This design comes from an exercise in tuning for small area, a short achievable clock period and few clock cycles per item on the open sky130 flow, not from production work. In this exercise RTL edits were held to simulation tests only and were not proved equivalent to the original. The series may have gaps, and a smaller design here may also do less where the tests do not look.

==> flow/run.sh <==
#!/bin/bash
# synth_recipe.tcl (not shown) runs the flow's synth.tcl, then flattens the netlist and writes it again
# the make line also repeats each setting of config.mk as NAME=value (left out here)
make -C /OpenROAD-flow-scripts/flow DESIGN_CONFIG=/design/flow/config.mk WORK_HOME=/design/flow/orfs CLKGATE_MAP_FILE= SYNTH_SCRIPT=/design/flow/synth_recipe.tcl finish
==> flow/config.mk <==
export PLATFORM = sky130hd
export DESIGN_NAME = mult32x32
export DESIGN_NICKNAME = mult32x32
export VERILOG_FILES = /design/flow/design.v
export SDC_FILE = /design/flow/constraint.sdc
export NUM_CORES = 4
export LEC_CHECK = 0
export CAP_MARGIN = 20
export CORE_MARGIN = 2
export CORE_UTILIZATION = 40
export SLEW_MARGIN = 20
==> flow/constraint.sdc <==
create_clock -name core_clock -period 12.0 [get_ports {clk}]
set_input_delay 2.4000 -clock core_clock [delete_from_list [all_inputs] [get_ports {clk}]]
set_output_delay 2.4000 -clock core_clock [all_outputs]
set_load 0.01 [all_outputs]
==> flow/design.v <==
module mult32x32_arith (
    input logic clk,              
    input logic reset,            
    input logic [31:0] a,         
    input logic [31:0] b,         
    input logic upd_prod,         
    output logic [63:0] product   
);
always_ff @(posedge clk, posedge reset) begin
	if (reset == 1'b1)
		product <= 64'b0;
	else if (upd_prod == 1'b1)
		product <= a * b;
end
endmodule
module mult32x32_fsm (
    input logic start,      
    output logic busy,      
    output logic upd_prod   
);
assign busy = 1'b0;
assign upd_prod = start;
endmodule
module mult32x32 (
    input logic clk,             
    input logic reset,           
    input logic start,           
    input logic [31:0] a,        
    input logic [31:0] b,        
    output logic busy,           
    output logic [63:0] product  
);
logic upd_prod;
mult32x32_arith arith(.clk(clk),
                      .reset(reset),
                      .a(a),
                      .b(b),
                      .upd_prod(upd_prod),
                      .product(product));
mult32x32_fsm fsm(.start(start),
                  .busy(busy),
                  .upd_prod(upd_prod));
endmodule
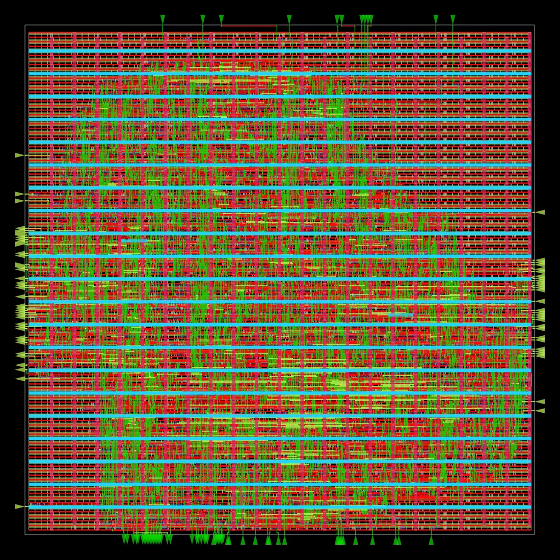
*Final layout, run 1*
fin util: 43.6%
# IOs: 132
Die ar.: 0.0923 mm²
Die Wd: 304 µm
final wirelength: 99,200 µm

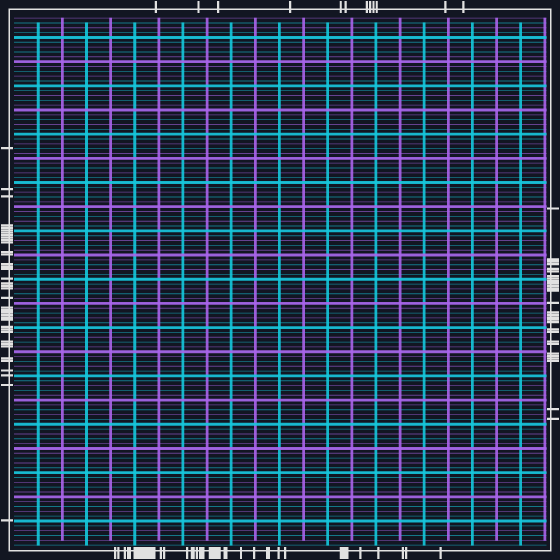
*Power grid, run 1*
Pins as bars on the die edge.
| colour | net |
|---|---|
| purple | VDD |
| cyan | VSS |
rows: 109
met5 straps: 21
met4 straps: 22
met1 rails: 110
signal pins: 132
Die H: 304 µm
core region area: 0.0888 mm²

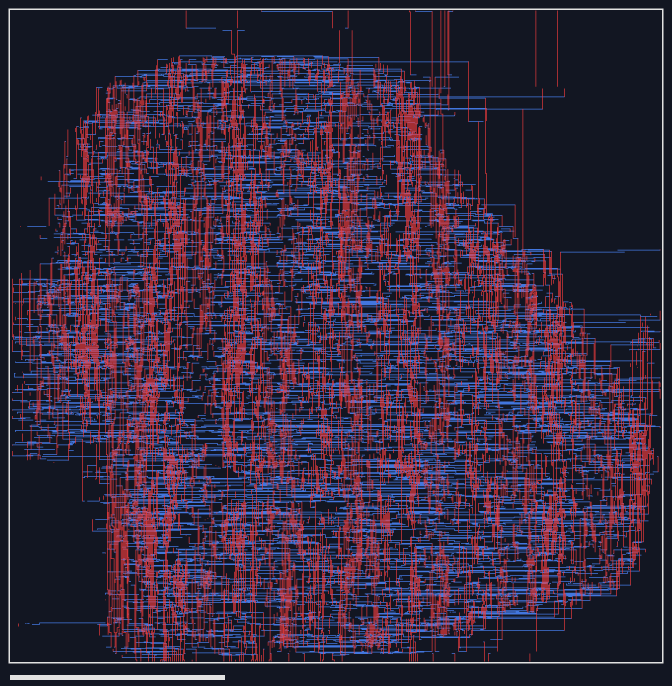
*Routed metal, one colour a layer, run 1*
Bar = 100 µm. Two of the layers only.
| colour | layer | wire length |
|---|---|---|
| blue | met1 | 47.3 mm |
| red | met2 | 44.1 mm |
GRT Total Usage: 22.5%
routed length per placed instance: 19.6 µm
vias post-DR: 25,800

==> results by group, run 1 <==
Synth
  – FFs w/ async S/R, synth: 100%
  – Post-synth EDFFs: 0
  – Sequential element share of the synthesized area: 4.46%
  – Yosys cell types: 69
  – Yosys reg bits: 64
  – Post-synth top flop: dfrtp_1
  – Avg Inst Size Synth: 9.20 µm²
  – Post-synthesis net count: 5,132
  – Gate Count Post-Synth: 3,906
  – Ys Warns: 1

Worst setup path
  – Critical path endpoint category: flip-flop
  – Largest stage delay, worst path: 1.14 ns
  – Critical path peak fanout: 19
  – Slowest-stage cell, CP: clkdlybuf4s50_1
  – Crit path DAT: 10.89 ns
  – CP Launch Type: input port
  – WP buf/inv: 7
  – Top cell by count, worst path: fa_1
  – WP data required: 12.24 ns
  – Kind of cell adding the most delay to the critical path: adder cells
  – Crit path depth: 24
  – Cell Chain, Critical Path: clkdlybuf4s50_1 > buf_4 > nand2_1 > fa_1 > inv_1 > fa_1 > inv_1 > fa_1 > inv_1 > fa_1 > fa_1 > fa_1 > fa_1 > inv_1 > fa_1 > inv_1 > ha_1 > and3_1 > nand4_1 > a311oi_1 > o311ai_4 > a211oi_2 > nor2_1 > o311ai_1
  – Setup CP Type: in -> reg

Timing
  – Slew @ Worst Pin: 1.02 ns
  – RSZ-0062 raised after global routing: no
  – Max-slew headroom: 31.7%
  – Final Hold Viols: 0
  – Final setup fails: 0
  – Max Freq: 93.9 MHz
  – Max-slew violations: 0
  – Final Cycle Share: 88.7%
  – Post-route setup TNS: 0 ns
  – Min cycle time layout: 10.65 ns
  – Worst Skew: 0 ns

Drt
  – Drt drc: 0
  – Final ANT Viol Nets: 0
  – DR iter-0 viols: 1,592
  – 1st-pass router iterations: 5
  – Via density per instance: 5.10

Placed design
  – Pre-CTS setup slack: 1.05 ns
  – Final RePlAce weighted congestion: 0.866
  – Hpwl dp: 84,700 µm
  – I/O Buffers: 130

Hold path
  – Min-Delay Path Class: reg -> reg

Finish
  – Fraction of layout cells with a size suffix above 1: 3.69%
  – Max FFs per register: 64
  – Layout Nets: 5,119
  – N_diodes: 0
  – Biggest register: arith.product
  – Area grow syn2layout: 7.63%
  – Regs by FF count: arith.product x64

Clock network
  – Worst-case clock buffer depth: 2
  – Post-CTS Setup Repair Bufs: 0
  – Hold Buf Count CTS: 0
  – Clock transition at path regs: 0.06 ns
  – Post-CTS Resized: 0
  – Sinks on Clock Net: 64
  – Htree depth: 3
  – Root Buffer: clkbuf_16
  – Clock Latency Late Sink: 0.34 ns
  – CTS buffer count: 9

Global route
  – First-pass GRT wire length: 164,000 µm
  – Largest net degree at the start of global routing: 65
  – Initial antenna violation count: 3
  – Gr ovfl total: 0

Floorplanning
  – Starting Density: 40.5%
  – Std cell rows: 109

Run
  – Max cap viols: 0

Outcome
  – Status: complete, no violations
Testbench counts for the RTL of run 1, summed over its fixed seeds: cycles 3,200, items 3,200.
run 1: cells in the final DEF, fill, tap and decap left out, types with 16 or more instances in the layout:
cell type | netlist | layout
fa_1 | 896 | 896
inv_1 | 871 | 870
and2_1 | 603 | 603
nand2_1 | 500 | 500
ha_1 | 263 | 263
clkdlybuf4s50_1 | 0 | 127
a21oi_1 | 76 | 76
buf_4 | 2 | 72
dfrtp_1 | 64 | 64
o21ai_0 | 49 | 49
mux2_2 | 39 | 39
nor2_1 | 36 | 36
xnor2_1 | 26 | 26
o21a_1 | 24 | 24
nor3_1 | 22 | 22
a21o_1 | 19 | 19
xor2_1 | 18 | 18
nand3_1 | 18 | 18
nand4_1 | 17 | 17
o21bai_1 | 16 | 16
o31ai_1 | 16 | 16
run 1: cells by family after synthesis:
group | count (synthesis) | synth area share (%)
buffers and inverters | 1097 | 11.5
XOR/XNOR | 44 | 1.07
AO/OA/AOI/OAI | 268 | 4.97
adder cells (fa/ha/maj) | 1159 | 59.1
multiplexers | 41 | 1.28
flip-flops | 64 | 4.46
other | 1 | 0.0104
AND/OR/NAND/NOR | 1232 | 17.6
run 1: layout make-up:
cell class | instances | area, µm²
Clock buffer | 11 | 253
Clock inverter | 5 | 78.8
Fill cell | 8673 | 50100
Inverter | 871 | 3270
Multi-Input combinational cell | 2745 | 30200
Sequential cell | 64 | 1600
Tap cell | 1165 | 1460
Timing Repair Buffer | 202 | 1830
run 1: Yosys cell counts (3+ instances only):
master    number  area share [%]
a211oi_1      11            0.23
a21o_1        19            0.40
a21oi_1       76             1.1
a311oi_1       3           0.073
a31oi_1        7            0.12
a41oi_1        3           0.073
and2_1       603              10
and3_1        12            0.21
buf_2         10            0.14
clkbuf_1     209             2.2
clkbuf_2       3           0.042
dfrtp_1       64             4.5
fa_1         896              50
ha_1         263             9.2
inv_1        871             9.1
mux2_2        39             1.2
nand2_1      500             5.2
nand2b_1       4           0.070
nand3_1       18            0.25
nand4_1       17            0.30
nor2_1        36            0.38
nor3_1        22            0.31
o211ai_1       5            0.10
o21a_1        24            0.50
o21ai_0       49            0.68
o21ai_1        3           0.042
o21bai_1      16            0.33
o31a_1         4           0.097
o31ai_1       16            0.33
or2_2          4           0.070
or3_1          4           0.070
xnor2_1       26            0.63
xor2_1        18            0.44
run 1: per-stage QoR:
stage / hold WS [ns] / util (%) / cell area (µm²) / instances
6_report: 0.494 / 43.6 / 38700 / 5063
3_3_place_gp: 0.482 / 43.2 / 38400 / 5047
3_5_place_dp: 0.477 / 43.2 / 38400 / 5047
5_1_grt: 0.505 / 43.6 / 38700 / 5063
2_1_floorplan: 0.518 / - / 35900 / 3906
4_1_cts: 0.502 / 43.6 / 38700 / 5063
run 1: final timing paths:
path,end,slack [ns],start
worst max register to register,arith.product[60],11.14,arith.product[60]
worst max-delay path,arith.product[62],1.35,b[9]
worst min-delay path,arith.product[6],0.49,arith.product[6]
worst min register to register,arith.product[6],0.49,arith.product[6]
min in group asynchronous,arith.product[5],2.64,reset
max in group asynchronous,arith.product[53],8.78,reset
run 1: routing by layer:
layer | GRT usage, % | routed length [µm] | up-vias | share of wire [%]
li1 | - | - | 11400 | -
met1 | 34.4 | 47300 | 13600 | 48
met2 | 34.7 | 44100 | 770 | 44
met3 | 3.23 | 6400 | 73 | 6.4
met4 | 3.32 | 1350 | 4 | 1.4
met5 | 0 | 26 | - | 0.026
==> run 2: too many edits to list; what changed since run 1 <==
flow/design.v: 43 -> 1903 lines; modules unchanged: 2
  mult32x32_arith: edited, 15 -> 1861 lines
  mult32x32_fa: new, 7 lines
  mult32x32_ha: new, 7 lines
==> module mult32x32_fa as of run 2 <==
module mult32x32_fa (
    input logic x, y, z,
    output logic s, c
);
assign s = x ^ y ^ z;
assign c = (x & y) | (x & z) | (y & z);
endmodule
==> module mult32x32_ha as of run 2 <==
module mult32x32_ha (
    input logic x, y,
    output logic s, c
);
assign s = x ^ y;
assign c = x & y;
endmodule
--- a/flow/config.mk
+++ b/flow/config.mk
@@ -9,3 +9,6 @@
 export CORE_MARGIN = 2
 export CORE_UTILIZATION = 40
+export SETUP_SLACK_MARGIN = 5
 export SLEW_MARGIN = 20
+export SYNTH_HIERARCHICAL = 1
+export SYNTH_MINIMUM_KEEP_SIZE = 0
==> results by group, run 2 <==
Clock network
  – Worst-case clock buffer depth: 2 (unchanged)
  – Clock transition at path regs: 0.06 ns (about the same)
  – Htree depth: 4 (was 3)
  – CTS buffer count: 17 (was 9)
  – Clock Latency Late Sink: 0.44 ns (was 0.34 ns)
  – Hold Buf Count CTS: 0 (unchanged)
  – Sinks on Clock Net: 128 (was 64)

Timing
  – Post-route setup TNS: 0 ns (unchanged)
  – Slew @ Worst Pin: 1.02 ns (about the same)
  – Max-slew violations: 0 (unchanged)
  – Final Hold Viols: 0 (unchanged)
  – Max-slew headroom: 31.9% (was 31.7%)
  – Max Freq: 144 MHz (was 93.9 MHz)
  – Min cycle time layout: 6.93 ns (was 10.65 ns)
  – Worst Skew: 0 ns (unchanged)
  – RSZ-0062 raised after global routing: no (unchanged)

Finish
  – Fraction of layout cells with a size suffix above 1: 7.72% (was 3.69%)
  – Area grow syn2layout: 11.6% (was 7.63%)
  – Regs by FF count: arith.sum_q x64, arith.carry_q x63, arith.valid x1 (was arith.product x64)
  – Most common cell after layout, fill and taps aside: xnor2_1 (was fa_1)
  – Biggest register: arith.sum_q (was arith.product)
  – Max FFs per register: 64 (unchanged)
  – Layout Nets: 3,424 (was 5,119)

Global route
  – Gr ovfl total: 0 (unchanged)
  – Initial antenna violation count: 2 (was 3)
  – Met1 global-route usage: 37.4% (was 34.4%)
  – Busiest layer in global routing: met2 (unchanged)
  – Routing usage on met3: 9.15% (was 3.23%)
  – Largest net degree at the start of global routing: 72 (was 65)

Synth
  – Top post-synthesis cells by count: 503 x xnor2_1, 481 x o22ai_1, 469 x fa_1 (was 896 x fa_1, 871 x inv_1, 603 x and2_1)
  – Ranking of synthesized cells by area: fa_1 34%, xnor2_1 16%, edfxtp_1 14% (was fa_1 50%, and2_1 10%, ha_1 9.2%)
  – Avg Inst Size Synth: 10.1 µm² (was 9.20 µm²)
  – Sequential element share of the synthesized area: 13.7% (was 4.46%)
  – Area fraction of the dominant cell type after synthesis: 33.6% (was 49.9%)
  – Gate Count Post-Synth: 2,772 (was 3,906)
  – Count leader, synth: xnor2_1 (was fa_1)
  – Post-synth top flop: edfxtp_1 (was dfrtp_1)

Hold path
  – Min-Delay Path Class: reg -> reg (unchanged)

Worst setup path
  – Reg2reg end: arith.valid (was arith.product[60])
  – Worst Setup EP: arith.sum_q[44] (was arith.product[62])
  – Largest stage delay, worst path: 0.56 ns (was 1.14 ns)
  – Crit path DAT: 7.06 ns (was 10.89 ns)
  – Crit path from: b[31] (was b[9])
  – CP Launch Type: input port (unchanged)
  – Critical path peak fanout: 35 (was 19)
  – Kind of cell adding the most delay to the critical path: adder cells (unchanged)
  – Crit path depth: 12 (was 24)
  – Critical R2R Launch: arith.valid (was arith.product[60])
  – Critical path endpoint category: flip-flop (unchanged)
  – Top cell by count, worst path: fa_1 (unchanged)
  – WP data required: 12.13 ns (was 12.24 ns)
  – Setup CP Type: in -> reg (unchanged)

Placed design
  – Hpwl dp: 74,900 µm (was 84,700 µm)
  – Final RePlAce weighted congestion: 1.02 (was 0.866)
  – I/O Buffers: 130 (unchanged)

Drt
  – DR iter-0 viols: 2,725 (was 1,592)
  – 1st-pass router iterations: 8 (was 5)
  – Via density per instance: 6.37 (was 5.10)
  – Final ANT Viol Nets: 0 (unchanged)

Run
  – Max cap viols: 0 (unchanged)

Floorplanning
  – Starting Density: 40.6% (was 40.5%)
  – # IOs: 132 (unchanged)

Outcome
  – Status: complete, no violations (unchanged)
Testbench counts for the RTL of run 2, summed over its fixed seeds: cycles 3,200, items 3,200.
[run 2: layer usage]
metal	wire length (µm)	vias up	part of all wire, %
li1	-	9889	-
met1	40000	11800	39
met2	45400	1583	44
met3	13000	301	13
met4	4780	4	4.6
met5	32	-	0.031
[run 2: per-stage QoR]
stage	setup WS, ns	area, µm²	cells
2_1_floorplan	5.18	27900	2772
3_3_place_gp	4.09	30000	3659
3_5_place_dp	4.08	30000	3659
4_1_cts	5.01	31000	3697
5_1_grt	4.99	31200	3702
6_report	5.07	31200	3702
[run 2: worst min path at each step]
| stage | startpoint | cells after the start | endpoint | slack, ns |
|---|---|---|---|---|
| 3_3_place_gp | arith.valid | 1 | arith.valid | 1.30 |
| 6_report | arith.valid | 1 | arith.valid | 1.29 |
| 4_1_cts | arith.valid | 1 | arith.valid | 1.31 |
| 5_1_grt | arith.valid | 1 | arith.valid | 1.35 |
| 2_1_floorplan | arith.valid | 2 | arith.valid | 0.80 |
| 3_5_place_dp | arith.valid | 1 | arith.valid | 1.29 |
[run 2: kinds of logic after synthesis]
| kind of cell | Yosys count | synth area share, % |
|---|---|---|
| AOI/OAI and AO/OA | 792 | 18.2 |
| buffers and inverters | 315 | 4.31 |
| xor gates and xnor gates | 529 | 16.6 |
| other | 1 | 0.0134 |
| adders and majority gates | 599 | 39.4 |
| DFF | 128 | 13.7 |
| muxes | 29 | 1.04 |
| and+or+nand+nor | 379 | 6.66 |
[run 2: final cells by class]
type,count,area (µm²),area share (%)
Tap cell,931,1160,3.74
Sequential cell,128,3840,12.3
Clock buffer,17,425,1.36
Timing Repair inverter,4,35.0,0.112
Multi-Input combinational cell,2329,23000,73.9
Timing Repair Buffer,209,2070,6.65
Inverter,69,417,1.34
Clock inverter,15,196,0.630
[run 2: per-module statistics from Yosys, one instance, submodules excluded, a selection]
module | flops+latches | cell area (µm²)
mult32x32_fa | 0 | 20.0
mult32x32_ha | 0 | 12.5
mult32x32_fsm | 0 | 18.8
mult32x32_arith | 128 | 18000
[run 2: repair_timing]
item,CTS,global route
resized for setup,56,34
gates cloned,6,3
endpoints found under the setup margin,63,38
buffers inserted,0,2
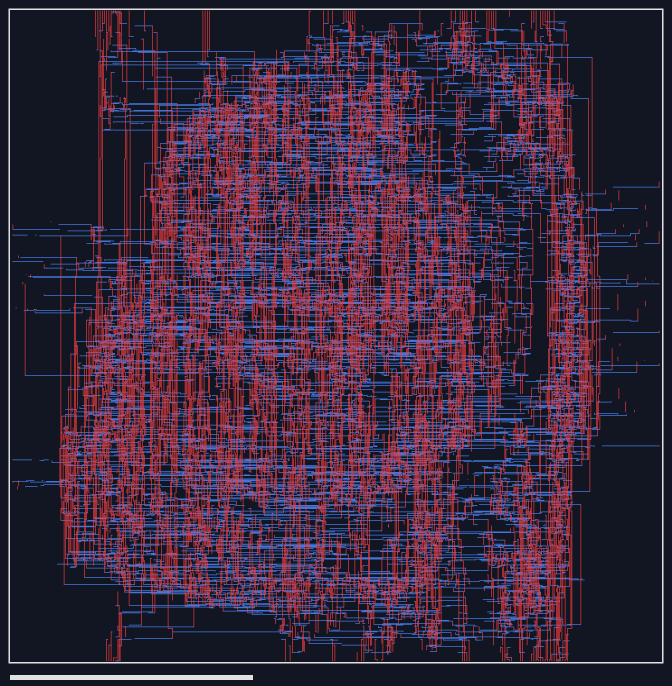
*Routed metal, one colour a layer, run 2*
Bar = 100 µm. Two of the layers only.
| colour | layer | wire length |
|---|---|---|
| blue | met1 | 40.0 mm |
| red | met2 | 45.4 mm |
vias post-DR: 23,600
final wirelength: 103,000 µm
GRT Total Usage: 28.7%
routed length per placed instance: 27.9 µm

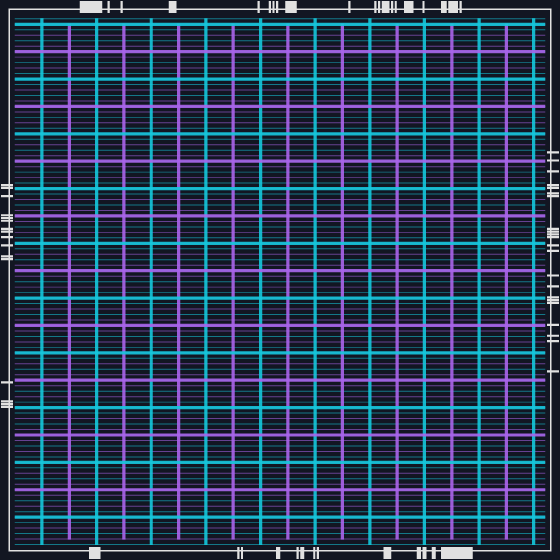
*Power grid, run 2*
Pins as bars on the die edge.
| colour | net |
|---|---|
| purple | VDD |
| cyan | VSS |
met5 straps: 19
met4 straps: 19
rows: 96
signal pins: 132
met1 rails: 97
Die H: 268 µm
Die Wd: 268 µm
core region area: 0.0688 mm²

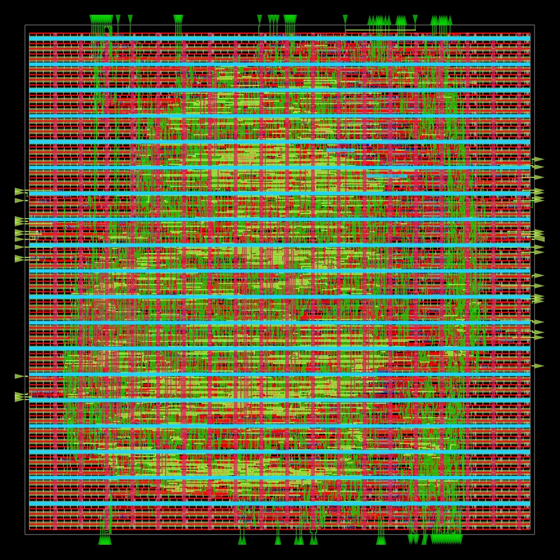
*Final layout, run 2*
fin util: 45.3%
post-route cell area: 0.0312 mm²
std cell rows: 96
Die ar.: 0.0719 mm²

==> run 2 -> run 3 <==
--- a/flow/config.mk
+++ b/flow/config.mk
@@ -7,2 +7,3 @@
 export LEC_CHECK = 0
+export ABC_AREA = 1
 export CAP_MARGIN = 20
==> results by group, run 3 <==
Timing
  – Post-route worst hold slack: 0.654 ns (was 1.29 ns)
  – Final Hold Viols: 0 (unchanged)
  – Slew @ Worst Pin: 1.00 ns (was 1.02 ns)
  – Max-slew headroom: 33.1% (was 31.9%)
  – Final setup fails: 0 (unchanged)
  – Post-route setup TNS: 0 ns (unchanged)
  – Max-slew violations: 0 (unchanged)
  – Final Cycle Share: 57.5% (was 57.7%)
  – Min cycle time layout: 6.90 ns (was 6.93 ns)
  – Worst Skew: 0 ns (unchanged)
  – Max Freq: 145 MHz (was 144 MHz)
  – RSZ-0062 raised after global routing: yes (was no)

Placed design
  – Hpwl dp: 83,800 µm (was 74,900 µm)
  – Placed Cells: 4,433 (was 3,659)
  – I/O Buffers: 130 (unchanged)
  – Final RePlAce weighted congestion: 0.944 (was 1.02)

Synth
  – Area fraction of the dominant cell type after synthesis: 31.1% (was 33.6%)
  – Count leader, synth: nand2_1 (was xnor2_1)
  – Yosys reg bits: 128 (unchanged)
  – Top post-synthesis cells by count: 591 x nand2_1, 516 x o22ai_1, 483 x xnor2_1 (was 503 x xnor2_1, 481 x o22ai_1, 469 x fa_1)
  – Sequential element share of the synthesized area: 12.7% (was 13.7%)
  – Post-synth top flop: edfxtp_1 (unchanged)
  – Yosys cell types: 40 (was 75)
  – Dominant cell type by area after synthesis: fa_1 (unchanged)
  – Ys Warns: 7 (unchanged)
  – Avg Inst Size Synth: 8.68 µm² (was 10.1 µm²)
  – Gate Count Post-Synth: 3,475 (was 2,772)
  – Post-synthesis net count: 4,141 (was 3,438)
  – Post-synth EDFFs: 127 (unchanged)
  – Ranking of synthesized cells by area: fa_1 31%, xnor2_1 14%, edfxtp_1 13% (was fa_1 34%, xnor2_1 16%, edfxtp_1 14%)
  – Post-Syn Area: 0.0302 mm² (was 0.0279 mm²)
  – FFs w/ async S/R, synth: 0.781% (unchanged)

Outcome
  – Status: complete, no violations (unchanged)

Drt
  – Final ANT Viol Nets: 0 (unchanged)
  – Met2 WL: 46,300 µm (was 45,400 µm)
  – DR top layer: met5 (unchanged)
  – Vias post-DR: 25,500 (was 23,600)
  – Met3 WL post-DR: 13,600 µm (was 13,000 µm)
  – DRT met1 WL: 44,200 µm (was 40,000 µm)
  – 1st-pass router iterations: 8 (unchanged)
  – DR iter-0 viols: 2,733 (was 2,725)
  – Via density per instance: 5.69 (was 6.37)
  – Drt drc: 0 (unchanged)

Global route
  – Largest net degree at the start of global routing: 74 (was 72)
  – Vias in the first global route: 25,800 (was 24,100)
  – Initial antenna violation count: 4 (was 2)
  – Gr ovfl total: 0 (unchanged)
  – First-pass GRT wire length: 163,000 µm (was 154,000 µm)

Worst setup path
  – CP Launch Type: input port (unchanged)
  – Largest stage delay, worst path: 0.57 ns (was 0.56 ns)
  – Reg2reg end: arith.valid (unchanged)
  – Worst r2r path cells: 1 (unchanged)
  – Crit path from: b[15] (was b[31])
  – WP buf/inv: 3 (was 4)
  – Cell Chain, Critical Path: clkdlybuf4s50_1 > ha_1 > inv_1 > buf_6 > o22ai_1 > fa_1 > fa_1 > fa_1 > fa_1 > fa_1 > fa_1 (was clkdlybuf4s50_1 > buf_6 > nand2b_1 > inv_2 > clkbuf_8 > xnor2_1 > o22ai_1 > fa_1 > fa_1 > fa_1 > fa_1 > fa_1)
  – WP data required: 12.21 ns (was 12.13 ns)
  – Critical path endpoint category: flip-flop (unchanged)
  – Crit path DAT: 7.10 ns (was 7.06 ns)
  – Critical R2R Launch: arith.valid (unchanged)
  – Kind of cell adding the most delay to the critical path: adder cells (unchanged)
  – Slowest-stage cell, CP: fa_1 (unchanged)
  – Critical path peak fanout: 25 (was 35)
  – R2R Setup Slk: 11.11 ns (was 10.64 ns)
  – Setup CP Type: in -> reg (unchanged)
  – Top cell by count, worst path: fa_1 (unchanged)

Finish
  – Fillers: 7,365 (was 6,328)
  – Area grow syn2layout: 8.87% (was 11.6%)
  – Biggest register: arith.sum_q (unchanged)
  – Most common cell after layout, fill and taps aside: nand2_1 (was xnor2_1)
  – Max FFs per register: 64 (unchanged)
  – Layout Nets: 4,157 (was 3,424)
  – Final Non-Filler Cells: 4,475 (was 3,702)
  – Regs by FF count: arith.sum_q x64, arith.carry_q x63, arith.valid x1 (unchanged)
  – Fraction of layout cells with a size suffix above 1: 7.25% (was 7.72%)
  – Most frequent cells in the layout: 591 x nand2_1, 516 x o22ai_1, 483 x xnor2_1, 469 x fa_1, 418 x inv_1 (was 501 x xnor2_1, 478 x o22ai_1, 469 x fa_1, 130 x ha_1, 127 x edfxtp_1)

Floorplanning
  – Die ar.: 0.0776 mm² (was 0.0719 mm²)
  – Starting Density: 40.4% (was 40.6%)
  – # IOs: 132 (unchanged)
  – Std cell rows: 100 (was 96)

Hold path
  – Hold path startpoint: arith.valid (unchanged)
  – Hold-critical path endpoint: arith.valid (unchanged)
  – Hold path cells: 1 (unchanged)
  – Min-Delay Path Class: reg -> reg (unchanged)

Clock network
  – CTS buffer count: 17 (unchanged)
  – Htree depth: 4 (unchanged)
  – Root Buffer: clkbuf_16 (unchanged)
  – Sinks on Clock Net: 128 (unchanged)
  – Worst-case clock buffer depth: 2 (unchanged)
  – Clock transition at path regs: 0.07 ns (was 0.06 ns)
  – CTS tree: done (unchanged)

Run
  – Max cap viols: 0 (unchanged)
## run 3: cell types whose count changed after synthesis, moves of 33 or more
| cell | before | now |
|---|---|---|
| a21o_1 | 33 | 0 |
| buf_2 | 9 | 78 |
| nor2_1 | 96 | 134 |
| inv_1 | 53 | 419 |
| clkbuf_1 | 155 | 53 |
| buf_1 | 79 | 44 |
| o22ai_1 | 481 | 516 |
| nand2_2 | 1 | 48 |
| nand2_1 | 120 | 591 |
| o21ai_0 | 69 | 27 |
| buf_4 | 2 | 40 |
| nand3_1 | 27 | 63 |
## run 3: modules after synthesis (local to each module, per instance), excerpt
module           cells inside  cell area (µm²)  copies in the design  flops+latches
mult32x32_ha                1             12.5                    41              0
mult32x32_fa                1             20.0                   469              0
mult32x32_fsm               3             18.8                     1              0
mult32x32_arith          2962            20200                     1            128
## run 3: layout make-up
class,count,area (µm²),area share (%)
Sequential cell,128,3840,11.7
Clock inverter,14,134,0.408
Tap cell,969,1210,3.69
Antenna cell,2,5.00,0.0152
Clock buffer,18,429,1.31
Multi-Input combinational cell,2698,23600,72.0
Inverter,432,1630,4.95
Timing Repair Buffer,214,1960,5.96
## run 3: repair_timing
item / in CTS / in global routing
setup buffers: 2 / 6
pin swaps: 0 / 1
resized for setup: 6 / 14
hold buffers: 0 / 0
hold endpoints to repair: 0 / 0
endpoints found under the setup margin: 31 / 32
## run 3: how the worst max path moves through the flow
stage,cells past startpoint,endpoint,slack [ns]
floorplan,11,arith.carry_q[33],5.53
global placement,12,arith.carry_q[35],4.22
detailed placement,12,arith.carry_q[34],4.20
CTS,12,arith.carry_q[36],5.04
global route,12,arith.carry_q[34],4.99
finish,11,arith.carry_q[36],5.10
## run 3: cells by family (layout without fill, tap and decap cells)
| group | count (synthesis) | after routing | share of synthesized area [%] |
|---|---|---|---|
| flops | 128 | 128 | 12.7 |
| fa+ha+maj | 599 | 599 | 36.5 |
| other cells | 1 | 3 | 0.0124 |
| simple gates | 933 | 933 | 13.7 |
| compound gates | 640 | 640 | 12.8 |
| buf+inv | 649 | 678 | 8.94 |
| xor+xnor | 525 | 525 | 15.2 |
## run 3: layer usage
| layer | track usage (%) | vias to the layer above |
|---|---|---|
| met3 | 9.39 | 242 |
| met1 | 37.7 | 12200 |
| li1 | - | 11500 |
| met5 | 0 | - |
| met2 | 42.6 | 1517 |
| met4 | 11.5 | 4 |
## run 3: through the flow
stage / util [%] / instance area (µm²) / setup slack, ns
after floorplan: - / 30200 / 5.53
after global routing: 44.0 / 32800 / 4.99
after detailed placement: 43.1 / 32100 / 4.20
after CTS: 43.9 / 32700 / 5.04
after global placement: 43.1 / 32100 / 4.22
final: 44.0 / 32800 / 5.10
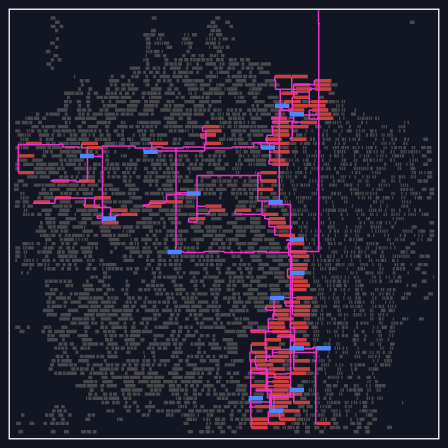
*Routed clock nets over the placement, run 3*
[magenta] clock wires | length: 2,170 µm
[blue] cells driving clock nets | count: 17
[red] flip-flops | count: 128
routed clock nets: 18
Clock Latency Late Sink: 0.46 ns

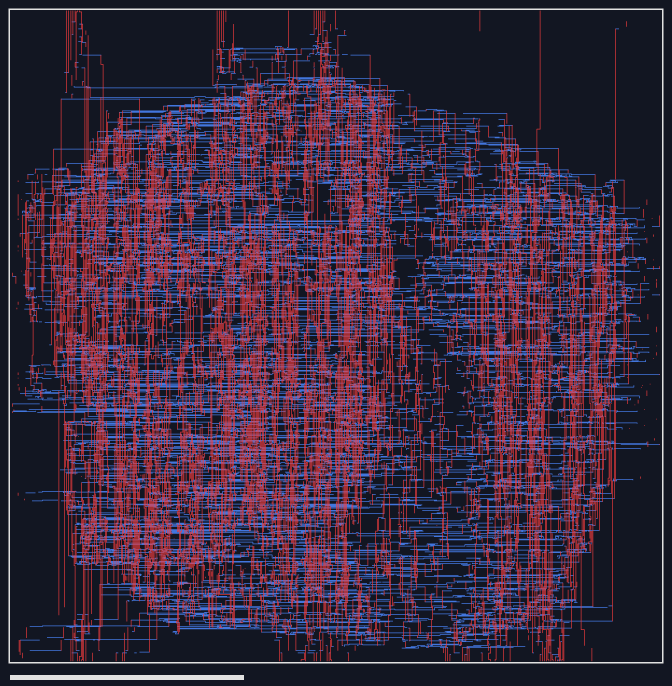
*Routed metal, one colour a layer, run 3*
Bar = 100 µm. Two of the layers only.
| colour | layer | wire length |
|---|---|---|
| red | met2 | 46.3 mm |
| blue | met1 | 44.2 mm |
GRT Total Usage: 28.4%
final wirelength: 109,000 µm
routed length per placed instance: 24.4 µm

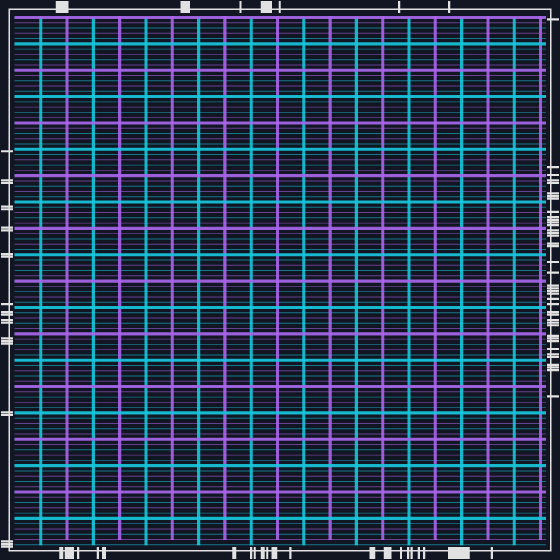
*Power grid, run 3*
Pins as bars on the die edge.
core region area: 0.0746 mm²
Die Wd: 279 µm

==> run 3 -> run 4 <==
--- a/flow/config.mk
+++ b/flow/config.mk
@@ -7,3 +7,2 @@
 export LEC_CHECK = 0
-export ABC_AREA = 1
 export CAP_MARGIN = 20
@@ -11,3 +10,2 @@
 export CORE_UTILIZATION = 40
-export SETUP_SLACK_MARGIN = 5
 export SLEW_MARGIN = 20
==> results by group, run 4 <==
Outcome
  – Status: complete, no violations (unchanged)

Finish
  – Layout Nets: 3,413 (was 4,157)
  – Most frequent cells in the layout: 503 x xnor2_1, 481 x o22ai_1, 469 x fa_1, 130 x ha_1, 127 x edfxtp_1 (was 591 x nand2_1, 516 x o22ai_1, 483 x xnor2_1, 469 x fa_1, 418 x inv_1)
  – Regs by FF count: arith.sum_q x64, arith.carry_q x63, arith.valid x1 (unchanged)
  – Max FFs per register: 64 (unchanged)
  – Biggest register: arith.sum_q (unchanged)
  – N_diodes: 0 (was 2)
  – Area grow syn2layout: 9.63% (was 8.87%)
  – Most common cell after layout, fill and taps aside: xnor2_1 (was nand2_1)
  – Fillers: 6,383 (was 7,365)

Drt
  – 1st-pass router iterations: 8 (unchanged)
  – DR iter-0 viols: 2,678 (was 2,733)
  – Via density per instance: 6.31 (was 5.69)
  – Drt drc: 0 (unchanged)
  – Final ANT Viol Nets: 0 (unchanged)

Worst setup path
  – Critical path peak fanout: 34 (was 25)
  – R2R Setup Slk: 10.63 ns (was 11.11 ns)
  – Setup CP Type: in -> reg (unchanged)
  – Reg2reg end: arith.valid (unchanged)
  – Worst r2r path cells: 1 (unchanged)
  – Crit path DAT: 7.66 ns (was 7.10 ns)
  – Critical path endpoint category: flip-flop (unchanged)
  – CP Launch Type: input port (unchanged)
  – WP data required: 12.20 ns (was 12.21 ns)

Timing
  – Max-slew violations: 0 (unchanged)
  – Slew @ Worst Pin: 1.10 ns (was 1.00 ns)
  – Post-route setup TNS: 0 ns (unchanged)
  – Final Cycle Share: 62.2% (was 57.5%)
  – Final setup fails: 0 (unchanged)
  – RSZ-0062 raised after global routing: no (was yes)
  – Final Hold Viols: 0 (unchanged)
  – Min cycle time layout: 7.47 ns (was 6.90 ns)
  – Final worst setup slack: 4.53 ns (was 5.10 ns)
  – Post-route worst hold slack: 1.30 ns (was 0.654 ns)
  – Max-slew headroom: 26.5% (was 33.1%)

Synth
  – Area fraction of the dominant cell type after synthesis: 33.6% (was 31.1%)
  – Post-synth top flop: edfxtp_1 (unchanged)
  – Post-synthesis net count: 3,438 (was 4,141)
  – Ys Warns: 7 (unchanged)
  – Dominant cell type by area after synthesis: fa_1 (unchanged)
  – Top post-synthesis cells by count: 503 x xnor2_1, 481 x o22ai_1, 469 x fa_1 (was 591 x nand2_1, 516 x o22ai_1, 483 x xnor2_1)
  – Ranking of synthesized cells by area: fa_1 34%, xnor2_1 16%, edfxtp_1 14% (was fa_1 31%, xnor2_1 14%, edfxtp_1 13%)
  – Post-synth EDFFs: 127 (unchanged)
  – Gate Count Post-Synth: 2,772 (was 3,475)
  – Yosys reg bits: 128 (unchanged)
  – Yosys cell types: 75 (was 40)
  – Count leader, synth: xnor2_1 (was nand2_1)
  – Sequential element share of the synthesized area: 13.7% (was 12.7%)
  – Avg Inst Size Synth: 10.1 µm² (was 8.68 µm²)
  – FFs w/ async S/R, synth: 0.781% (unchanged)
  – Post-Syn Area: 0.0279 mm² (was 0.0302 mm²)

Clock network
  – Post-CTS Setup Repair Bufs: 0 (was 2)
  – CTS tree: done (unchanged)
  – Post-CTS Resized: 0 (was 6)
  – Clock transition at path regs: 0.07 ns (about the same)
  – Worst-case clock buffer depth: 2 (unchanged)
  – Hold Buf Count CTS: 0 (unchanged)
  – CTS buffer count: 17 (unchanged)
  – Sinks on Clock Net: 128 (unchanged)
  – Htree depth: 4 (unchanged)
  – Clock Latency Late Sink: 0.44 ns (was 0.46 ns)

Placed design
  – Placed Area: 0.0300 mm² (was 0.0321 mm²)
  – Placed Cells: 3,659 (was 4,433)
  – Final RePlAce weighted congestion: 1.02 (was 0.944)
  – I/O Buffers: 130 (unchanged)
  – Hpwl dp: 74,900 µm (was 83,800 µm)
  – Pre-CTS setup slack: 4.08 ns (was 4.20 ns)

Floorplanning
  – Starting Density: 40.6% (was 40.4%)
  – # IOs: 132 (unchanged)
  – Core region area: 0.0688 mm² (was 0.0746 mm²)
  – Std cell rows: 96 (was 100)
  – Die ar.: 0.0719 mm² (was 0.0776 mm²)

Global route
  – Gr ovfl total: 0 (unchanged)
  – Vias in the first global route: 24,000 (was 25,800)
  – First-pass GRT wire length: 152,000 µm (was 163,000 µm)
  – Busiest layer in global routing: met2 (unchanged)
  – Met1 global-route usage: 37.6% (was 37.7%)
  – GRT Total Usage: 28.3% (was 28.4%)
  – Largest net degree at the start of global routing: 72 (was 74)
  – Routing usage on met3: 8.18% (was 9.39%)
  – Initial antenna violation count: 3 (was 4)
  – Met2 usage: 43.7% (was 42.6%)

Hold path
  – Hold path cells: 1 (unchanged)
  – Min-Delay Path Class: reg -> reg (unchanged)
  – Hold path startpoint: arith.valid (unchanged)
  – Hold-critical path endpoint: arith.valid (unchanged)

Run
  – Max cap viols: 0 (unchanged)
==> run 4: cell types whose count changed after synthesis, sizes merged, moves of 35 or more <==
cell	previous run	this run
inv	428	68
o21ai	28	82
buf	162	90
o22ai	516	481
nor2	179	96
nand3	79	28
clkbuf	55	156
nand2	640	122
==> run 4: worst max-delay path, stage by stage <==
cell             delay, ns
clkdlybuf4s50_1       0.53
ha_1                  0.25
nand2b_1              0.32
inv_2                 0.83
xnor2_1               0.20
o22ai_1               0.24
fa_1                  0.47
fa_1                  0.56
fa_1                  0.45
fa_1                  0.43
fa_1                  0.54
fa_1                  0.42
==> run 4: logic make-up after synthesis <==
group                      count (synthesis)  synth area share [%]
AOI/OAI and AO/OA                        792                  18.2
xor gates and xnor gates                 529                  16.6
adders and majority gates                599                  39.4
buffers and inverters                    315                  4.31
DFF                                      128                  13.7
muxes                                     29                  1.04
other                                      1                0.0134
and+or+nand+nor                          379                  6.66
==> run 4: Yosys stat by module (local to each module, per instance), excerpt <==
module           cell area, µm²  cells  flops+latches  times used
mult32x32_ha               12.5      1              0          41
mult32x32_arith           18000   2259            128           1
mult32x32_fa               20.0      1              0         469
mult32x32_fsm              18.8      3              0           1
==> run 4: final cells by class <==
type	instances	area, µm²	area share [%]
flip-flops and latches	128	3840	12.5
clock inverters	15	196	0.642
clock buffers	17	425	1.39
multi-input cells	2329	22900	74.9
repair buffers	202	1790	5.84
inverters	69	259	0.846
well taps	931	1160	3.81
==> run 4: metrics by stage <==
step	utilization (%)
floorplan	-
global placement	43.6
detailed placement	43.6
CTS	44.5
global route	44.5
finish	44.5
==> run 4: worst max-delay path by stage <==
stage / startpoint / to / slack (ns) / cells past startpoint
final: b[15] / arith.carry_q[36] / 4.53 / 12
after global routing: b[19] / arith.carry_q[37] / 4.34 / 12
after CTS: b[19] / arith.carry_q[37] / 4.55 / 12
after detailed placement: b[19] / arith.carry_q[37] / 4.08 / 12
after global placement: b[19] / arith.carry_q[37] / 4.09 / 12
after floorplan: b[5] / arith.carry_q[33] / 5.18 / 12
==> run 4: per-layer routing <==
metal / wire length, µm / vias up
li1: - / 9854
met1: 39700 / 11600
met2: 44700 / 1559
met3: 12100 / 278
met4: 4500 / 6
met5: 41 / -
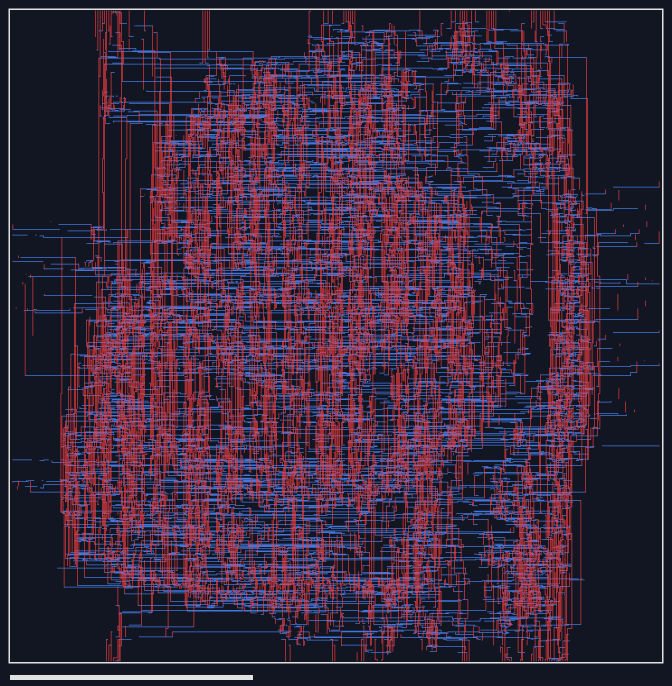
*Routed metal, one colour a layer, run 4*
Bar = 100 µm. Two of the layers only.
| colour | layer | wire length |
|---|---|---|
| red | met2 | 44.7 mm |
| blue | met1 | 39.7 mm |
final wirelength: 101,000 µm
routed length per placed instance: 27.4 µm
vias post-DR: 23,300

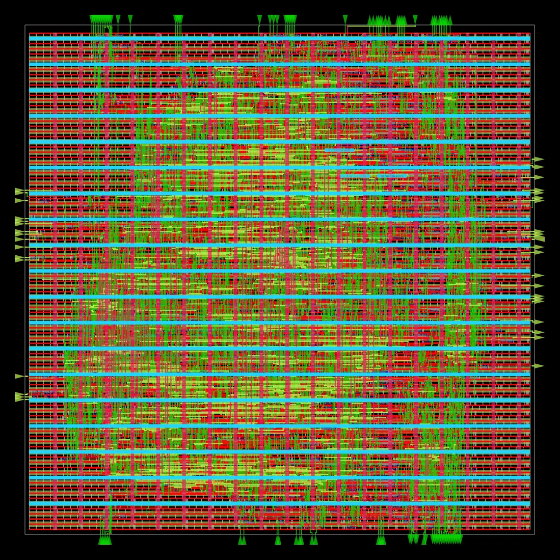
*Final layout, run 4*
Die Wd: 268 µm
fin util: 44.5%
post-route cell area: 0.0306 mm²
Final Non-Filler Cells: 3,691

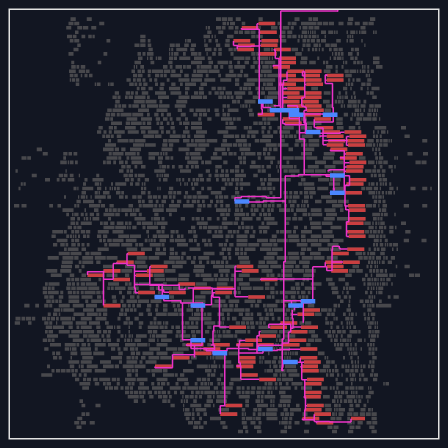
*Routed clock nets over the placement, run 4*
[magenta] clock wires | length: 2,020 µm
[blue] cells driving clock nets | count: 17
[red] flip-flops | count: 128
routed clock nets: 18
Worst Skew: 0 ns

==> run 4 -> run 5 <==
==> flow/flow/run.sh (new file) <==
#!/bin/bash
# Standard ORFS layout, with a plain buffer on each port and a tighter
# setup target for repair_timing.
set -euo pipefail
export BUFFER_PORTS_ARGS="-buffer_cell sky130_fd_sc_hd__buf_2"
export SETUP_SLACK_MARGIN=5
bash standard.sh > standard.log 2>&1
==> flow/standard.sh (new file) <==
#!/bin/bash
# synth_recipe.tcl (not shown) runs the flow's synth.tcl, then flattens the netlist and writes it again
# the make line also repeats each setting of config.mk as NAME=value (left out here)
make -C /OpenROAD-flow-scripts/flow DESIGN_CONFIG=/design/flow/config.mk WORK_HOME=/design/flow/orfs CLKGATE_MAP_FILE= SYNTH_SCRIPT=/design/flow/synth_recipe.tcl "${@:-finish}"
removed: flow/run.sh
==> results by group, run 5 <==
Outcome
  – Status: complete, no violations (unchanged)

Synth
  – Yosys reg bits: 128 (unchanged)
  – Top post-synthesis cells by count: 503 x xnor2_1, 481 x o22ai_1, 469 x fa_1 (unchanged)
  – Post-Syn Area: 0.0279 mm² (unchanged)
  – Area fraction of the dominant cell type after synthesis: 33.6% (unchanged)
  – Post-synthesis net count: 3,438 (unchanged)
  – FFs w/ async S/R, synth: 0.781% (unchanged)
  – Ranking of synthesized cells by area: fa_1 34%, xnor2_1 16%, edfxtp_1 14% (unchanged)
  – Gate Count Post-Synth: 2,772 (unchanged)
  – Yosys cell types: 75 (unchanged)
  – Avg Inst Size Synth: 10.1 µm² (unchanged)

Placed design
  – Pre-CTS setup slack: 4.29 ns (was 4.08 ns)
  – Hpwl dp: 76,900 µm (was 74,900 µm)

Timing
  – Final Hold Viols: 0 (unchanged)
  – Max-slew headroom: 33.9% (was 26.5%)
  – Final setup fails: 0 (unchanged)
  – Max-slew violations: 0 (unchanged)
  – Final Cycle Share: 57.5% (was 62.2%)
  – RSZ-0062 raised after global routing: no (unchanged)
  – Worst Skew: 0 ns (unchanged)
  – Final worst setup slack: 5.11 ns (was 4.53 ns)
  – Post-route setup TNS: 0 ns (unchanged)

Worst setup path
  – Crit path DAT: 7.08 ns (was 7.66 ns)
  – CP Launch Type: input port (unchanged)
  – Reg2reg end: arith.valid (unchanged)
  – Top cell by count, worst path: fa_1 (unchanged)
  – Cell Chain, Critical Path: buf_2 > ha_1 > nand2b_1 > inv_2 > clkbuf_8 > xnor2_1 > o22ai_1 > fa_1 > fa_1 > fa_1 > fa_1 > fa_1 > fa_1 (was clkdlybuf4s50_1 > ha_1 > nand2b_1 > inv_2 > xnor2_1 > o22ai_1 > fa_1 > fa_1 > fa_1 > fa_1 > fa_1 > fa_1)
  – WP buf/inv: 3 (was 2)
  – Worst r2r path cells: 2 (was 1)
  – Slowest-stage cell, CP: fa_1 (was inv_2)
  – Setup CP Type: in -> reg (unchanged)
  – R2R Setup Slk: 10.98 ns (was 10.63 ns)
  – Kind of cell adding the most delay to the critical path: adder cells (unchanged)
  – Critical R2R Launch: arith.valid (unchanged)
  – WP data required: 12.18 ns (was 12.20 ns)

Floorplanning
  – Die ar.: 0.0719 mm² (unchanged)
  – # IOs: 132 (unchanged)
  – Core region area: 0.0688 mm² (unchanged)
  – Starting Density: 40.6% (unchanged)

Clock network
  – Worst-case clock buffer depth: 2 (unchanged)
  – CTS buffer count: 17 (unchanged)
  – CTS tree: done (unchanged)
  – Htree depth: 4 (unchanged)
  – Clock transition at path regs: 0.06 ns (was 0.07 ns)

Global route
  – First-pass GRT wire length: 149,000 µm (was 152,000 µm)
  – Largest net degree at the start of global routing: 74 (was 72)
  – Vias in the first global route: 23,200 (was 24,000)
  – Gr ovfl total: 0 (unchanged)

Finish
  – Most frequent cells in the layout: 503 x xnor2_1, 481 x o22ai_1, 469 x fa_1, 130 x ha_1, 129 x buf_2 (was 503 x xnor2_1, 481 x o22ai_1, 469 x fa_1, 130 x ha_1, 127 x edfxtp_1)
  – Max FFs per register: 64 (unchanged)
  – Biggest register: arith.sum_q (unchanged)
  – Area grow syn2layout: 7.15% (was 9.63%)
  – Most common cell after layout, fill and taps aside: xnor2_1 (unchanged)
  – Regs by FF count: arith.sum_q x64, arith.carry_q x63, arith.valid x1 (unchanged)

Hold path
  – Min-Delay Path Class: reg -> reg (unchanged)
  – Hold path startpoint: arith.valid (unchanged)

Drt
  – Drt drc: 0 (unchanged)
  – Final ANT Viol Nets: 0 (unchanged)
  – DR iter-0 viols: 2,876 (was 2,678)
  – 1st-pass router iterations: 9 (was 8)
  – Via density per instance: 6.31 (about the same)

Run
  – Max cap viols: 0 (unchanged)
[run 5: tightest hold or removal path, stage by stage (launching register included)]
cell     delay, ns
dfrtp_1       0.32
buf_4         0.30
or2_2         0.17
[run 5: timing repair]
| item | 4_1_cts | 5_1_grt |
|---|---|---|
| cloned | 0 | 0 |
| endpoints found under the setup margin | 21 | 27 |
| gates resized for setup | 3 | 15 |
| endpoints found under the hold margin | 0 | 0 |
| buffers inserted | 0 | 0 |
[run 5: metal layers]
| metal | track usage (%) | part of all wire [%] | up-vias |
|---|---|---|---|
| met1 | 38.9 | 41 | 11600 |
| met3 | 6.68 | 11 | 255 |
| met2 | 42.9 | 43 | 1519 |
| met5 | 0 | 0 | - |
| li1 | - | - | 9814 |
| met4 | 9.98 | 4.2 | 0 |
[run 5: worst max-delay path by stage]
stage / startpoint / endpoint
finish: b[3] / arith.carry_q[36]
global route: b[9] / arith.carry_q[36]
CTS: b[3] / arith.carry_q[36]
detailed placement: b[1] / arith.carry_q[31]
global placement: b[1] / arith.carry_q[32]
floorplan: b[5] / arith.carry_q[33]
[run 5: stage by stage]
step | instances | instance area (µm²) | hold slack [ns] | util (%)
detailed placement | 3644 | 29300 | 0.821 | 42.5
global route | 3676 | 29900 | 0.874 | 43.5
global placement | 3644 | 29300 | 0.816 | 42.5
CTS | 3676 | 29900 | 0.834 | 43.4
floorplan | 2772 | 27900 | 0.800 | -
finish | 3677 | 29900 | 0.819 | 43.5
[run 5: final cells by class]
cell class / count / area [µm²] / area share, %
Tap cell: 931 / 1160 / 3.89
Antenna cell: 1 / 2.50 / 0.00836
Multi-Input combinational cell: 2329 / 22900 / 76.7
Clock inverter: 10 / 100 / 0.335
Timing Repair Buffer: 187 / 1120 / 3.73
Clock buffer: 22 / 484 / 1.62
Sequential cell: 128 / 3840 / 12.8
Inverter: 69 / 273 / 0.912
[run 5: cells by family after synthesis]
group / after synthesis / synth area share [%]
AO/OA/AOI/OAI: 792 / 18.2
adder cells (fa/ha/maj): 599 / 39.4
AND/OR/NAND/NOR: 379 / 6.66
multiplexers: 29 / 1.04
flip-flops: 128 / 13.7
XOR/XNOR: 529 / 16.6
other: 1 / 0.0134
buffers and inverters: 315 / 4.31
[run 5: per-module statistics from Yosys (local to each module, per instance), excerpt]
module	flops+latches	copies in the design
mult32x32_fsm	0	1
mult32x32_ha	0	41
mult32x32_arith	128	1
mult32x32_fa	0	469
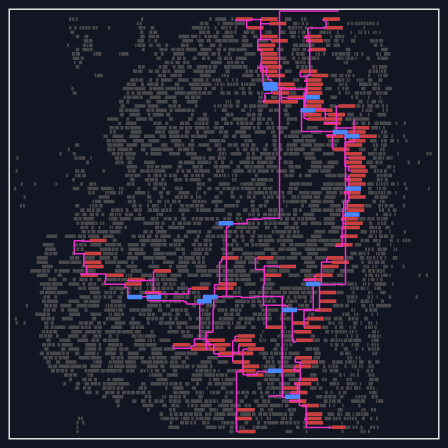
*Routed clock nets over the placement, run 5*
[blue] cells driving clock nets | count: 17
[magenta] clock wires | length: 1,920 µm
[red] flip-flops | count: 128
routed clock nets: 18
Clock Latency Late Sink: 0.44 ns

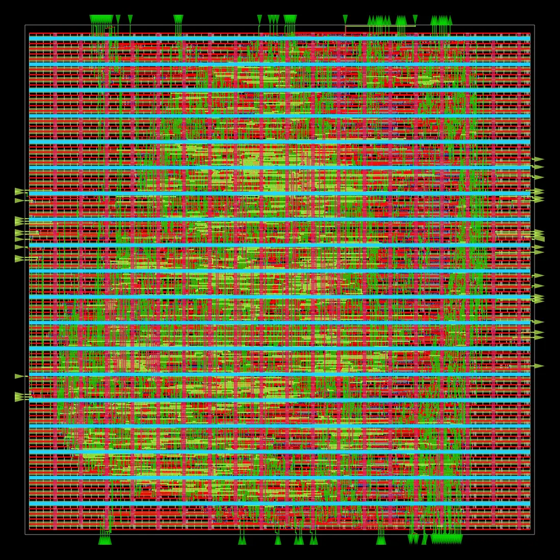
*Final layout, run 5*
fin util: 43.5%
final wirelength: 101,000 µm
Final Non-Filler Cells: 3,677
post-route cell area: 0.0299 mm²

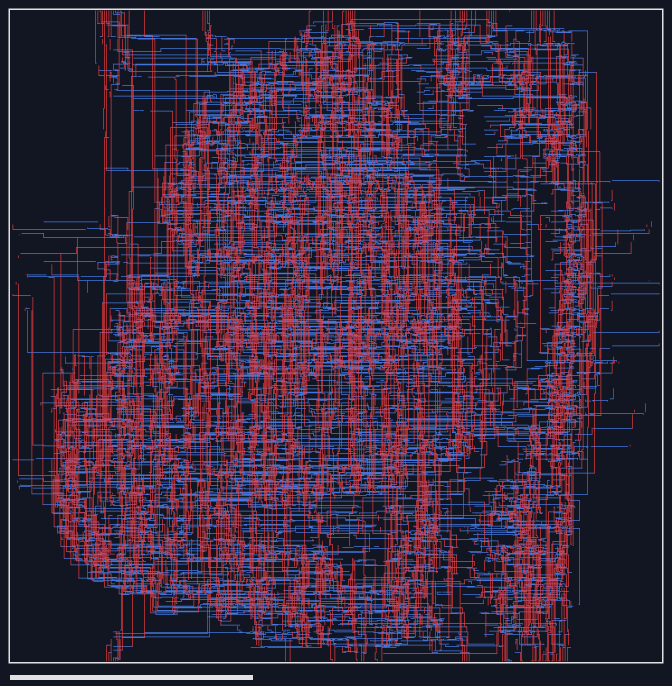
*Routed metal, one colour a layer, run 5*
Bar = 100 µm. Two of the layers only.
| colour | layer | wire length |
|---|---|---|
| blue | met1 | 41.3 mm |
| red | met2 | 43.9 mm |
vias post-DR: 23,200
routed length per placed instance: 27.5 µm
GRT Total Usage: 28.1%

==> run 5 -> run 6 <==
--- a/flow/flow/run.sh
+++ b/flow/flow/run.sh
@@ -5,3 +5,3 @@
 export BUFFER_PORTS_ARGS="-buffer_cell sky130_fd_sc_hd__buf_2"
-export SETUP_SLACK_MARGIN=5
+export SETUP_SLACK_MARGIN=6.5
 bash standard.sh > standard.log 2>&1
==> results by group, run 6 <==
Outcome
  – Status: complete, no violations (unchanged)

Timing
  – Max-slew violations: 0 (unchanged)
  – Worst Skew: 0 ns (unchanged)
  – Final Cycle Share: 51.2% (was 57.5%)
  – Max-slew headroom: 37.4% (was 33.9%)
  – Final setup fails: 0 (unchanged)
  – Slew @ Worst Pin: 0.938 ns (was 0.991 ns)
  – RSZ-0062 raised after global routing: yes (was no)
  – Final Hold Viols: 0 (unchanged)
  – Max Freq: 163 MHz (was 145 MHz)

Synth
  – Post-synthesis net count: 3,438 (unchanged)
  – Sequential element share of the synthesized area: 13.7% (unchanged)
  – Gate Count Post-Synth: 2,772 (unchanged)
  – Avg Inst Size Synth: 10.1 µm² (unchanged)
  – Top post-synthesis cells by count: 503 x xnor2_1, 481 x o22ai_1, 469 x fa_1 (unchanged)
  – Area fraction of the dominant cell type after synthesis: 33.6% (unchanged)
  – Dominant cell type by area after synthesis: fa_1 (unchanged)
  – Ranking of synthesized cells by area: fa_1 34%, xnor2_1 16%, edfxtp_1 14% (unchanged)
  – Post-Syn Area: 0.0279 mm² (unchanged)
  – Post-synth top flop: edfxtp_1 (unchanged)
  – Yosys reg bits: 128 (unchanged)
  – FFs w/ async S/R, synth: 0.781% (unchanged)
  – Ys Warns: 7 (unchanged)
  – Count leader, synth: xnor2_1 (unchanged)

Global route
  – Gr ovfl total: 0 (unchanged)
  – Largest net degree at the start of global routing: 73 (was 74)
  – Initial antenna violation count: 2 (was 3)
  – First-pass GRT wire length: 170,000 µm (was 149,000 µm)
  – Vias in the first global route: 26,100 (was 23,200)

Clock network
  – CTS buffer count: 17 (unchanged)
  – Sinks on Clock Net: 128 (unchanged)
  – Root Buffer: clkbuf_16 (unchanged)
  – Htree depth: 4 (unchanged)
  – Clock transition at path regs: 0.06 ns (about the same)
  – Worst-case clock buffer depth: 2 (unchanged)
  – Hold Buf Count CTS: 0 (unchanged)
  – CTS tree: done (unchanged)
  – Clock Latency Late Sink: 0.44 ns (about the same)

Run
  – Max cap viols: 0 (unchanged)

Worst setup path
  – Critical R2R Launch: arith.valid (unchanged)
  – Crit path from: a[28] (was b[3])
  – Worst Setup EP: arith.carry_q[35] (was arith.carry_q[36])
  – Setup CP Type: in -> reg (unchanged)
  – Critical path peak fanout: 19 (was 34)
  – Critical path endpoint category: flip-flop (unchanged)
  – Worst r2r path cells: 2 (unchanged)
  – Crit path DAT: 6.32 ns (was 7.08 ns)
  – CP Launch Type: input port (unchanged)
  – WP data required: 12.18 ns (about the same)

Placed design
  – Final RePlAce weighted congestion: 0.955 (was 1.01)
  – Hpwl dp: 76,200 µm (was 76,900 µm)
  – Placed Area: 0.0304 mm² (was 0.0293 mm²)
  – Placed Cells: 3,626 (was 3,644)

Floorplanning
  – Die ar.: 0.0719 mm² (unchanged)
  – # IOs: 132 (unchanged)
  – Core region area: 0.0688 mm² (unchanged)
  – Die H: 268 µm (unchanged)
  – Die Wd: 268 µm (unchanged)
  – Starting Density: 40.6% (unchanged)

Hold path
  – Min-Delay Path Class: reg -> reg (unchanged)

Finish
  – Max FFs per register: 64 (unchanged)
  – Regs by FF count: arith.sum_q x64, arith.carry_q x63, arith.valid x1 (unchanged)
  – Most frequent cells in the layout: 372 x o22ai_1, 349 x xnor2_1, 278 x fa_1, 191 x fa_2, 182 x buf_4 (was 503 x xnor2_1, 481 x o22ai_1, 469 x fa_1, 130 x ha_1, 129 x buf_2)
  – N_diodes: 0 (was 1)
  – Most common cell after layout, fill and taps aside: o22ai_1 (was xnor2_1)
  – Area grow syn2layout: 35.5% (was 7.15%)
  – Biggest register: arith.sum_q (unchanged)
  – Layout Nets: 3,634 (was 3,398)
  – Fillers: 5,652 (was 6,461)

Drt
  – 1st-pass router iterations: 5 (was 9)
  – Final ANT Viol Nets: 0 (unchanged)
  – Drt drc: 0 (unchanged)
  – DR iter-0 viols: 2,956 (was 2,876)
==> run 6: cell counts after synthesis <==
No cell type changed its count.
==> run 6: timing repair <==
item	4_1_cts	5_1_grt
gates resized for setup	671	208
endpoints found under the setup margin	124	118
cloned	35	2
pin swaps	227	110
setup buffers	148	69
==> run 6: stage by stage <==
stage | util (%) | worst slack (ns) | hold slack (ns)
after floorplan | - | 5.84 | 0.800
after global placement | 44.2 | 4.63 | 0.812
after detailed placement | 44.2 | 4.44 | 0.827
after CTS | 52.6 | 5.90 | 0.844
after global routing | 55.0 | 5.82 | 0.878
final | 55.0 | 5.85 | 0.825
==> run 6: per-module statistics from Yosys, one instance, submodules excluded, a selection <==
module	cells inside	times used	flops+latches	cell area (µm²)
mult32x32_arith	2259	1	128	18000
mult32x32_ha	1	41	0	12.5
mult32x32_fa	1	469	0	20.0
mult32x32_fsm	3	1	0	18.8
==> run 6: cells by family (layout without fill, tap and decap cells) <==
| family | count (synthesis) | in the layout | share of synthesized area (%) |
|---|---|---|---|
| AO/OA/AOI/OAI | 792 | 792 | 18.2 |
| adder cells (fa/ha/maj) | 599 | 599 | 39.4 |
| XOR/XNOR | 529 | 529 | 16.6 |
| AND/OR/NAND/NOR | 379 | 379 | 6.66 |
| buffers and inverters | 315 | 524 | 4.31 |
| flip-flops | 128 | 128 | 13.7 |
| multiplexers | 29 | 29 | 1.04 |
| other | 1 | 1 | 0.0134 |
==> run 6: worst min path at each step <==
stage | to | cells after the start | start
after floorplan | arith.valid | 2 | arith.valid
after global placement | arith.valid | 2 | arith.valid
after detailed placement | arith.valid | 2 | arith.valid
after CTS | arith.valid | 2 | arith.valid
after global routing | arith.valid | 2 | arith.valid
final | arith.valid | 2 | arith.valid
==> run 6: area by class of cell <==
| class | count | area (µm²) | area share (%) |
|---|---|---|---|
| clock buffers | 18 | 429 | 1.13 |
| clock inverters | 14 | 181 | 0.480 |
| inverters | 69 | 510 | 1.35 |
| multi-input cells | 2329 | 27300 | 72.3 |
| flip-flops and latches | 128 | 3840 | 10.1 |
| well taps | 931 | 1160 | 3.08 |
| repair buffers | 396 | 3950 | 10.4 |
| repair inverters | 27 | 415 | 1.10 |
==> run 6: routing by layer <==
| metal | up-vias | routed length [µm] | global-route usage (%) |
|---|---|---|---|
| met4 | 2 | 6550 | 14.2 |
| li1 | 10300 | - | - |
| met5 | - | 10 | 0 |
| met2 | 1878 | 51800 | 49.8 |
| met1 | 12700 | 44900 | 42.7 |
| met3 | 421 | 13000 | 7.47 |
==> run 6: worst max-delay path: stages <==
cell     delay, ns
buf_4         0.49
xnor2_1       0.27
o22ai_1       0.26
fa_1          0.49
fa_1          0.55
fa_2          0.46
fa_2          0.36
fa_2          0.56
fa_2          0.42
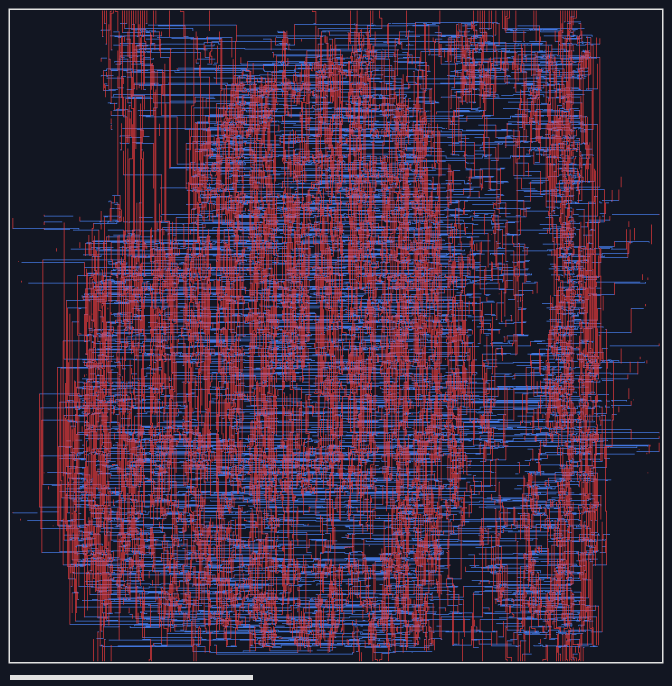
*Routed metal, one colour a layer, run 6*
Bar = 100 µm. Two of the layers only.
| colour | layer | wire length |
|---|---|---|
| blue | met1 | 44.9 mm |
| red | met2 | 51.8 mm |
routed length per placed instance: 29.7 µm
final wirelength: 116,000 µm
GRT Total Usage: 32.0%
vias post-DR: 25,300

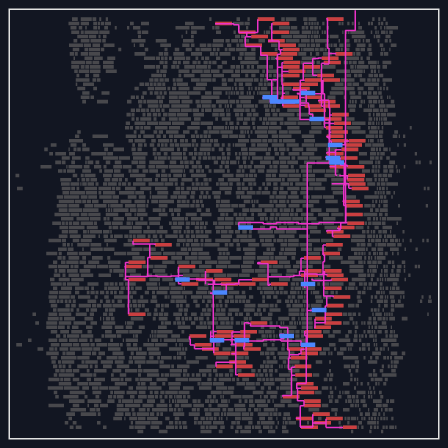
*Routed clock nets over the placement, run 6*

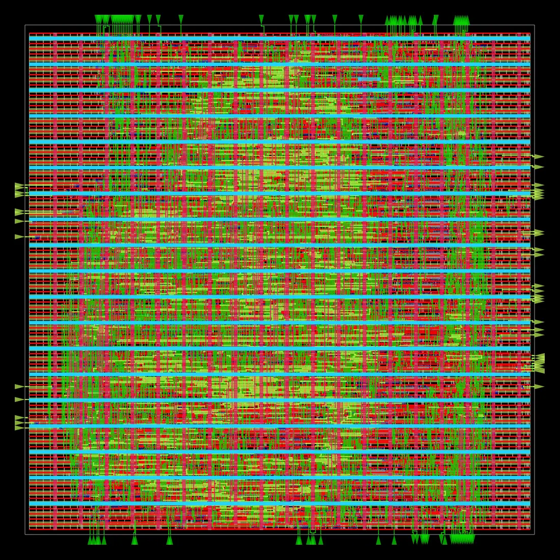
*Final layout, run 6*
fin util: 55.0%
post-route cell area: 0.0378 mm²
Final Non-Filler Cells: 3,912

==> run 6 -> run 7 <==
--- a/flow/flow/run.sh
+++ b/flow/flow/run.sh
@@ -5,3 +5,3 @@
 export BUFFER_PORTS_ARGS="-buffer_cell sky130_fd_sc_hd__buf_2"
-export SETUP_SLACK_MARGIN=6.5
+export SETUP_SLACK_MARGIN=6.0
 bash standard.sh > standard.log 2>&1
==> results by group, run 7 <==
Finish
  – Biggest register: arith.sum_q (unchanged)
  – Layout Nets: 3,502 (was 3,634)
  – Area grow syn2layout: 22.0% (was 35.5%)
  – Regs by FF count: arith.sum_q x64, arith.carry_q x63, arith.valid x1 (unchanged)
  – Max FFs per register: 64 (unchanged)
  – Most frequent cells in the layout: 410 x o22ai_1, 392 x xnor2_1, 385 x fa_1, 127 x edfxtp_1, 119 x nand2_1 (was 372 x o22ai_1, 349 x xnor2_1, 278 x fa_1, 191 x fa_2, 182 x buf_4)
  – Fraction of layout cells with a size suffix above 1: 25.2% (was 38.5%)

Worst setup path
  – Crit path DAT: 6.31 ns (was 6.32 ns)
  – R2R Setup Slk: 10.97 ns (was 10.98 ns)
  – Worst r2r path cells: 2 (unchanged)
  – Critical path endpoint category: flip-flop (unchanged)
  – Critical R2R Launch: arith.valid (unchanged)
  – Setup CP Type: in -> reg (unchanged)
  – Worst Setup EP: arith.carry_q[36] (was arith.carry_q[35])
  – WP data required: 12.20 ns (was 12.18 ns)
  – CP Launch Type: input port (unchanged)

Hold path
  – Min-Delay Path Class: reg -> reg (unchanged)

Drt
  – Final ANT Viol Nets: 0 (unchanged)
  – Drt drc: 0 (unchanged)
  – 1st-pass router iterations: 6 (was 5)
  – DR iter-0 viols: 2,842 (was 2,956)

Timing
  – Slew @ Worst Pin: 0.991 ns (was 0.938 ns)
  – Worst Skew: 0 ns (unchanged)
  – Final setup fails: 0 (unchanged)
  – Final Cycle Share: 50.9% (was 51.2%)
  – Post-route worst hold slack: 0.831 ns (was 0.825 ns)
  – Max Freq: 164 MHz (was 163 MHz)
  – RSZ-0062 raised after global routing: yes (unchanged)
  – Max-slew violations: 0 (unchanged)
  – Max-slew headroom: 33.9% (was 37.4%)

Placed design
  – Pre-CTS setup slack: 4.22 ns (was 4.44 ns)
  – Final RePlAce weighted congestion: 0.929 (was 0.955)
  – I/O Buffers: 130 (unchanged)
  – Hpwl dp: 75,600 µm (was 76,200 µm)

Synth
  – FFs w/ async S/R, synth: 0.781% (unchanged)
  – Post-synth EDFFs: 127 (unchanged)
  – Avg Inst Size Synth: 10.1 µm² (unchanged)
  – Count leader, synth: xnor2_1 (unchanged)
  – Top post-synthesis cells by count: 503 x xnor2_1, 481 x o22ai_1, 469 x fa_1 (unchanged)
  – Gate Count Post-Synth: 2,772 (unchanged)
  – Post-synth top flop: edfxtp_1 (unchanged)
  – Post-synthesis net count: 3,438 (unchanged)
  – Dominant cell type by area after synthesis: fa_1 (unchanged)
  – Yosys cell types: 75 (unchanged)
  – Ys Warns: 7 (unchanged)
  – Ranking of synthesized cells by area: fa_1 34%, xnor2_1 16%, edfxtp_1 14% (unchanged)
  – Sequential element share of the synthesized area: 13.7% (unchanged)

Clock network
  – Worst-case clock buffer depth: 2 (unchanged)
  – Sinks on Clock Net: 128 (unchanged)
  – Htree depth: 4 (unchanged)

Global route
  – Vias in the first global route: 24,600 (was 26,100)
  – First-pass GRT wire length: 160,000 µm (was 170,000 µm)
  – Gr ovfl total: 0 (unchanged)
  – Largest net degree at the start of global routing: 71 (was 73)

Floorplanning
  – # IOs: 132 (unchanged)
  – Std cell rows: 96 (unchanged)
  – Core region area: 0.0688 mm² (unchanged)
  – Die ar.: 0.0719 mm² (unchanged)
  – Starting Density: 40.6% (unchanged)

Outcome
  – Status: complete, no violations (unchanged)

Run
  – Max cap viols: 0 (unchanged)
[run 7: cell counts after synthesis]
Identical to the previous run, type by type.
[run 7: cell families (layout without fill, tap and decap cells)]
kind of cell             Yosys count  count (layout)  synth area share (%)
flip-flops                       128             128                  13.7
XOR/XNOR                         529             529                  16.6
buffers and inverters            315             392                  4.31
other                              1               3                0.0134
multiplexers                      29              29                  1.04
AO/OA/AOI/OAI                    792             792                  18.2
AND/OR/NAND/NOR                  379             379                  6.66
adder cells (fa/ha/maj)          599             599                  39.4
[run 7: what timing repair did]
action | in CTS | in global routing
buffers inserted | 51 | 49
resized for setup | 177 | 246
pin swaps | 33 | 66
cloned | 18 | 2
endpoints found under the setup margin | 83 | 71
[run 7: through the flow]
| stage | cells | instance area (µm²) |
|---|---|---|
| floorplan | 2772 | 29400 |
| global placement | 3628 | 30100 |
| detailed placement | 3628 | 30100 |
| CTS | 3729 | 32100 |
| global route | 3780 | 34100 |
| finish | 3782 | 34100 |
[run 7: routing by layer]
metal | GRT usage, % | wire [µm]
met1 | 40.3 | 42900
met2 | 45.2 | 47500
met3 | 8.91 | 13700
met4 | 12.5 | 5290
met5 | 0 | 13
[run 7: worst min-delay path by stage]
| stage | start | to | slack, ns | depth (start not counted) |
|---|---|---|---|---|
| final | arith.valid | arith.valid | 0.83 | 2 |
| after global placement | arith.valid | arith.valid | 0.82 | 2 |
| after global routing | arith.valid | arith.valid | 0.89 | 2 |
| after detailed placement | arith.valid | arith.valid | 0.83 | 2 |
| after CTS | arith.valid | arith.valid | 0.85 | 2 |
| after floorplan | arith.valid | arith.valid | 0.80 | 2 |
[run 7: layout make-up]
type | count | area [µm²]
antenna | 2 | 5.00
clock buffer | 17 | 425
clock inverter | 15 | 175
fill | 6047 | 34800
inverter | 69 | 519
multi-input combinational | 2329 | 25200
sequential | 128 | 3840
tap | 931 | 1160
timing repair buffer | 275 | 2500
timing repair inverter | 16 | 204
[run 7: critical path: stages]
cell	delay, ns
buf_8	0.10
ha_4	0.13
nand2b_4	0.19
inv_16	0.07
buf_4	0.14
buf_4	0.13
xnor2_2	0.14
o22ai_1	0.24
fa_1	0.47
fa_1	0.52
fa_2	0.47
fa_2	0.35
fa_1	0.52
fa_2	0.43
[run 7: modules after synthesis (local to each module, per instance), a selection]
module           flip-flops and latches  times used  area (µm²)
mult32x32_arith                     128           1       18000
mult32x32_ha                          0          41        12.5
mult32x32_fsm                         0           1        18.8
mult32x32_fa                          0         469        20.0
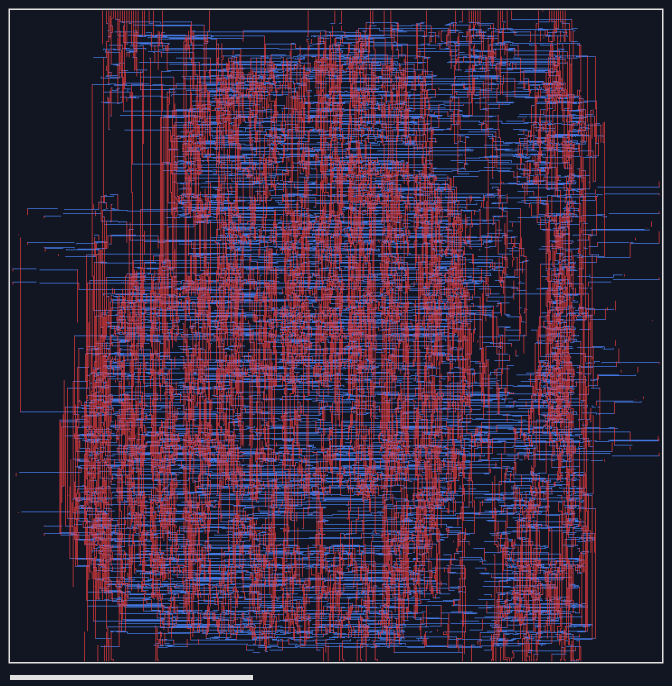
*Routed metal, one colour a layer, run 7*
Bar = 100 µm. Two of the layers only.
| colour | layer | wire length |
|---|---|---|
| red | met2 | 47.5 mm |
| blue | met1 | 42.9 mm |
routed length per placed instance: 28.9 µm
final wirelength: 109,000 µm
GRT Total Usage: 30.0%
vias post-DR: 24,300

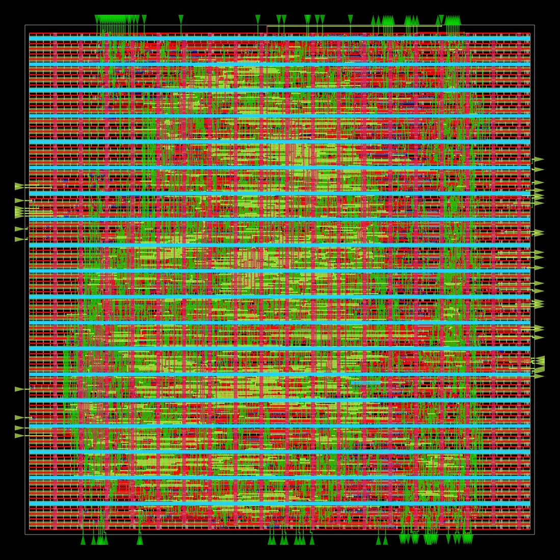
*Final layout, run 7*
fin util: 49.5%
post-route cell area: 0.0341 mm²
Final Non-Filler Cells: 3,782

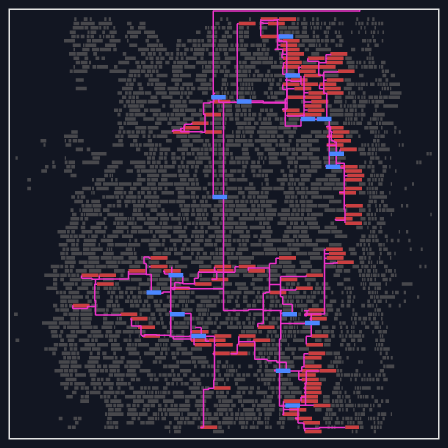
*Routed clock nets over the placement, run 7*
[blue] cells driving clock nets | count: 17
[magenta] clock wires | length: 2,140 µm
[red] flip-flops | count: 128
routed clock nets: 18
Clock Latency Late Sink: 0.46 ns

==> run 7 -> run 8 <==
--- a/flow/flow/run.sh
+++ b/flow/flow/run.sh
@@ -5,3 +5,3 @@
 export BUFFER_PORTS_ARGS="-buffer_cell sky130_fd_sc_hd__buf_2"
-export SETUP_SLACK_MARGIN=6.0
+export SETUP_SLACK_MARGIN=5
 bash standard.sh > standard.log 2>&1
--- a/flow/config.mk
+++ b/flow/config.mk
@@ -9,3 +9,3 @@
 export CORE_MARGIN = 2
-export CORE_UTILIZATION = 40
+export CORE_UTILIZATION = 60
 export SLEW_MARGIN = 20
==> results by group, run 8 <==
Timing
  – Min cycle time layout: 7.00 ns (was 6.10 ns)
  – Max-slew headroom: 37.2% (was 33.9%)
  – Worst Skew: 0 ns (unchanged)
  – Slew @ Worst Pin: 0.943 ns (was 0.991 ns)
  – Max-slew violations: 0 (unchanged)
  – Final Hold Viols: 0 (unchanged)
  – Post-route setup TNS: 0 ns (unchanged)
  – RSZ-0062 raised after global routing: no (was yes)
  – Final setup fails: 0 (unchanged)
  – Final Cycle Share: 58.3% (was 50.9%)
  – Max Freq: 143 MHz (was 164 MHz)

Clock network
  – Clock transition at path regs: 0.06 ns (about the same)
  – CTS buffer count: 17 (unchanged)
  – Root Buffer: clkbuf_16 (unchanged)
  – Htree depth: 4 (unchanged)
  – Worst-case clock buffer depth: 2 (unchanged)
  – CTS tree: done (unchanged)
  – Sinks on Clock Net: 128 (unchanged)

Hold path
  – Min-Delay Path Class: reg -> reg (unchanged)
  – Hold path cells: 1 (was 2)

Worst setup path
  – CP Launch Type: input port (unchanged)
  – Largest stage delay, worst path: 0.58 ns (was 0.52 ns)
  – Worst r2r path cells: 1 (was 2)
  – WP data required: 12.16 ns (was 12.20 ns)
  – Top cell by count, worst path: fa_1
  – Critical path peak fanout: 48 (was 8)
  – Critical path endpoint category: flip-flop (unchanged)
  – Crit path DAT: 7.16 ns (was 6.31 ns)
  – Setup CP Type: in -> reg (unchanged)
  – Cell Chain, Critical Path: buf_2 > buf_12 > ha_1 > nand2b_1 > inv_2 > buf_12 > xnor2_1 > o22ai_1 > fa_1 > fa_1 > fa_1 > fa_1 > fa_1 > fa_1 (was buf_8 > ha_4 > nand2b_4 > inv_16 > buf_4 > buf_4 > xnor2_2 > o22ai_1 > fa_1 > fa_1 > fa_2 > fa_2 > fa_1 > fa_2)
  – Slowest-stage cell, CP: fa_1 (unchanged)

Run
  – Max cap viols: 0 (unchanged)

Finish
  – Biggest register: arith.sum_q (unchanged)
  – N_diodes: 0 (was 2)
  – Most frequent cells in the layout: 503 x xnor2_1, 481 x o22ai_1, 469 x fa_1, 130 x ha_1, 128 x buf_2 (was 410 x o22ai_1, 392 x xnor2_1, 385 x fa_1, 127 x edfxtp_1, 119 x nand2_1)
  – Regs by FF count: arith.sum_q x64, arith.carry_q x63, arith.valid x1 (unchanged)
  – Area grow syn2layout: 5.59% (was 22.0%)
  – Most common cell after layout, fill and taps aside: xnor2_1 (was o22ai_1)
  – Max FFs per register: 64 (unchanged)
  – Fraction of layout cells with a size suffix above 1: 10.2% (was 25.2%)

Floorplanning
  – # IOs: 132 (unchanged)
  – Die ar.: 0.0483 mm² (was 0.0719 mm²)
  – Std cell rows: 79 (was 96)
  – Starting Density: 60.4% (was 40.6%)

Drt
  – Final ANT Viol Nets: 0 (unchanged)
  – 1st-pass router iterations: 5 (was 6)
  – Drt drc: 0 (unchanged)
  – Via density per instance: 6.95 (was 6.43)
  – DR iter-0 viols: 3,102 (was 2,842)

Global route
  – Initial antenna violation count: 5 (was 3)
  – Gr ovfl total: 0 (unchanged)
  – Largest net degree at the start of global routing: 78 (was 71)
  – First-pass GRT wire length: 144,000 µm (was 160,000 µm)
  – Vias in the first global route: 22,900 (was 24,600)

Synth
  – Avg Inst Size Synth: 10.1 µm² (unchanged)
  – Dominant cell type by area after synthesis: fa_1 (unchanged)
  – Area fraction of the dominant cell type after synthesis: 33.6% (unchanged)
  – Post-synth EDFFs: 127 (unchanged)
  – Post-synth top flop: edfxtp_1 (unchanged)
  – Gate Count Post-Synth: 2,772 (unchanged)
  – Sequential element share of the synthesized area: 13.7% (unchanged)
  – Post-Syn Area: 0.0279 mm² (unchanged)
  – Post-synthesis net count: 3,438 (unchanged)
  – Yosys cell types: 75 (unchanged)
  – Count leader, synth: xnor2_1 (unchanged)
  – Ys Warns: 7 (unchanged)
  – FFs w/ async S/R, synth: 0.781% (unchanged)
  – Top post-synthesis cells by count: 503 x xnor2_1, 481 x o22ai_1, 469 x fa_1 (unchanged)
  – Yosys reg bits: 128 (unchanged)
  – Ranking of synthesized cells by area: fa_1 34%, xnor2_1 16%, edfxtp_1 14% (unchanged)

Placed design
  – Final RePlAce weighted congestion: 1.08 (was 0.929)
  – Hpwl dp: 72,700 µm (was 75,600 µm)
  – I/O Buffers: 130 (unchanged)

Outcome
  – Status: complete, no violations (unchanged)
## run 8: cell counts after synthesis
Identical to the previous run, type by type.
## run 8: layout make-up
cell class              count  area, µm²
flip-flops and latches    128       3840
clock buffers              18        429
fillers                  3860      16800
clock inverters            14        179
repair buffers            177       1040
well taps                 607        759
inverters                  69        295
multi-input cells        2329      22900
## run 8: logic make-up (layout without fill, tap and decap cells)
logic type	Yosys count	count (layout)	share of synthesized area (%)
compound gates	792	792	18.2
xor+xnor	529	529	16.6
fa+ha+maj	599	599	39.4
buf+inv	315	278	4.31
flops	128	128	13.7
mux	29	29	1.04
other cells	1	1	0.0134
simple gates	379	379	6.66
## run 8: metrics by stage
step                      utilization, %  hold slack [ns]  setup WS [ns]  cells  instance area [µm²]
after floorplan                        -            0.800           5.18   2772                27900
after global placement              62.2             1.08           4.28   3307                28800
after detailed placement            62.2             1.08           4.21   3307                28800
after CTS                           63.6             1.10           5.00   3339                29400
after global routing                63.7             1.13           5.01   3342                29500
final                               63.7             1.08           5.00   3342                29500
## run 8: worst paths after layout
path | start | end | slack (ns)
worst min register to register | arith.valid | arith.valid | 1.08
max in group asynchronous | reset | arith.valid | 10.12
worst min-delay path | arith.valid | arith.valid | 1.08
min in group asynchronous | reset | arith.valid | 1.79
worst max-delay path | b[1] | arith.carry_q[34] | 5.00
worst max register to register | arith.valid | arith.valid | 10.81
## run 8: per-module statistics from Yosys, one instance, submodules excluded, excerpt
module	flops+latches	copies in the design	cells inside	cell area, µm²
mult32x32_arith	128	1	2259	18000
mult32x32_fa	0	469	1	20.0
mult32x32_fsm	0	1	3	18.8
mult32x32_ha	0	41	1	12.5
## run 8: timing repair
action | 4_1_cts | 5_1_grt
gates cloned | 0 | 0
hold buffers | 0 | 0
endpoints found under the hold margin | 0 | 0
buffers inserted | 0 | 3
setup endpoints to repair | 35 | 38
gates resized for setup | 10 | 20
## run 8: layer usage
metal	share of wire [%]	global-route usage, %	up-vias	wire length (µm)
met3	14	14.1	245	13800
met1	40	57.7	11400	38400
li1	-	-	9826	-
met2	41	57.6	1698	39900
met5	0	0	-	0
met4	4.3	15.6	0	4140
## run 8: worst max-delay path, delay by kind of cell
family                     cells  cell delay [ns]
and+or+nand+nor                1             0.28
xor gates and xnor gates       1             0.12
buffers and inverters          4             0.81
adders and majority gates      7             3.17
AOI/OAI and AO/OA              1             0.34
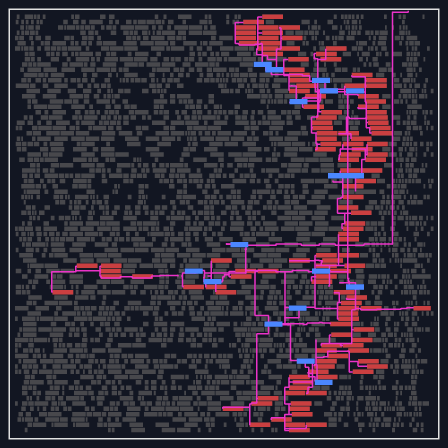
*Routed clock nets over the placement, run 8*
Clock Latency Late Sink: 0.43 ns

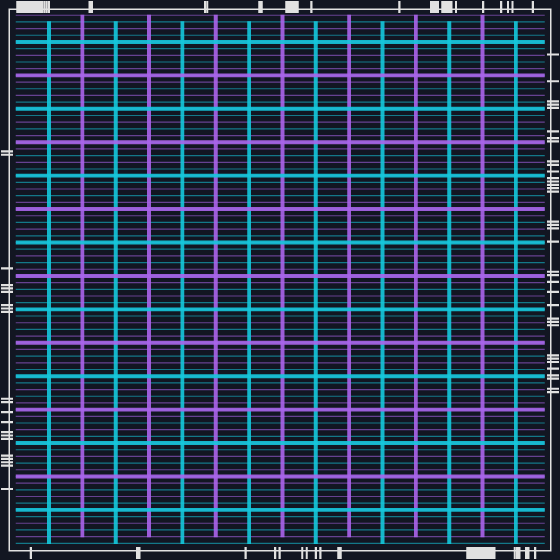
*Power grid, run 8*
Pins as bars on the die edge.
| colour | net |
|---|---|
| purple | VDD |
| cyan | VSS |
rows: 79
met1 rails: 80
signal pins: 132
met5 straps: 15
met4 straps: 15
Die Wd: 220 µm
Die H: 220 µm
core region area: 0.0463 mm²

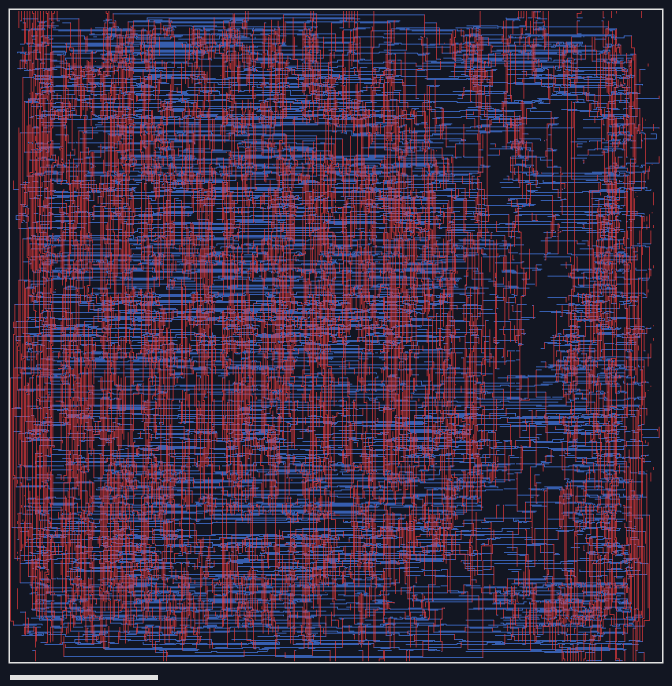
*Routed metal, one colour a layer, run 8*
Bar = 50 µm. Two of the layers only.
final wirelength: 96,200 µm
routed length per placed instance: 28.8 µm
GRT Total Usage: 40.7%
vias post-DR: 23,200

==> run 8 -> run 9 <==
--- a/flow/flow/run.sh
+++ b/flow/flow/run.sh
@@ -5,3 +5,3 @@
 export BUFFER_PORTS_ARGS="-buffer_cell sky130_fd_sc_hd__buf_2"
-export SETUP_SLACK_MARGIN=5
+export SETUP_SLACK_MARGIN=5.5
 bash standard.sh > standard.log 2>&1
--- a/flow/config.mk
+++ b/flow/config.mk
@@ -9,3 +9,5 @@
 export CORE_MARGIN = 2
-export CORE_UTILIZATION = 60
+export CORE_UTILIZATION = 40
+export CTS_CLUSTER_DIAMETER = 100
+export CTS_CLUSTER_SIZE = 40
 export SLEW_MARGIN = 20
==> results by group, run 9 <==
Finish
  – Fraction of layout cells with a size suffix above 1: 13.4% (was 10.2%)
  – Fillers: 6,450 (was 3,860)
  – Most common cell after layout, fill and taps aside: xnor2_1 (unchanged)
  – Layout Nets: 3,438 (was 3,388)
  – Biggest register: arith.sum_q (unchanged)

Synth
  – Yosys cell types: 75 (unchanged)
  – Ranking of synthesized cells by area: fa_1 34%, xnor2_1 16%, edfxtp_1 14% (unchanged)
  – Post-synth top flop: edfxtp_1 (unchanged)
  – Post-Syn Area: 0.0279 mm² (unchanged)
  – Yosys reg bits: 128 (unchanged)

Timing
  – Final Hold Viols: 0 (unchanged)
  – Post-route setup TNS: 0 ns (unchanged)
  – Post-route worst hold slack: 0.837 ns (was 1.08 ns)
  – Max-slew headroom: 34.9% (was 37.2%)
  – Worst Skew: 0 ns (unchanged)
  – Slew @ Worst Pin: 0.977 ns (was 0.943 ns)
  – Final setup fails: 0 (unchanged)
  – Final Cycle Share: 53.9% (was 58.3%)
  – Max Freq: 155 MHz (was 143 MHz)

Worst setup path
  – Reg2reg end: arith.valid (unchanged)
  – WP data required: 12.18 ns (was 12.16 ns)
  – CP Launch Type: input port (unchanged)
  – Critical path endpoint category: flip-flop (unchanged)
  – Worst r2r path cells: 2 (was 1)
  – Largest stage delay, worst path: 0.58 ns (about the same)
  – R2R Setup Slk: 10.97 ns (was 10.81 ns)
  – Critical path peak fanout: 8 (was 48)
  – Top cell by count, worst path: fa_1 (unchanged)

Floorplanning
  – # IOs: 132 (unchanged)
  – Starting Density: 40.6% (was 60.4%)

Global route
  – Vias in the first global route: 23,800 (was 22,900)
  – First-pass GRT wire length: 153,000 µm (was 144,000 µm)
  – Largest net degree at the start of global routing: 75 (was 78)

Outcome
  – Status: complete, no violations (unchanged)

Drt
  – DR iter-0 viols: 2,533 (was 3,102)
  – Vias post-DR: 23,600 (was 23,200)
  – Drt drc: 0 (unchanged)
  – 1st-pass router iterations: 6 (was 5)
  – Via density per instance: 6.36 (was 6.95)

Placed design
  – I/O Buffers: 130 (unchanged)

Hold path
  – Hold path startpoint: arith.valid (unchanged)

Clock network
  – Hold Buf Count CTS: 0 (unchanged)
  – Clock transition at path regs: 0.07 ns (was 0.06 ns)
==> run 9: worst max-delay path: cells and delay by family <==
family                   cells  cell delay, ns
adder cells (fa/ha/maj)      7            3.14
AND/OR/NAND/NOR              1            0.22
buffers and inverters        3            0.47
XOR/XNOR                     1            0.28
AO/OA/AOI/OAI                1            0.13
==> run 9: per-module statistics from Yosys (local to each module, per instance), excerpt <==
module	area (µm²)	copies in the design
mult32x32_arith	18000	1
mult32x32_fa	20.0	469
mult32x32_fsm	18.8	1
mult32x32_ha	12.5	41
==> run 9: what timing repair did <==
action | in CTS | in global routing
pin swaps | 0 | 8
buffers inserted | 12 | 19
endpoints found under the setup margin | 64 | 35
gates resized for setup | 64 | 61
cloned | 7 | 5
==> run 9: per-layer routing <==
| layer | share of wire, % | GRT usage, % |
|---|---|---|
| met5 | 0.080 | 0 |
| met4 | 5.2 | 12.6 |
| met3 | 12 | 7.79 |
| met2 | 43 | 43.6 |
| met1 | 40 | 38.8 |
==> run 9: cells by family (layout without fill, tap and decap cells) <==
family,after synthesis,in the layout,synth area share (%)
AO/OA/AOI/OAI,792,792,18.2
XOR/XNOR,529,529,16.6
adder cells (fa/ha/maj),599,599,39.4
buffers and inverters,315,328,4.31
flip-flops,128,128,13.7
multiplexers,29,29,1.04
other,1,4,0.0134
AND/OR/NAND/NOR,379,379,6.66
==> run 9: layout make-up <==
cell class | instances | area (µm²) | area share [%]
Tap cell | 931 | 1160 | 3.77
Timing Repair inverter | 3 | 22.5 | 0.0729
Antenna cell | 3 | 7.51 | 0.0243
Timing Repair Buffer | 224 | 1750 | 5.65
Clock buffer | 18 | 439 | 1.42
Clock inverter | 14 | 148 | 0.478
Sequential cell | 128 | 3840 | 12.4
Multi-Input combinational cell | 2329 | 23200 | 75.1
Inverter | 69 | 338 | 1.09
==> run 9: per-stage QoR <==
stage	instances	setup slack (ns)
after CTS	3692	5.47
after global routing	3716	5.44
final	3719	5.53
after global placement	3641	4.39
after floorplan	2772	5.47
after detailed placement	3641	4.29
==> run 9: how the worst max path moves through the flow <==
stage                     slack, ns                end  cells past startpoint
after global placement         4.39  arith.carry_q[35]                     13
after CTS                      5.47  arith.carry_q[36]                     13
after detailed placement       4.29  arith.carry_q[36]                     13
final                          5.53  arith.carry_q[32]                     13
after global routing           5.44  arith.carry_q[36]                     12
after floorplan                5.47  arith.carry_q[38]                     12
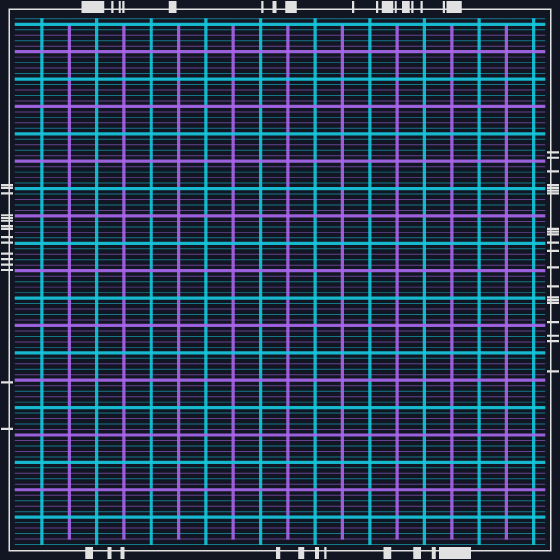
*Power grid, run 9*
Pins as bars on the die edge.
| colour | net |
|---|---|
| cyan | VSS |
| purple | VDD |
met4 straps: 19
met5 straps: 19
signal pins: 132
Die Wd: 268 µm
core region area: 0.0688 mm²
Die H: 268 µm

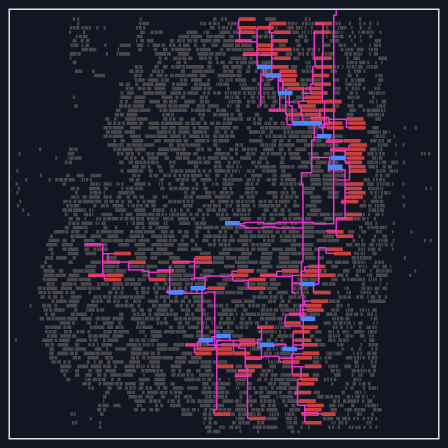
*Routed clock nets over the placement, run 9*
[magenta] clock wires | length: 2,040 µm
[red] flip-flops | count: 128
[blue] cells driving clock nets | count: 17
routed clock nets: 18
Clock Latency Late Sink: 0.44 ns

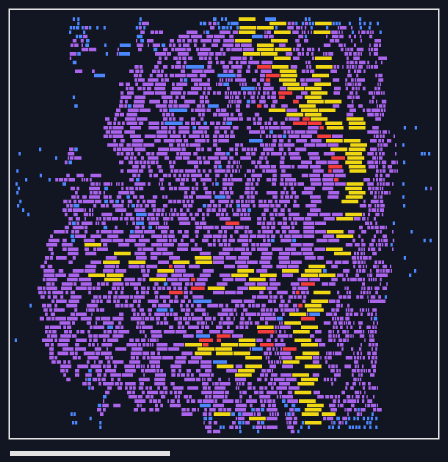
*Cells coloured by class, run 9*
Bar = 100 µm.
| colour | class | cells |
|---|---|---|
| blue | other buffers and delay cells | 224 |
| red | clock drivers and dummy loads | 32 |
| yellow | flip-flops | 128 |
| purple | all other logic | 2,401 |
post-route cell area: 0.0309 mm²
fin util: 44.9%
Seq area share: 12.4%

==> run 9 -> run 10 <==
--- a/flow/config.mk
+++ b/flow/config.mk
@@ -7,2 +7,3 @@
 export LEC_CHECK = 0
+export ABC_CLOCK_PERIOD_IN_PS = 2000
 export CAP_MARGIN = 20
@@ -10,4 +11,2 @@
 export CORE_UTILIZATION = 40
-export CTS_CLUSTER_DIAMETER = 100
-export CTS_CLUSTER_SIZE = 40
 export SLEW_MARGIN = 20
==> results by group, run 10 <==
Outcome
  – Status: complete, no violations (unchanged)

Synth
  – Area fraction of the dominant cell type after synthesis: 33.6% (unchanged)
  – FFs w/ async S/R, synth: 0.781% (unchanged)
  – Yosys reg bits: 128 (unchanged)
  – Top post-synthesis cells by count: 503 x xnor2_1, 481 x o22ai_1, 469 x fa_1 (unchanged)
  – Post-synth EDFFs: 127 (unchanged)
  – Count leader, synth: xnor2_1 (unchanged)
  – Ranking of synthesized cells by area: fa_1 34%, xnor2_1 16%, edfxtp_1 14% (unchanged)
  – Sequential element share of the synthesized area: 13.7% (unchanged)
  – Avg Inst Size Synth: 10.1 µm² (unchanged)
  – Dominant cell type by area after synthesis: fa_1 (unchanged)
  – Post-synth top flop: edfxtp_1 (unchanged)
  – Post-Syn Area: 0.0279 mm² (unchanged)
  – Gate Count Post-Synth: 2,772 (unchanged)
  – Post-synthesis net count: 3,438 (unchanged)
  – Yosys cell types: 75 (unchanged)
  – Ys Warns: 7 (unchanged)

Worst setup path
  – Critical path peak fanout: 8 (unchanged)
  – Setup CP Type: in -> reg (unchanged)
  – CP Launch Type: input port (unchanged)
  – Crit path DAT: 6.66 ns (about the same)
  – Critical R2R Launch: arith.valid (unchanged)
  – Cell Chain, Critical Path: buf_2 > ha_1 > nand2b_4 > inv_4 > buf_12 > xnor2_1 > o22ai_2 > fa_1 > fa_1 > fa_1 > fa_1 > fa_1 > fa_1 (unchanged)
  – Largest stage delay, worst path: 0.58 ns (about the same)
  – Slowest-stage cell, CP: fa_1 (unchanged)
  – Reg2reg end: arith.valid (unchanged)
  – WP data required: 12.18 ns (about the same)
  – Worst r2r path cells: 2 (unchanged)
  – Top cell by count, worst path: fa_1 (unchanged)
  – R2R Setup Slk: 10.97 ns (about the same)
  – Critical path endpoint category: flip-flop (unchanged)

Finish
  – Fraction of layout cells with a size suffix above 1: 13.4% (unchanged)
  – Area grow syn2layout: 10.7% (unchanged)
  – Regs by FF count: arith.sum_q x64, arith.carry_q x63, arith.valid x1 (unchanged)
  – Most common cell after layout, fill and taps aside: xnor2_1 (unchanged)
  – Biggest register: arith.sum_q (unchanged)
  – Max FFs per register: 64 (unchanged)
  – Layout Nets: 3,438 (unchanged)
  – Most frequent cells in the layout: 493 x xnor2_1, 468 x o22ai_1, 466 x fa_1, 130 x ha_1, 129 x buf_2 (unchanged)

Timing
  – Final setup fails: 0 (unchanged)
  – Max Freq: 155 MHz (unchanged)
  – Final Cycle Share: 53.9% (unchanged)
  – Post-route setup TNS: 0 ns (unchanged)
  – Slew @ Worst Pin: 0.977 ns (unchanged)
  – Final Hold Viols: 0 (unchanged)
  – Min cycle time layout: 6.47 ns (unchanged)
  – Max-slew violations: 0 (unchanged)
  – Worst Skew: 0 ns (unchanged)
  – Max-slew headroom: 34.9% (unchanged)
  – RSZ-0062 raised after global routing: yes (unchanged)

Clock network
  – CTS buffer count: 17 (unchanged)
  – Hold Buf Count CTS: 0 (unchanged)
  – Sinks on Clock Net: 128 (unchanged)
  – CTS tree: done (unchanged)
  – Clock transition at path regs: 0.07 ns (about the same)
  – Htree depth: 4 (unchanged)
  – Worst-case clock buffer depth: 2 (unchanged)
  – Clock Latency Late Sink: 0.44 ns (about the same)
  – Root Buffer: clkbuf_16 (unchanged)

Floorplanning
  – Die ar.: 0.0719 mm² (unchanged)
  – # IOs: 132 (unchanged)
  – Std cell rows: 96 (unchanged)
  – Die H: 268 µm (unchanged)
  – Starting Density: 40.6% (unchanged)
  – Die Wd: 268 µm (unchanged)
  – Core region area: 0.0688 mm² (unchanged)

Global route
  – Vias in the first global route: 23,800 (unchanged)
  – Gr ovfl total: 0 (unchanged)
  – Largest net degree at the start of global routing: 75 (unchanged)
  – Initial antenna violation count: 7 (unchanged)
  – First-pass GRT wire length: 153,000 µm (unchanged)

Drt
  – DR iter-0 viols: 2,533 (unchanged)
  – Via density per instance: 6.36 (unchanged)
  – Final ANT Viol Nets: 0 (unchanged)
  – Drt drc: 0 (unchanged)
  – 1st-pass router iterations: 6 (unchanged)

Hold path
  – Hold-critical path endpoint: arith.valid (unchanged)
  – Hold path startpoint: arith.valid (unchanged)
  – Min-Delay Path Class: reg -> reg (unchanged)
  – Hold path cells: 2 (unchanged)

Placed design
  – Hpwl dp: 76,300 µm (unchanged)
  – I/O Buffers: 130 (unchanged)
  – Final RePlAce weighted congestion: 0.966 (unchanged)

Run
  – Max cap viols: 0 (unchanged)
run 10: modules after synthesis (local to each module, per instance), a selection:
module	times used	flops+latches	cells	cell area [µm²]
mult32x32_fa	469	0	1	20.0
mult32x32_fsm	1	0	3	18.8
mult32x32_arith	1	128	2259	18000
mult32x32_ha	41	0	1	12.5
run 10: worst max-delay path by stage:
| stage | startpoint | endpoint | slack [ns] | depth (start not counted) |
|---|---|---|---|---|
| after floorplan | b[5] | arith.carry_q[38] | 5.47 | 12 |
| after global placement | b[1] | arith.carry_q[35] | 4.39 | 13 |
| after detailed placement | b[1] | arith.carry_q[36] | 4.29 | 13 |
| after CTS | b[9] | arith.carry_q[36] | 5.47 | 13 |
| after global routing | b[15] | arith.carry_q[36] | 5.44 | 12 |
| final | b[3] | arith.carry_q[32] | 5.53 | 13 |
run 10: cells by family after synthesis:
kind of cell	after synthesis	synth area share (%)
AOI/OAI and AO/OA	792	18.2
xor gates and xnor gates	529	16.6
adders and majority gates	599	39.4
buffers and inverters	315	4.31
DFF	128	13.7
muxes	29	1.04
other	1	0.0134
and+or+nand+nor	379	6.66
run 10: what timing repair did:
item,4_1_cts,5_1_grt
cloned,7,5
pin swaps,0,8
setup endpoints to repair,64,35
buffers inserted,12,19
gates resized for setup,64,61
run 10: area by class of cell:
type / count / area, µm²
Clock buffer: 18 / 439
Tap cell: 931 / 1160
Timing Repair inverter: 3 / 22.5
Timing Repair Buffer: 224 / 1750
Sequential cell: 128 / 3840
Inverter: 69 / 338
Multi-Input combinational cell: 2329 / 23200
Antenna cell: 3 / 7.51
Fill cell: 6450 / 37900
Clock inverter: 14 / 148
run 10: through the flow:
stage / hold WS [ns] / worst slack (ns) / std cells / instance area, µm² / util, %
finish: 0.837 / 5.53 / 3719 / 30900 / 44.9
global route: 0.869 / 5.44 / 3716 / 30900 / 44.9
CTS: 0.841 / 5.47 / 3692 / 30300 / 44.1
detailed placement: 0.826 / 4.29 / 3641 / 29300 / 42.5
global placement: 0.826 / 4.39 / 3641 / 29300 / 42.5
floorplan: 0.800 / 5.47 / 2772 / 28000 / -
run 10: worst max-delay path: cells and delay by family:
family | cells | cell delay (ns)
AO/OA/AOI/OAI | 1 | 0.13
XOR/XNOR | 1 | 0.28
adder cells (fa/ha/maj) | 7 | 3.14
buffers and inverters | 3 | 0.47
AND/OR/NAND/NOR | 1 | 0.22
run 10: metal layers:
metal / vias up / part of all wire, % / global-route usage (%)
met5: - / 0.080 / 0
met4: 10 / 5.2 / 12.6
met3: 295 / 12 / 7.79
met2: 1555 / 43 / 43.6
met1: 11900 / 40 / 38.8
li1: 9918 / - / -
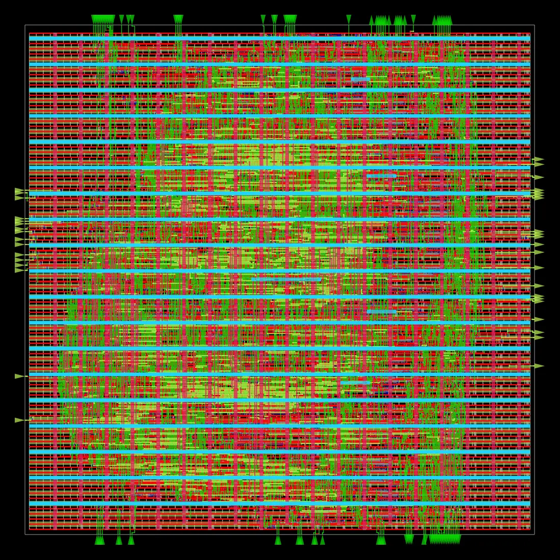
*Final layout, run 10*
Final Non-Filler Cells: 3,719
final wirelength: 105,000 µm

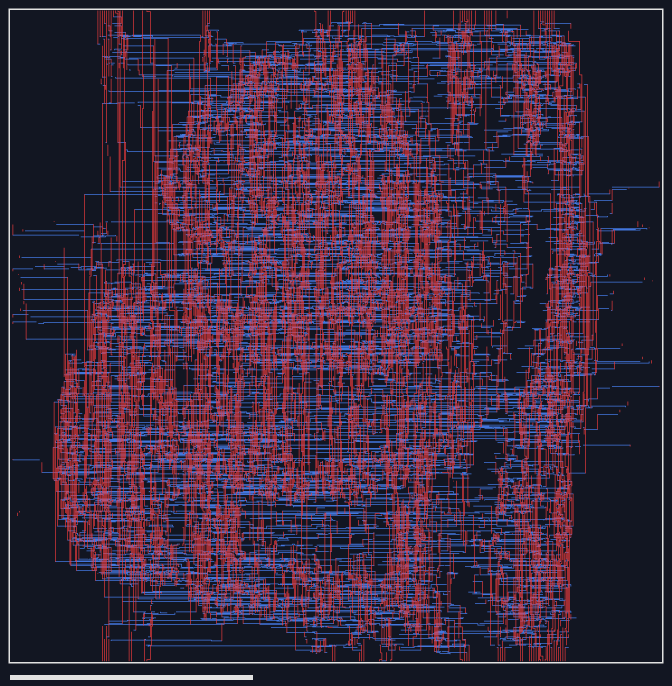
*Routed metal, one colour a layer, run 10*
Bar = 100 µm. Two of the layers only.
| colour | layer | wire length |
|---|---|---|
| blue | met1 | 42.0 mm |
| red | met2 | 45.3 mm |
routed length per placed instance: 28.2 µm
vias post-DR: 23,600
GRT Total Usage: 28.8%

==> run 10 -> run 11 <==
--- a/flow/config.mk
+++ b/flow/config.mk
@@ -7,3 +7,2 @@
 export LEC_CHECK = 0
-export ABC_CLOCK_PERIOD_IN_PS = 2000
 export CAP_MARGIN = 20
==> results by group, run 11 <==
Outcome
  – Status: complete, no violations (unchanged)

Floorplanning
  – Core region area: 0.0688 mm² (unchanged)
  – Die Wd: 268 µm (unchanged)
  – Starting Density: 40.6% (unchanged)
  – Die H: 268 µm (unchanged)

Timing
  – Max Freq: 155 MHz (unchanged)
  – Final Cycle Share: 53.9% (unchanged)
  – Post-route setup TNS: 0 ns (unchanged)
  – RSZ-0062 raised after global routing: yes (unchanged)
  – Worst Skew: 0 ns (unchanged)
  – Min cycle time layout: 6.47 ns (unchanged)

Clock network
  – CTS tree: done (unchanged)
  – CTS buffer count: 17 (unchanged)
  – Clock transition at path regs: 0.07 ns (about the same)
  – Root Buffer: clkbuf_16 (unchanged)

Synth
  – Post-Syn Area: 0.0279 mm² (unchanged)
  – Area fraction of the dominant cell type after synthesis: 33.6% (unchanged)
  – Sequential element share of the synthesized area: 13.7% (unchanged)
  – Post-synth EDFFs: 127 (unchanged)
  – Ranking of synthesized cells by area: fa_1 34%, xnor2_1 16%, edfxtp_1 14% (unchanged)
  – Gate Count Post-Synth: 2,772 (unchanged)
  – Post-synthesis net count: 3,438 (unchanged)
  – Post-synth top flop: edfxtp_1 (unchanged)

Drt
  – Via density per instance: 6.36 (unchanged)
  – Final wirelength: 105,000 µm (unchanged)
  – Routed length per placed instance: 28.2 µm (unchanged)
  – Met2 WL: 45,300 µm (unchanged)
  – 1st-pass router iterations: 6 (unchanged)
  – DRT met1 WL: 42,000 µm (unchanged)
  – Met3 WL post-DR: 12,100 µm (unchanged)

Worst setup path
  – Critical path endpoint category: flip-flop (unchanged)
  – WP data required: 12.18 ns (about the same)
  – Worst r2r path cells: 2 (unchanged)
  – CP Launch Type: input port (unchanged)

Global route
  – GRT Total Usage: 28.8% (unchanged)
  – Initial antenna violation count: 7 (unchanged)
  – Largest net degree at the start of global routing: 75 (unchanged)
  – Gr ovfl total: 0 (unchanged)
  – Vias in the first global route: 23,800 (unchanged)

Hold path
  – Hold path cells: 2 (unchanged)
  – Min-Delay Path Class: reg -> reg (unchanged)

Placed design
  – Hpwl dp: 76,300 µm (unchanged)
  – Final RePlAce weighted congestion: 0.966 (unchanged)

Finish
  – Most frequent cells in the layout: 493 x xnor2_1, 468 x o22ai_1, 466 x fa_1, 130 x ha_1, 129 x buf_2 (unchanged)
  – Biggest register: arith.sum_q (unchanged)
  – Fraction of layout cells with a size suffix above 1: 13.4% (unchanged)

Run
  – Max cap viols: 0 (unchanged)
-- run 11: cell counts in the layout (fill, tap and decap cells not counted) --
No cell type changed its count.
-- run 11: cells by family (layout without fill, tap and decap cells) --
family	Yosys count	count (layout)	share of synthesized area, %
AOI/OAI and AO/OA	792	792	18.2
adders and majority gates	599	599	39.4
xor gates and xnor gates	529	529	16.6
and+or+nand+nor	379	379	6.66
buffers and inverters	315	328	4.31
DFF	128	128	13.7
muxes	29	29	1.04
other	1	4	0.0134
-- run 11: how the worst max path moves through the flow --
| stage | start | end | slack [ns] | cells past startpoint |
|---|---|---|---|---|
| floorplan | b[5] | arith.carry_q[38] | 5.47 | 12 |
| finish | b[3] | arith.carry_q[32] | 5.53 | 13 |
| global route | b[15] | arith.carry_q[36] | 5.44 | 12 |
| detailed placement | b[1] | arith.carry_q[36] | 4.29 | 13 |
| CTS | b[9] | arith.carry_q[36] | 5.47 | 13 |
| global placement | b[1] | arith.carry_q[35] | 4.39 | 13 |
-- run 11: per-layer routing --
layer	track usage [%]	vias to the layer above
li1	-	9918
met1	38.8	11900
met2	43.6	1555
met3	7.79	295
met5	0	-
met4	12.6	10
-- run 11: Yosys stat by module (local to each module, per instance), a selection --
module	copies in the design	flops+latches	cells
mult32x32_fsm	1	0	3
mult32x32_fa	469	0	1
mult32x32_arith	1	128	2259
mult32x32_ha	41	0	1
-- run 11: cell type report --
cell class / instances / area, µm²
Inverter: 69 / 338
Timing Repair Buffer: 224 / 1750
Clock inverter: 14 / 148
Tap cell: 931 / 1160
Fill cell: 6450 / 37900
Antenna cell: 3 / 7.51
Timing Repair inverter: 3 / 22.5
Sequential cell: 128 / 3840
Multi-Input combinational cell: 2329 / 23200
Clock buffer: 18 / 439
-- run 11: worst max-delay path, stage by stage --
cell      delay (ns)
buf_2           0.22
ha_1            0.18
nand2b_4        0.22
inv_4           0.09
buf_12          0.16
xnor2_1         0.28
o22ai_2         0.13
fa_1            0.52
fa_1            0.58
fa_1            0.45
fa_1            0.44
fa_1            0.55
fa_1            0.42
-- run 11: stage by stage --
stage | setup WS (ns) | util, % | area, µm² | hold slack, ns | std cells
6_report | 5.53 | 44.9 | 30900 | 0.837 | 3719
5_1_grt | 5.44 | 44.9 | 30900 | 0.869 | 3716
4_1_cts | 5.47 | 44.1 | 30300 | 0.841 | 3692
3_5_place_dp | 4.29 | 42.5 | 29300 | 0.826 | 3641
3_3_place_gp | 4.39 | 42.5 | 29300 | 0.826 | 3641
2_1_floorplan | 5.47 | - | 28000 | 0.800 | 2772
-- run 11: what timing repair did --
item / 4_1_cts / 5_1_grt
gates cloned: 7 / 5
setup endpoints to repair: 64 / 35
buffers inserted: 12 / 19
pin swaps: 0 / 8
gates resized for setup: 64 / 61
hold buffers: 0 / 0

==> notes/layouts.md <==
Pictures saved along the way, in no particular order.

Cells coloured by class.
image #1
Bar = 100 µm.
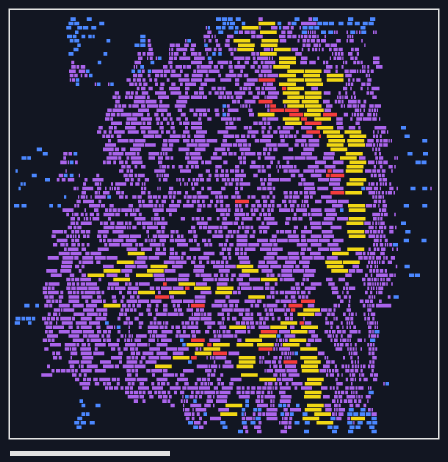
image #2
Bar = 50 µm.
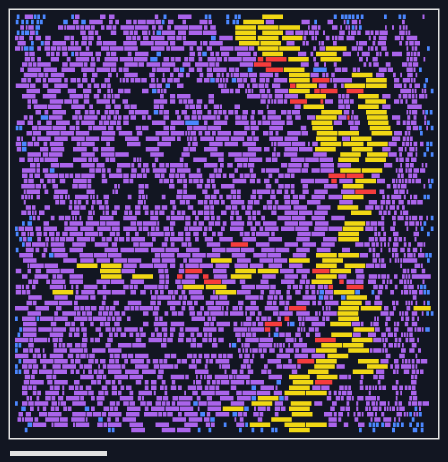
image #3
Bar = 100 µm.
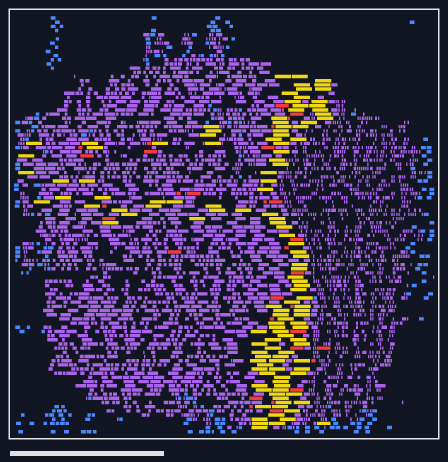
image #4
Bar = 100 µm.
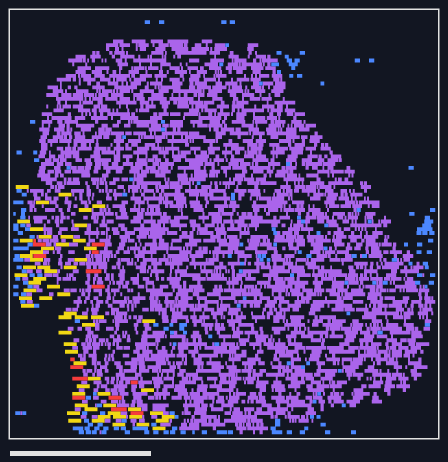
Of these, fewest sequential cells: image #4
Of these, smallest die: image #2
| picture | from |
|---|---|
| image #4 | run 1 |
| image #3 | run 3 |
| image #2 | run 8 |
| image #1 | run 4 |

Key to image #3:
| colour | class | cells |
|---|---|---|
| red | clock drivers and dummy loads | 32 |
| purple | all other logic | 3,130 |
| yellow | flip-flops | 128 |
| blue | other buffers and delay cells | 214 |

[separate check: timing with driven ports]
In the flow no input, the clock included, has a driving cell. The finished layouts below were timed again as built, in two steps.
Step 1 (the two cells are an assumption about what drives the block):
set clk [get_ports {clk}]
set_driving_cell -lib_cell sky130_fd_sc_hd__clkbuf_16 $clk
set_driving_cell -lib_cell sky130_fd_sc_hd__buf_2 [delete_from_list [all_inputs] $clk]
Step 2 moves the port delays by t, midway between the first and last clock arrival at a register: inputs arrive t later, outputs are due t later. That takes back most of the time a late clock gives input paths.
Slacks: ideal ports / drivers / drivers and shift; pairs: ideal ports / drivers.
run	t, ns	slack for setup (ns)	worst hold slack (ns)
run 1	0.391	1.354 / 1.332 / 0.942	0.494 / 0.494 / 0.494
run 2	0.496	5.073 / 5.095 / 4.599	1.285 / 1.285 / 1.285
run 3	0.521	5.102 / 5.147 / 4.626	0.654 / 0.654 / 0.654
run 4	0.498	4.534 / 4.560 / 4.061	1.300 / 1.300 / 1.300
run 5	0.504	5.106 / 5.142 / 4.638	0.819 / 0.819 / 0.819
run 6	0.494	5.854 / 5.873 / 5.378	0.825 / 0.825 / 0.825
run 7	0.514	5.897 / 5.896 / 5.383	0.831 / 0.831 / 0.831
run 8	0.490	5.004 / 5.045 / 4.555	1.083 / 1.083 / 1.083
run 9	0.497	5.529 / 5.555 / 5.058	0.837 / 0.837 / 0.837
run 10	0.497	5.529 / 5.555 / 5.058	0.837 / 0.837 / 0.837
run 11	0.497	5.529 / 5.555 / 5.058	0.837 / 0.837 / 0.837
After both steps every run listed still meets setup and hold. For run 7, which loses most, drivers alone change the setup slack by -0.001 ns; drivers and shift together by -0.514 ns.
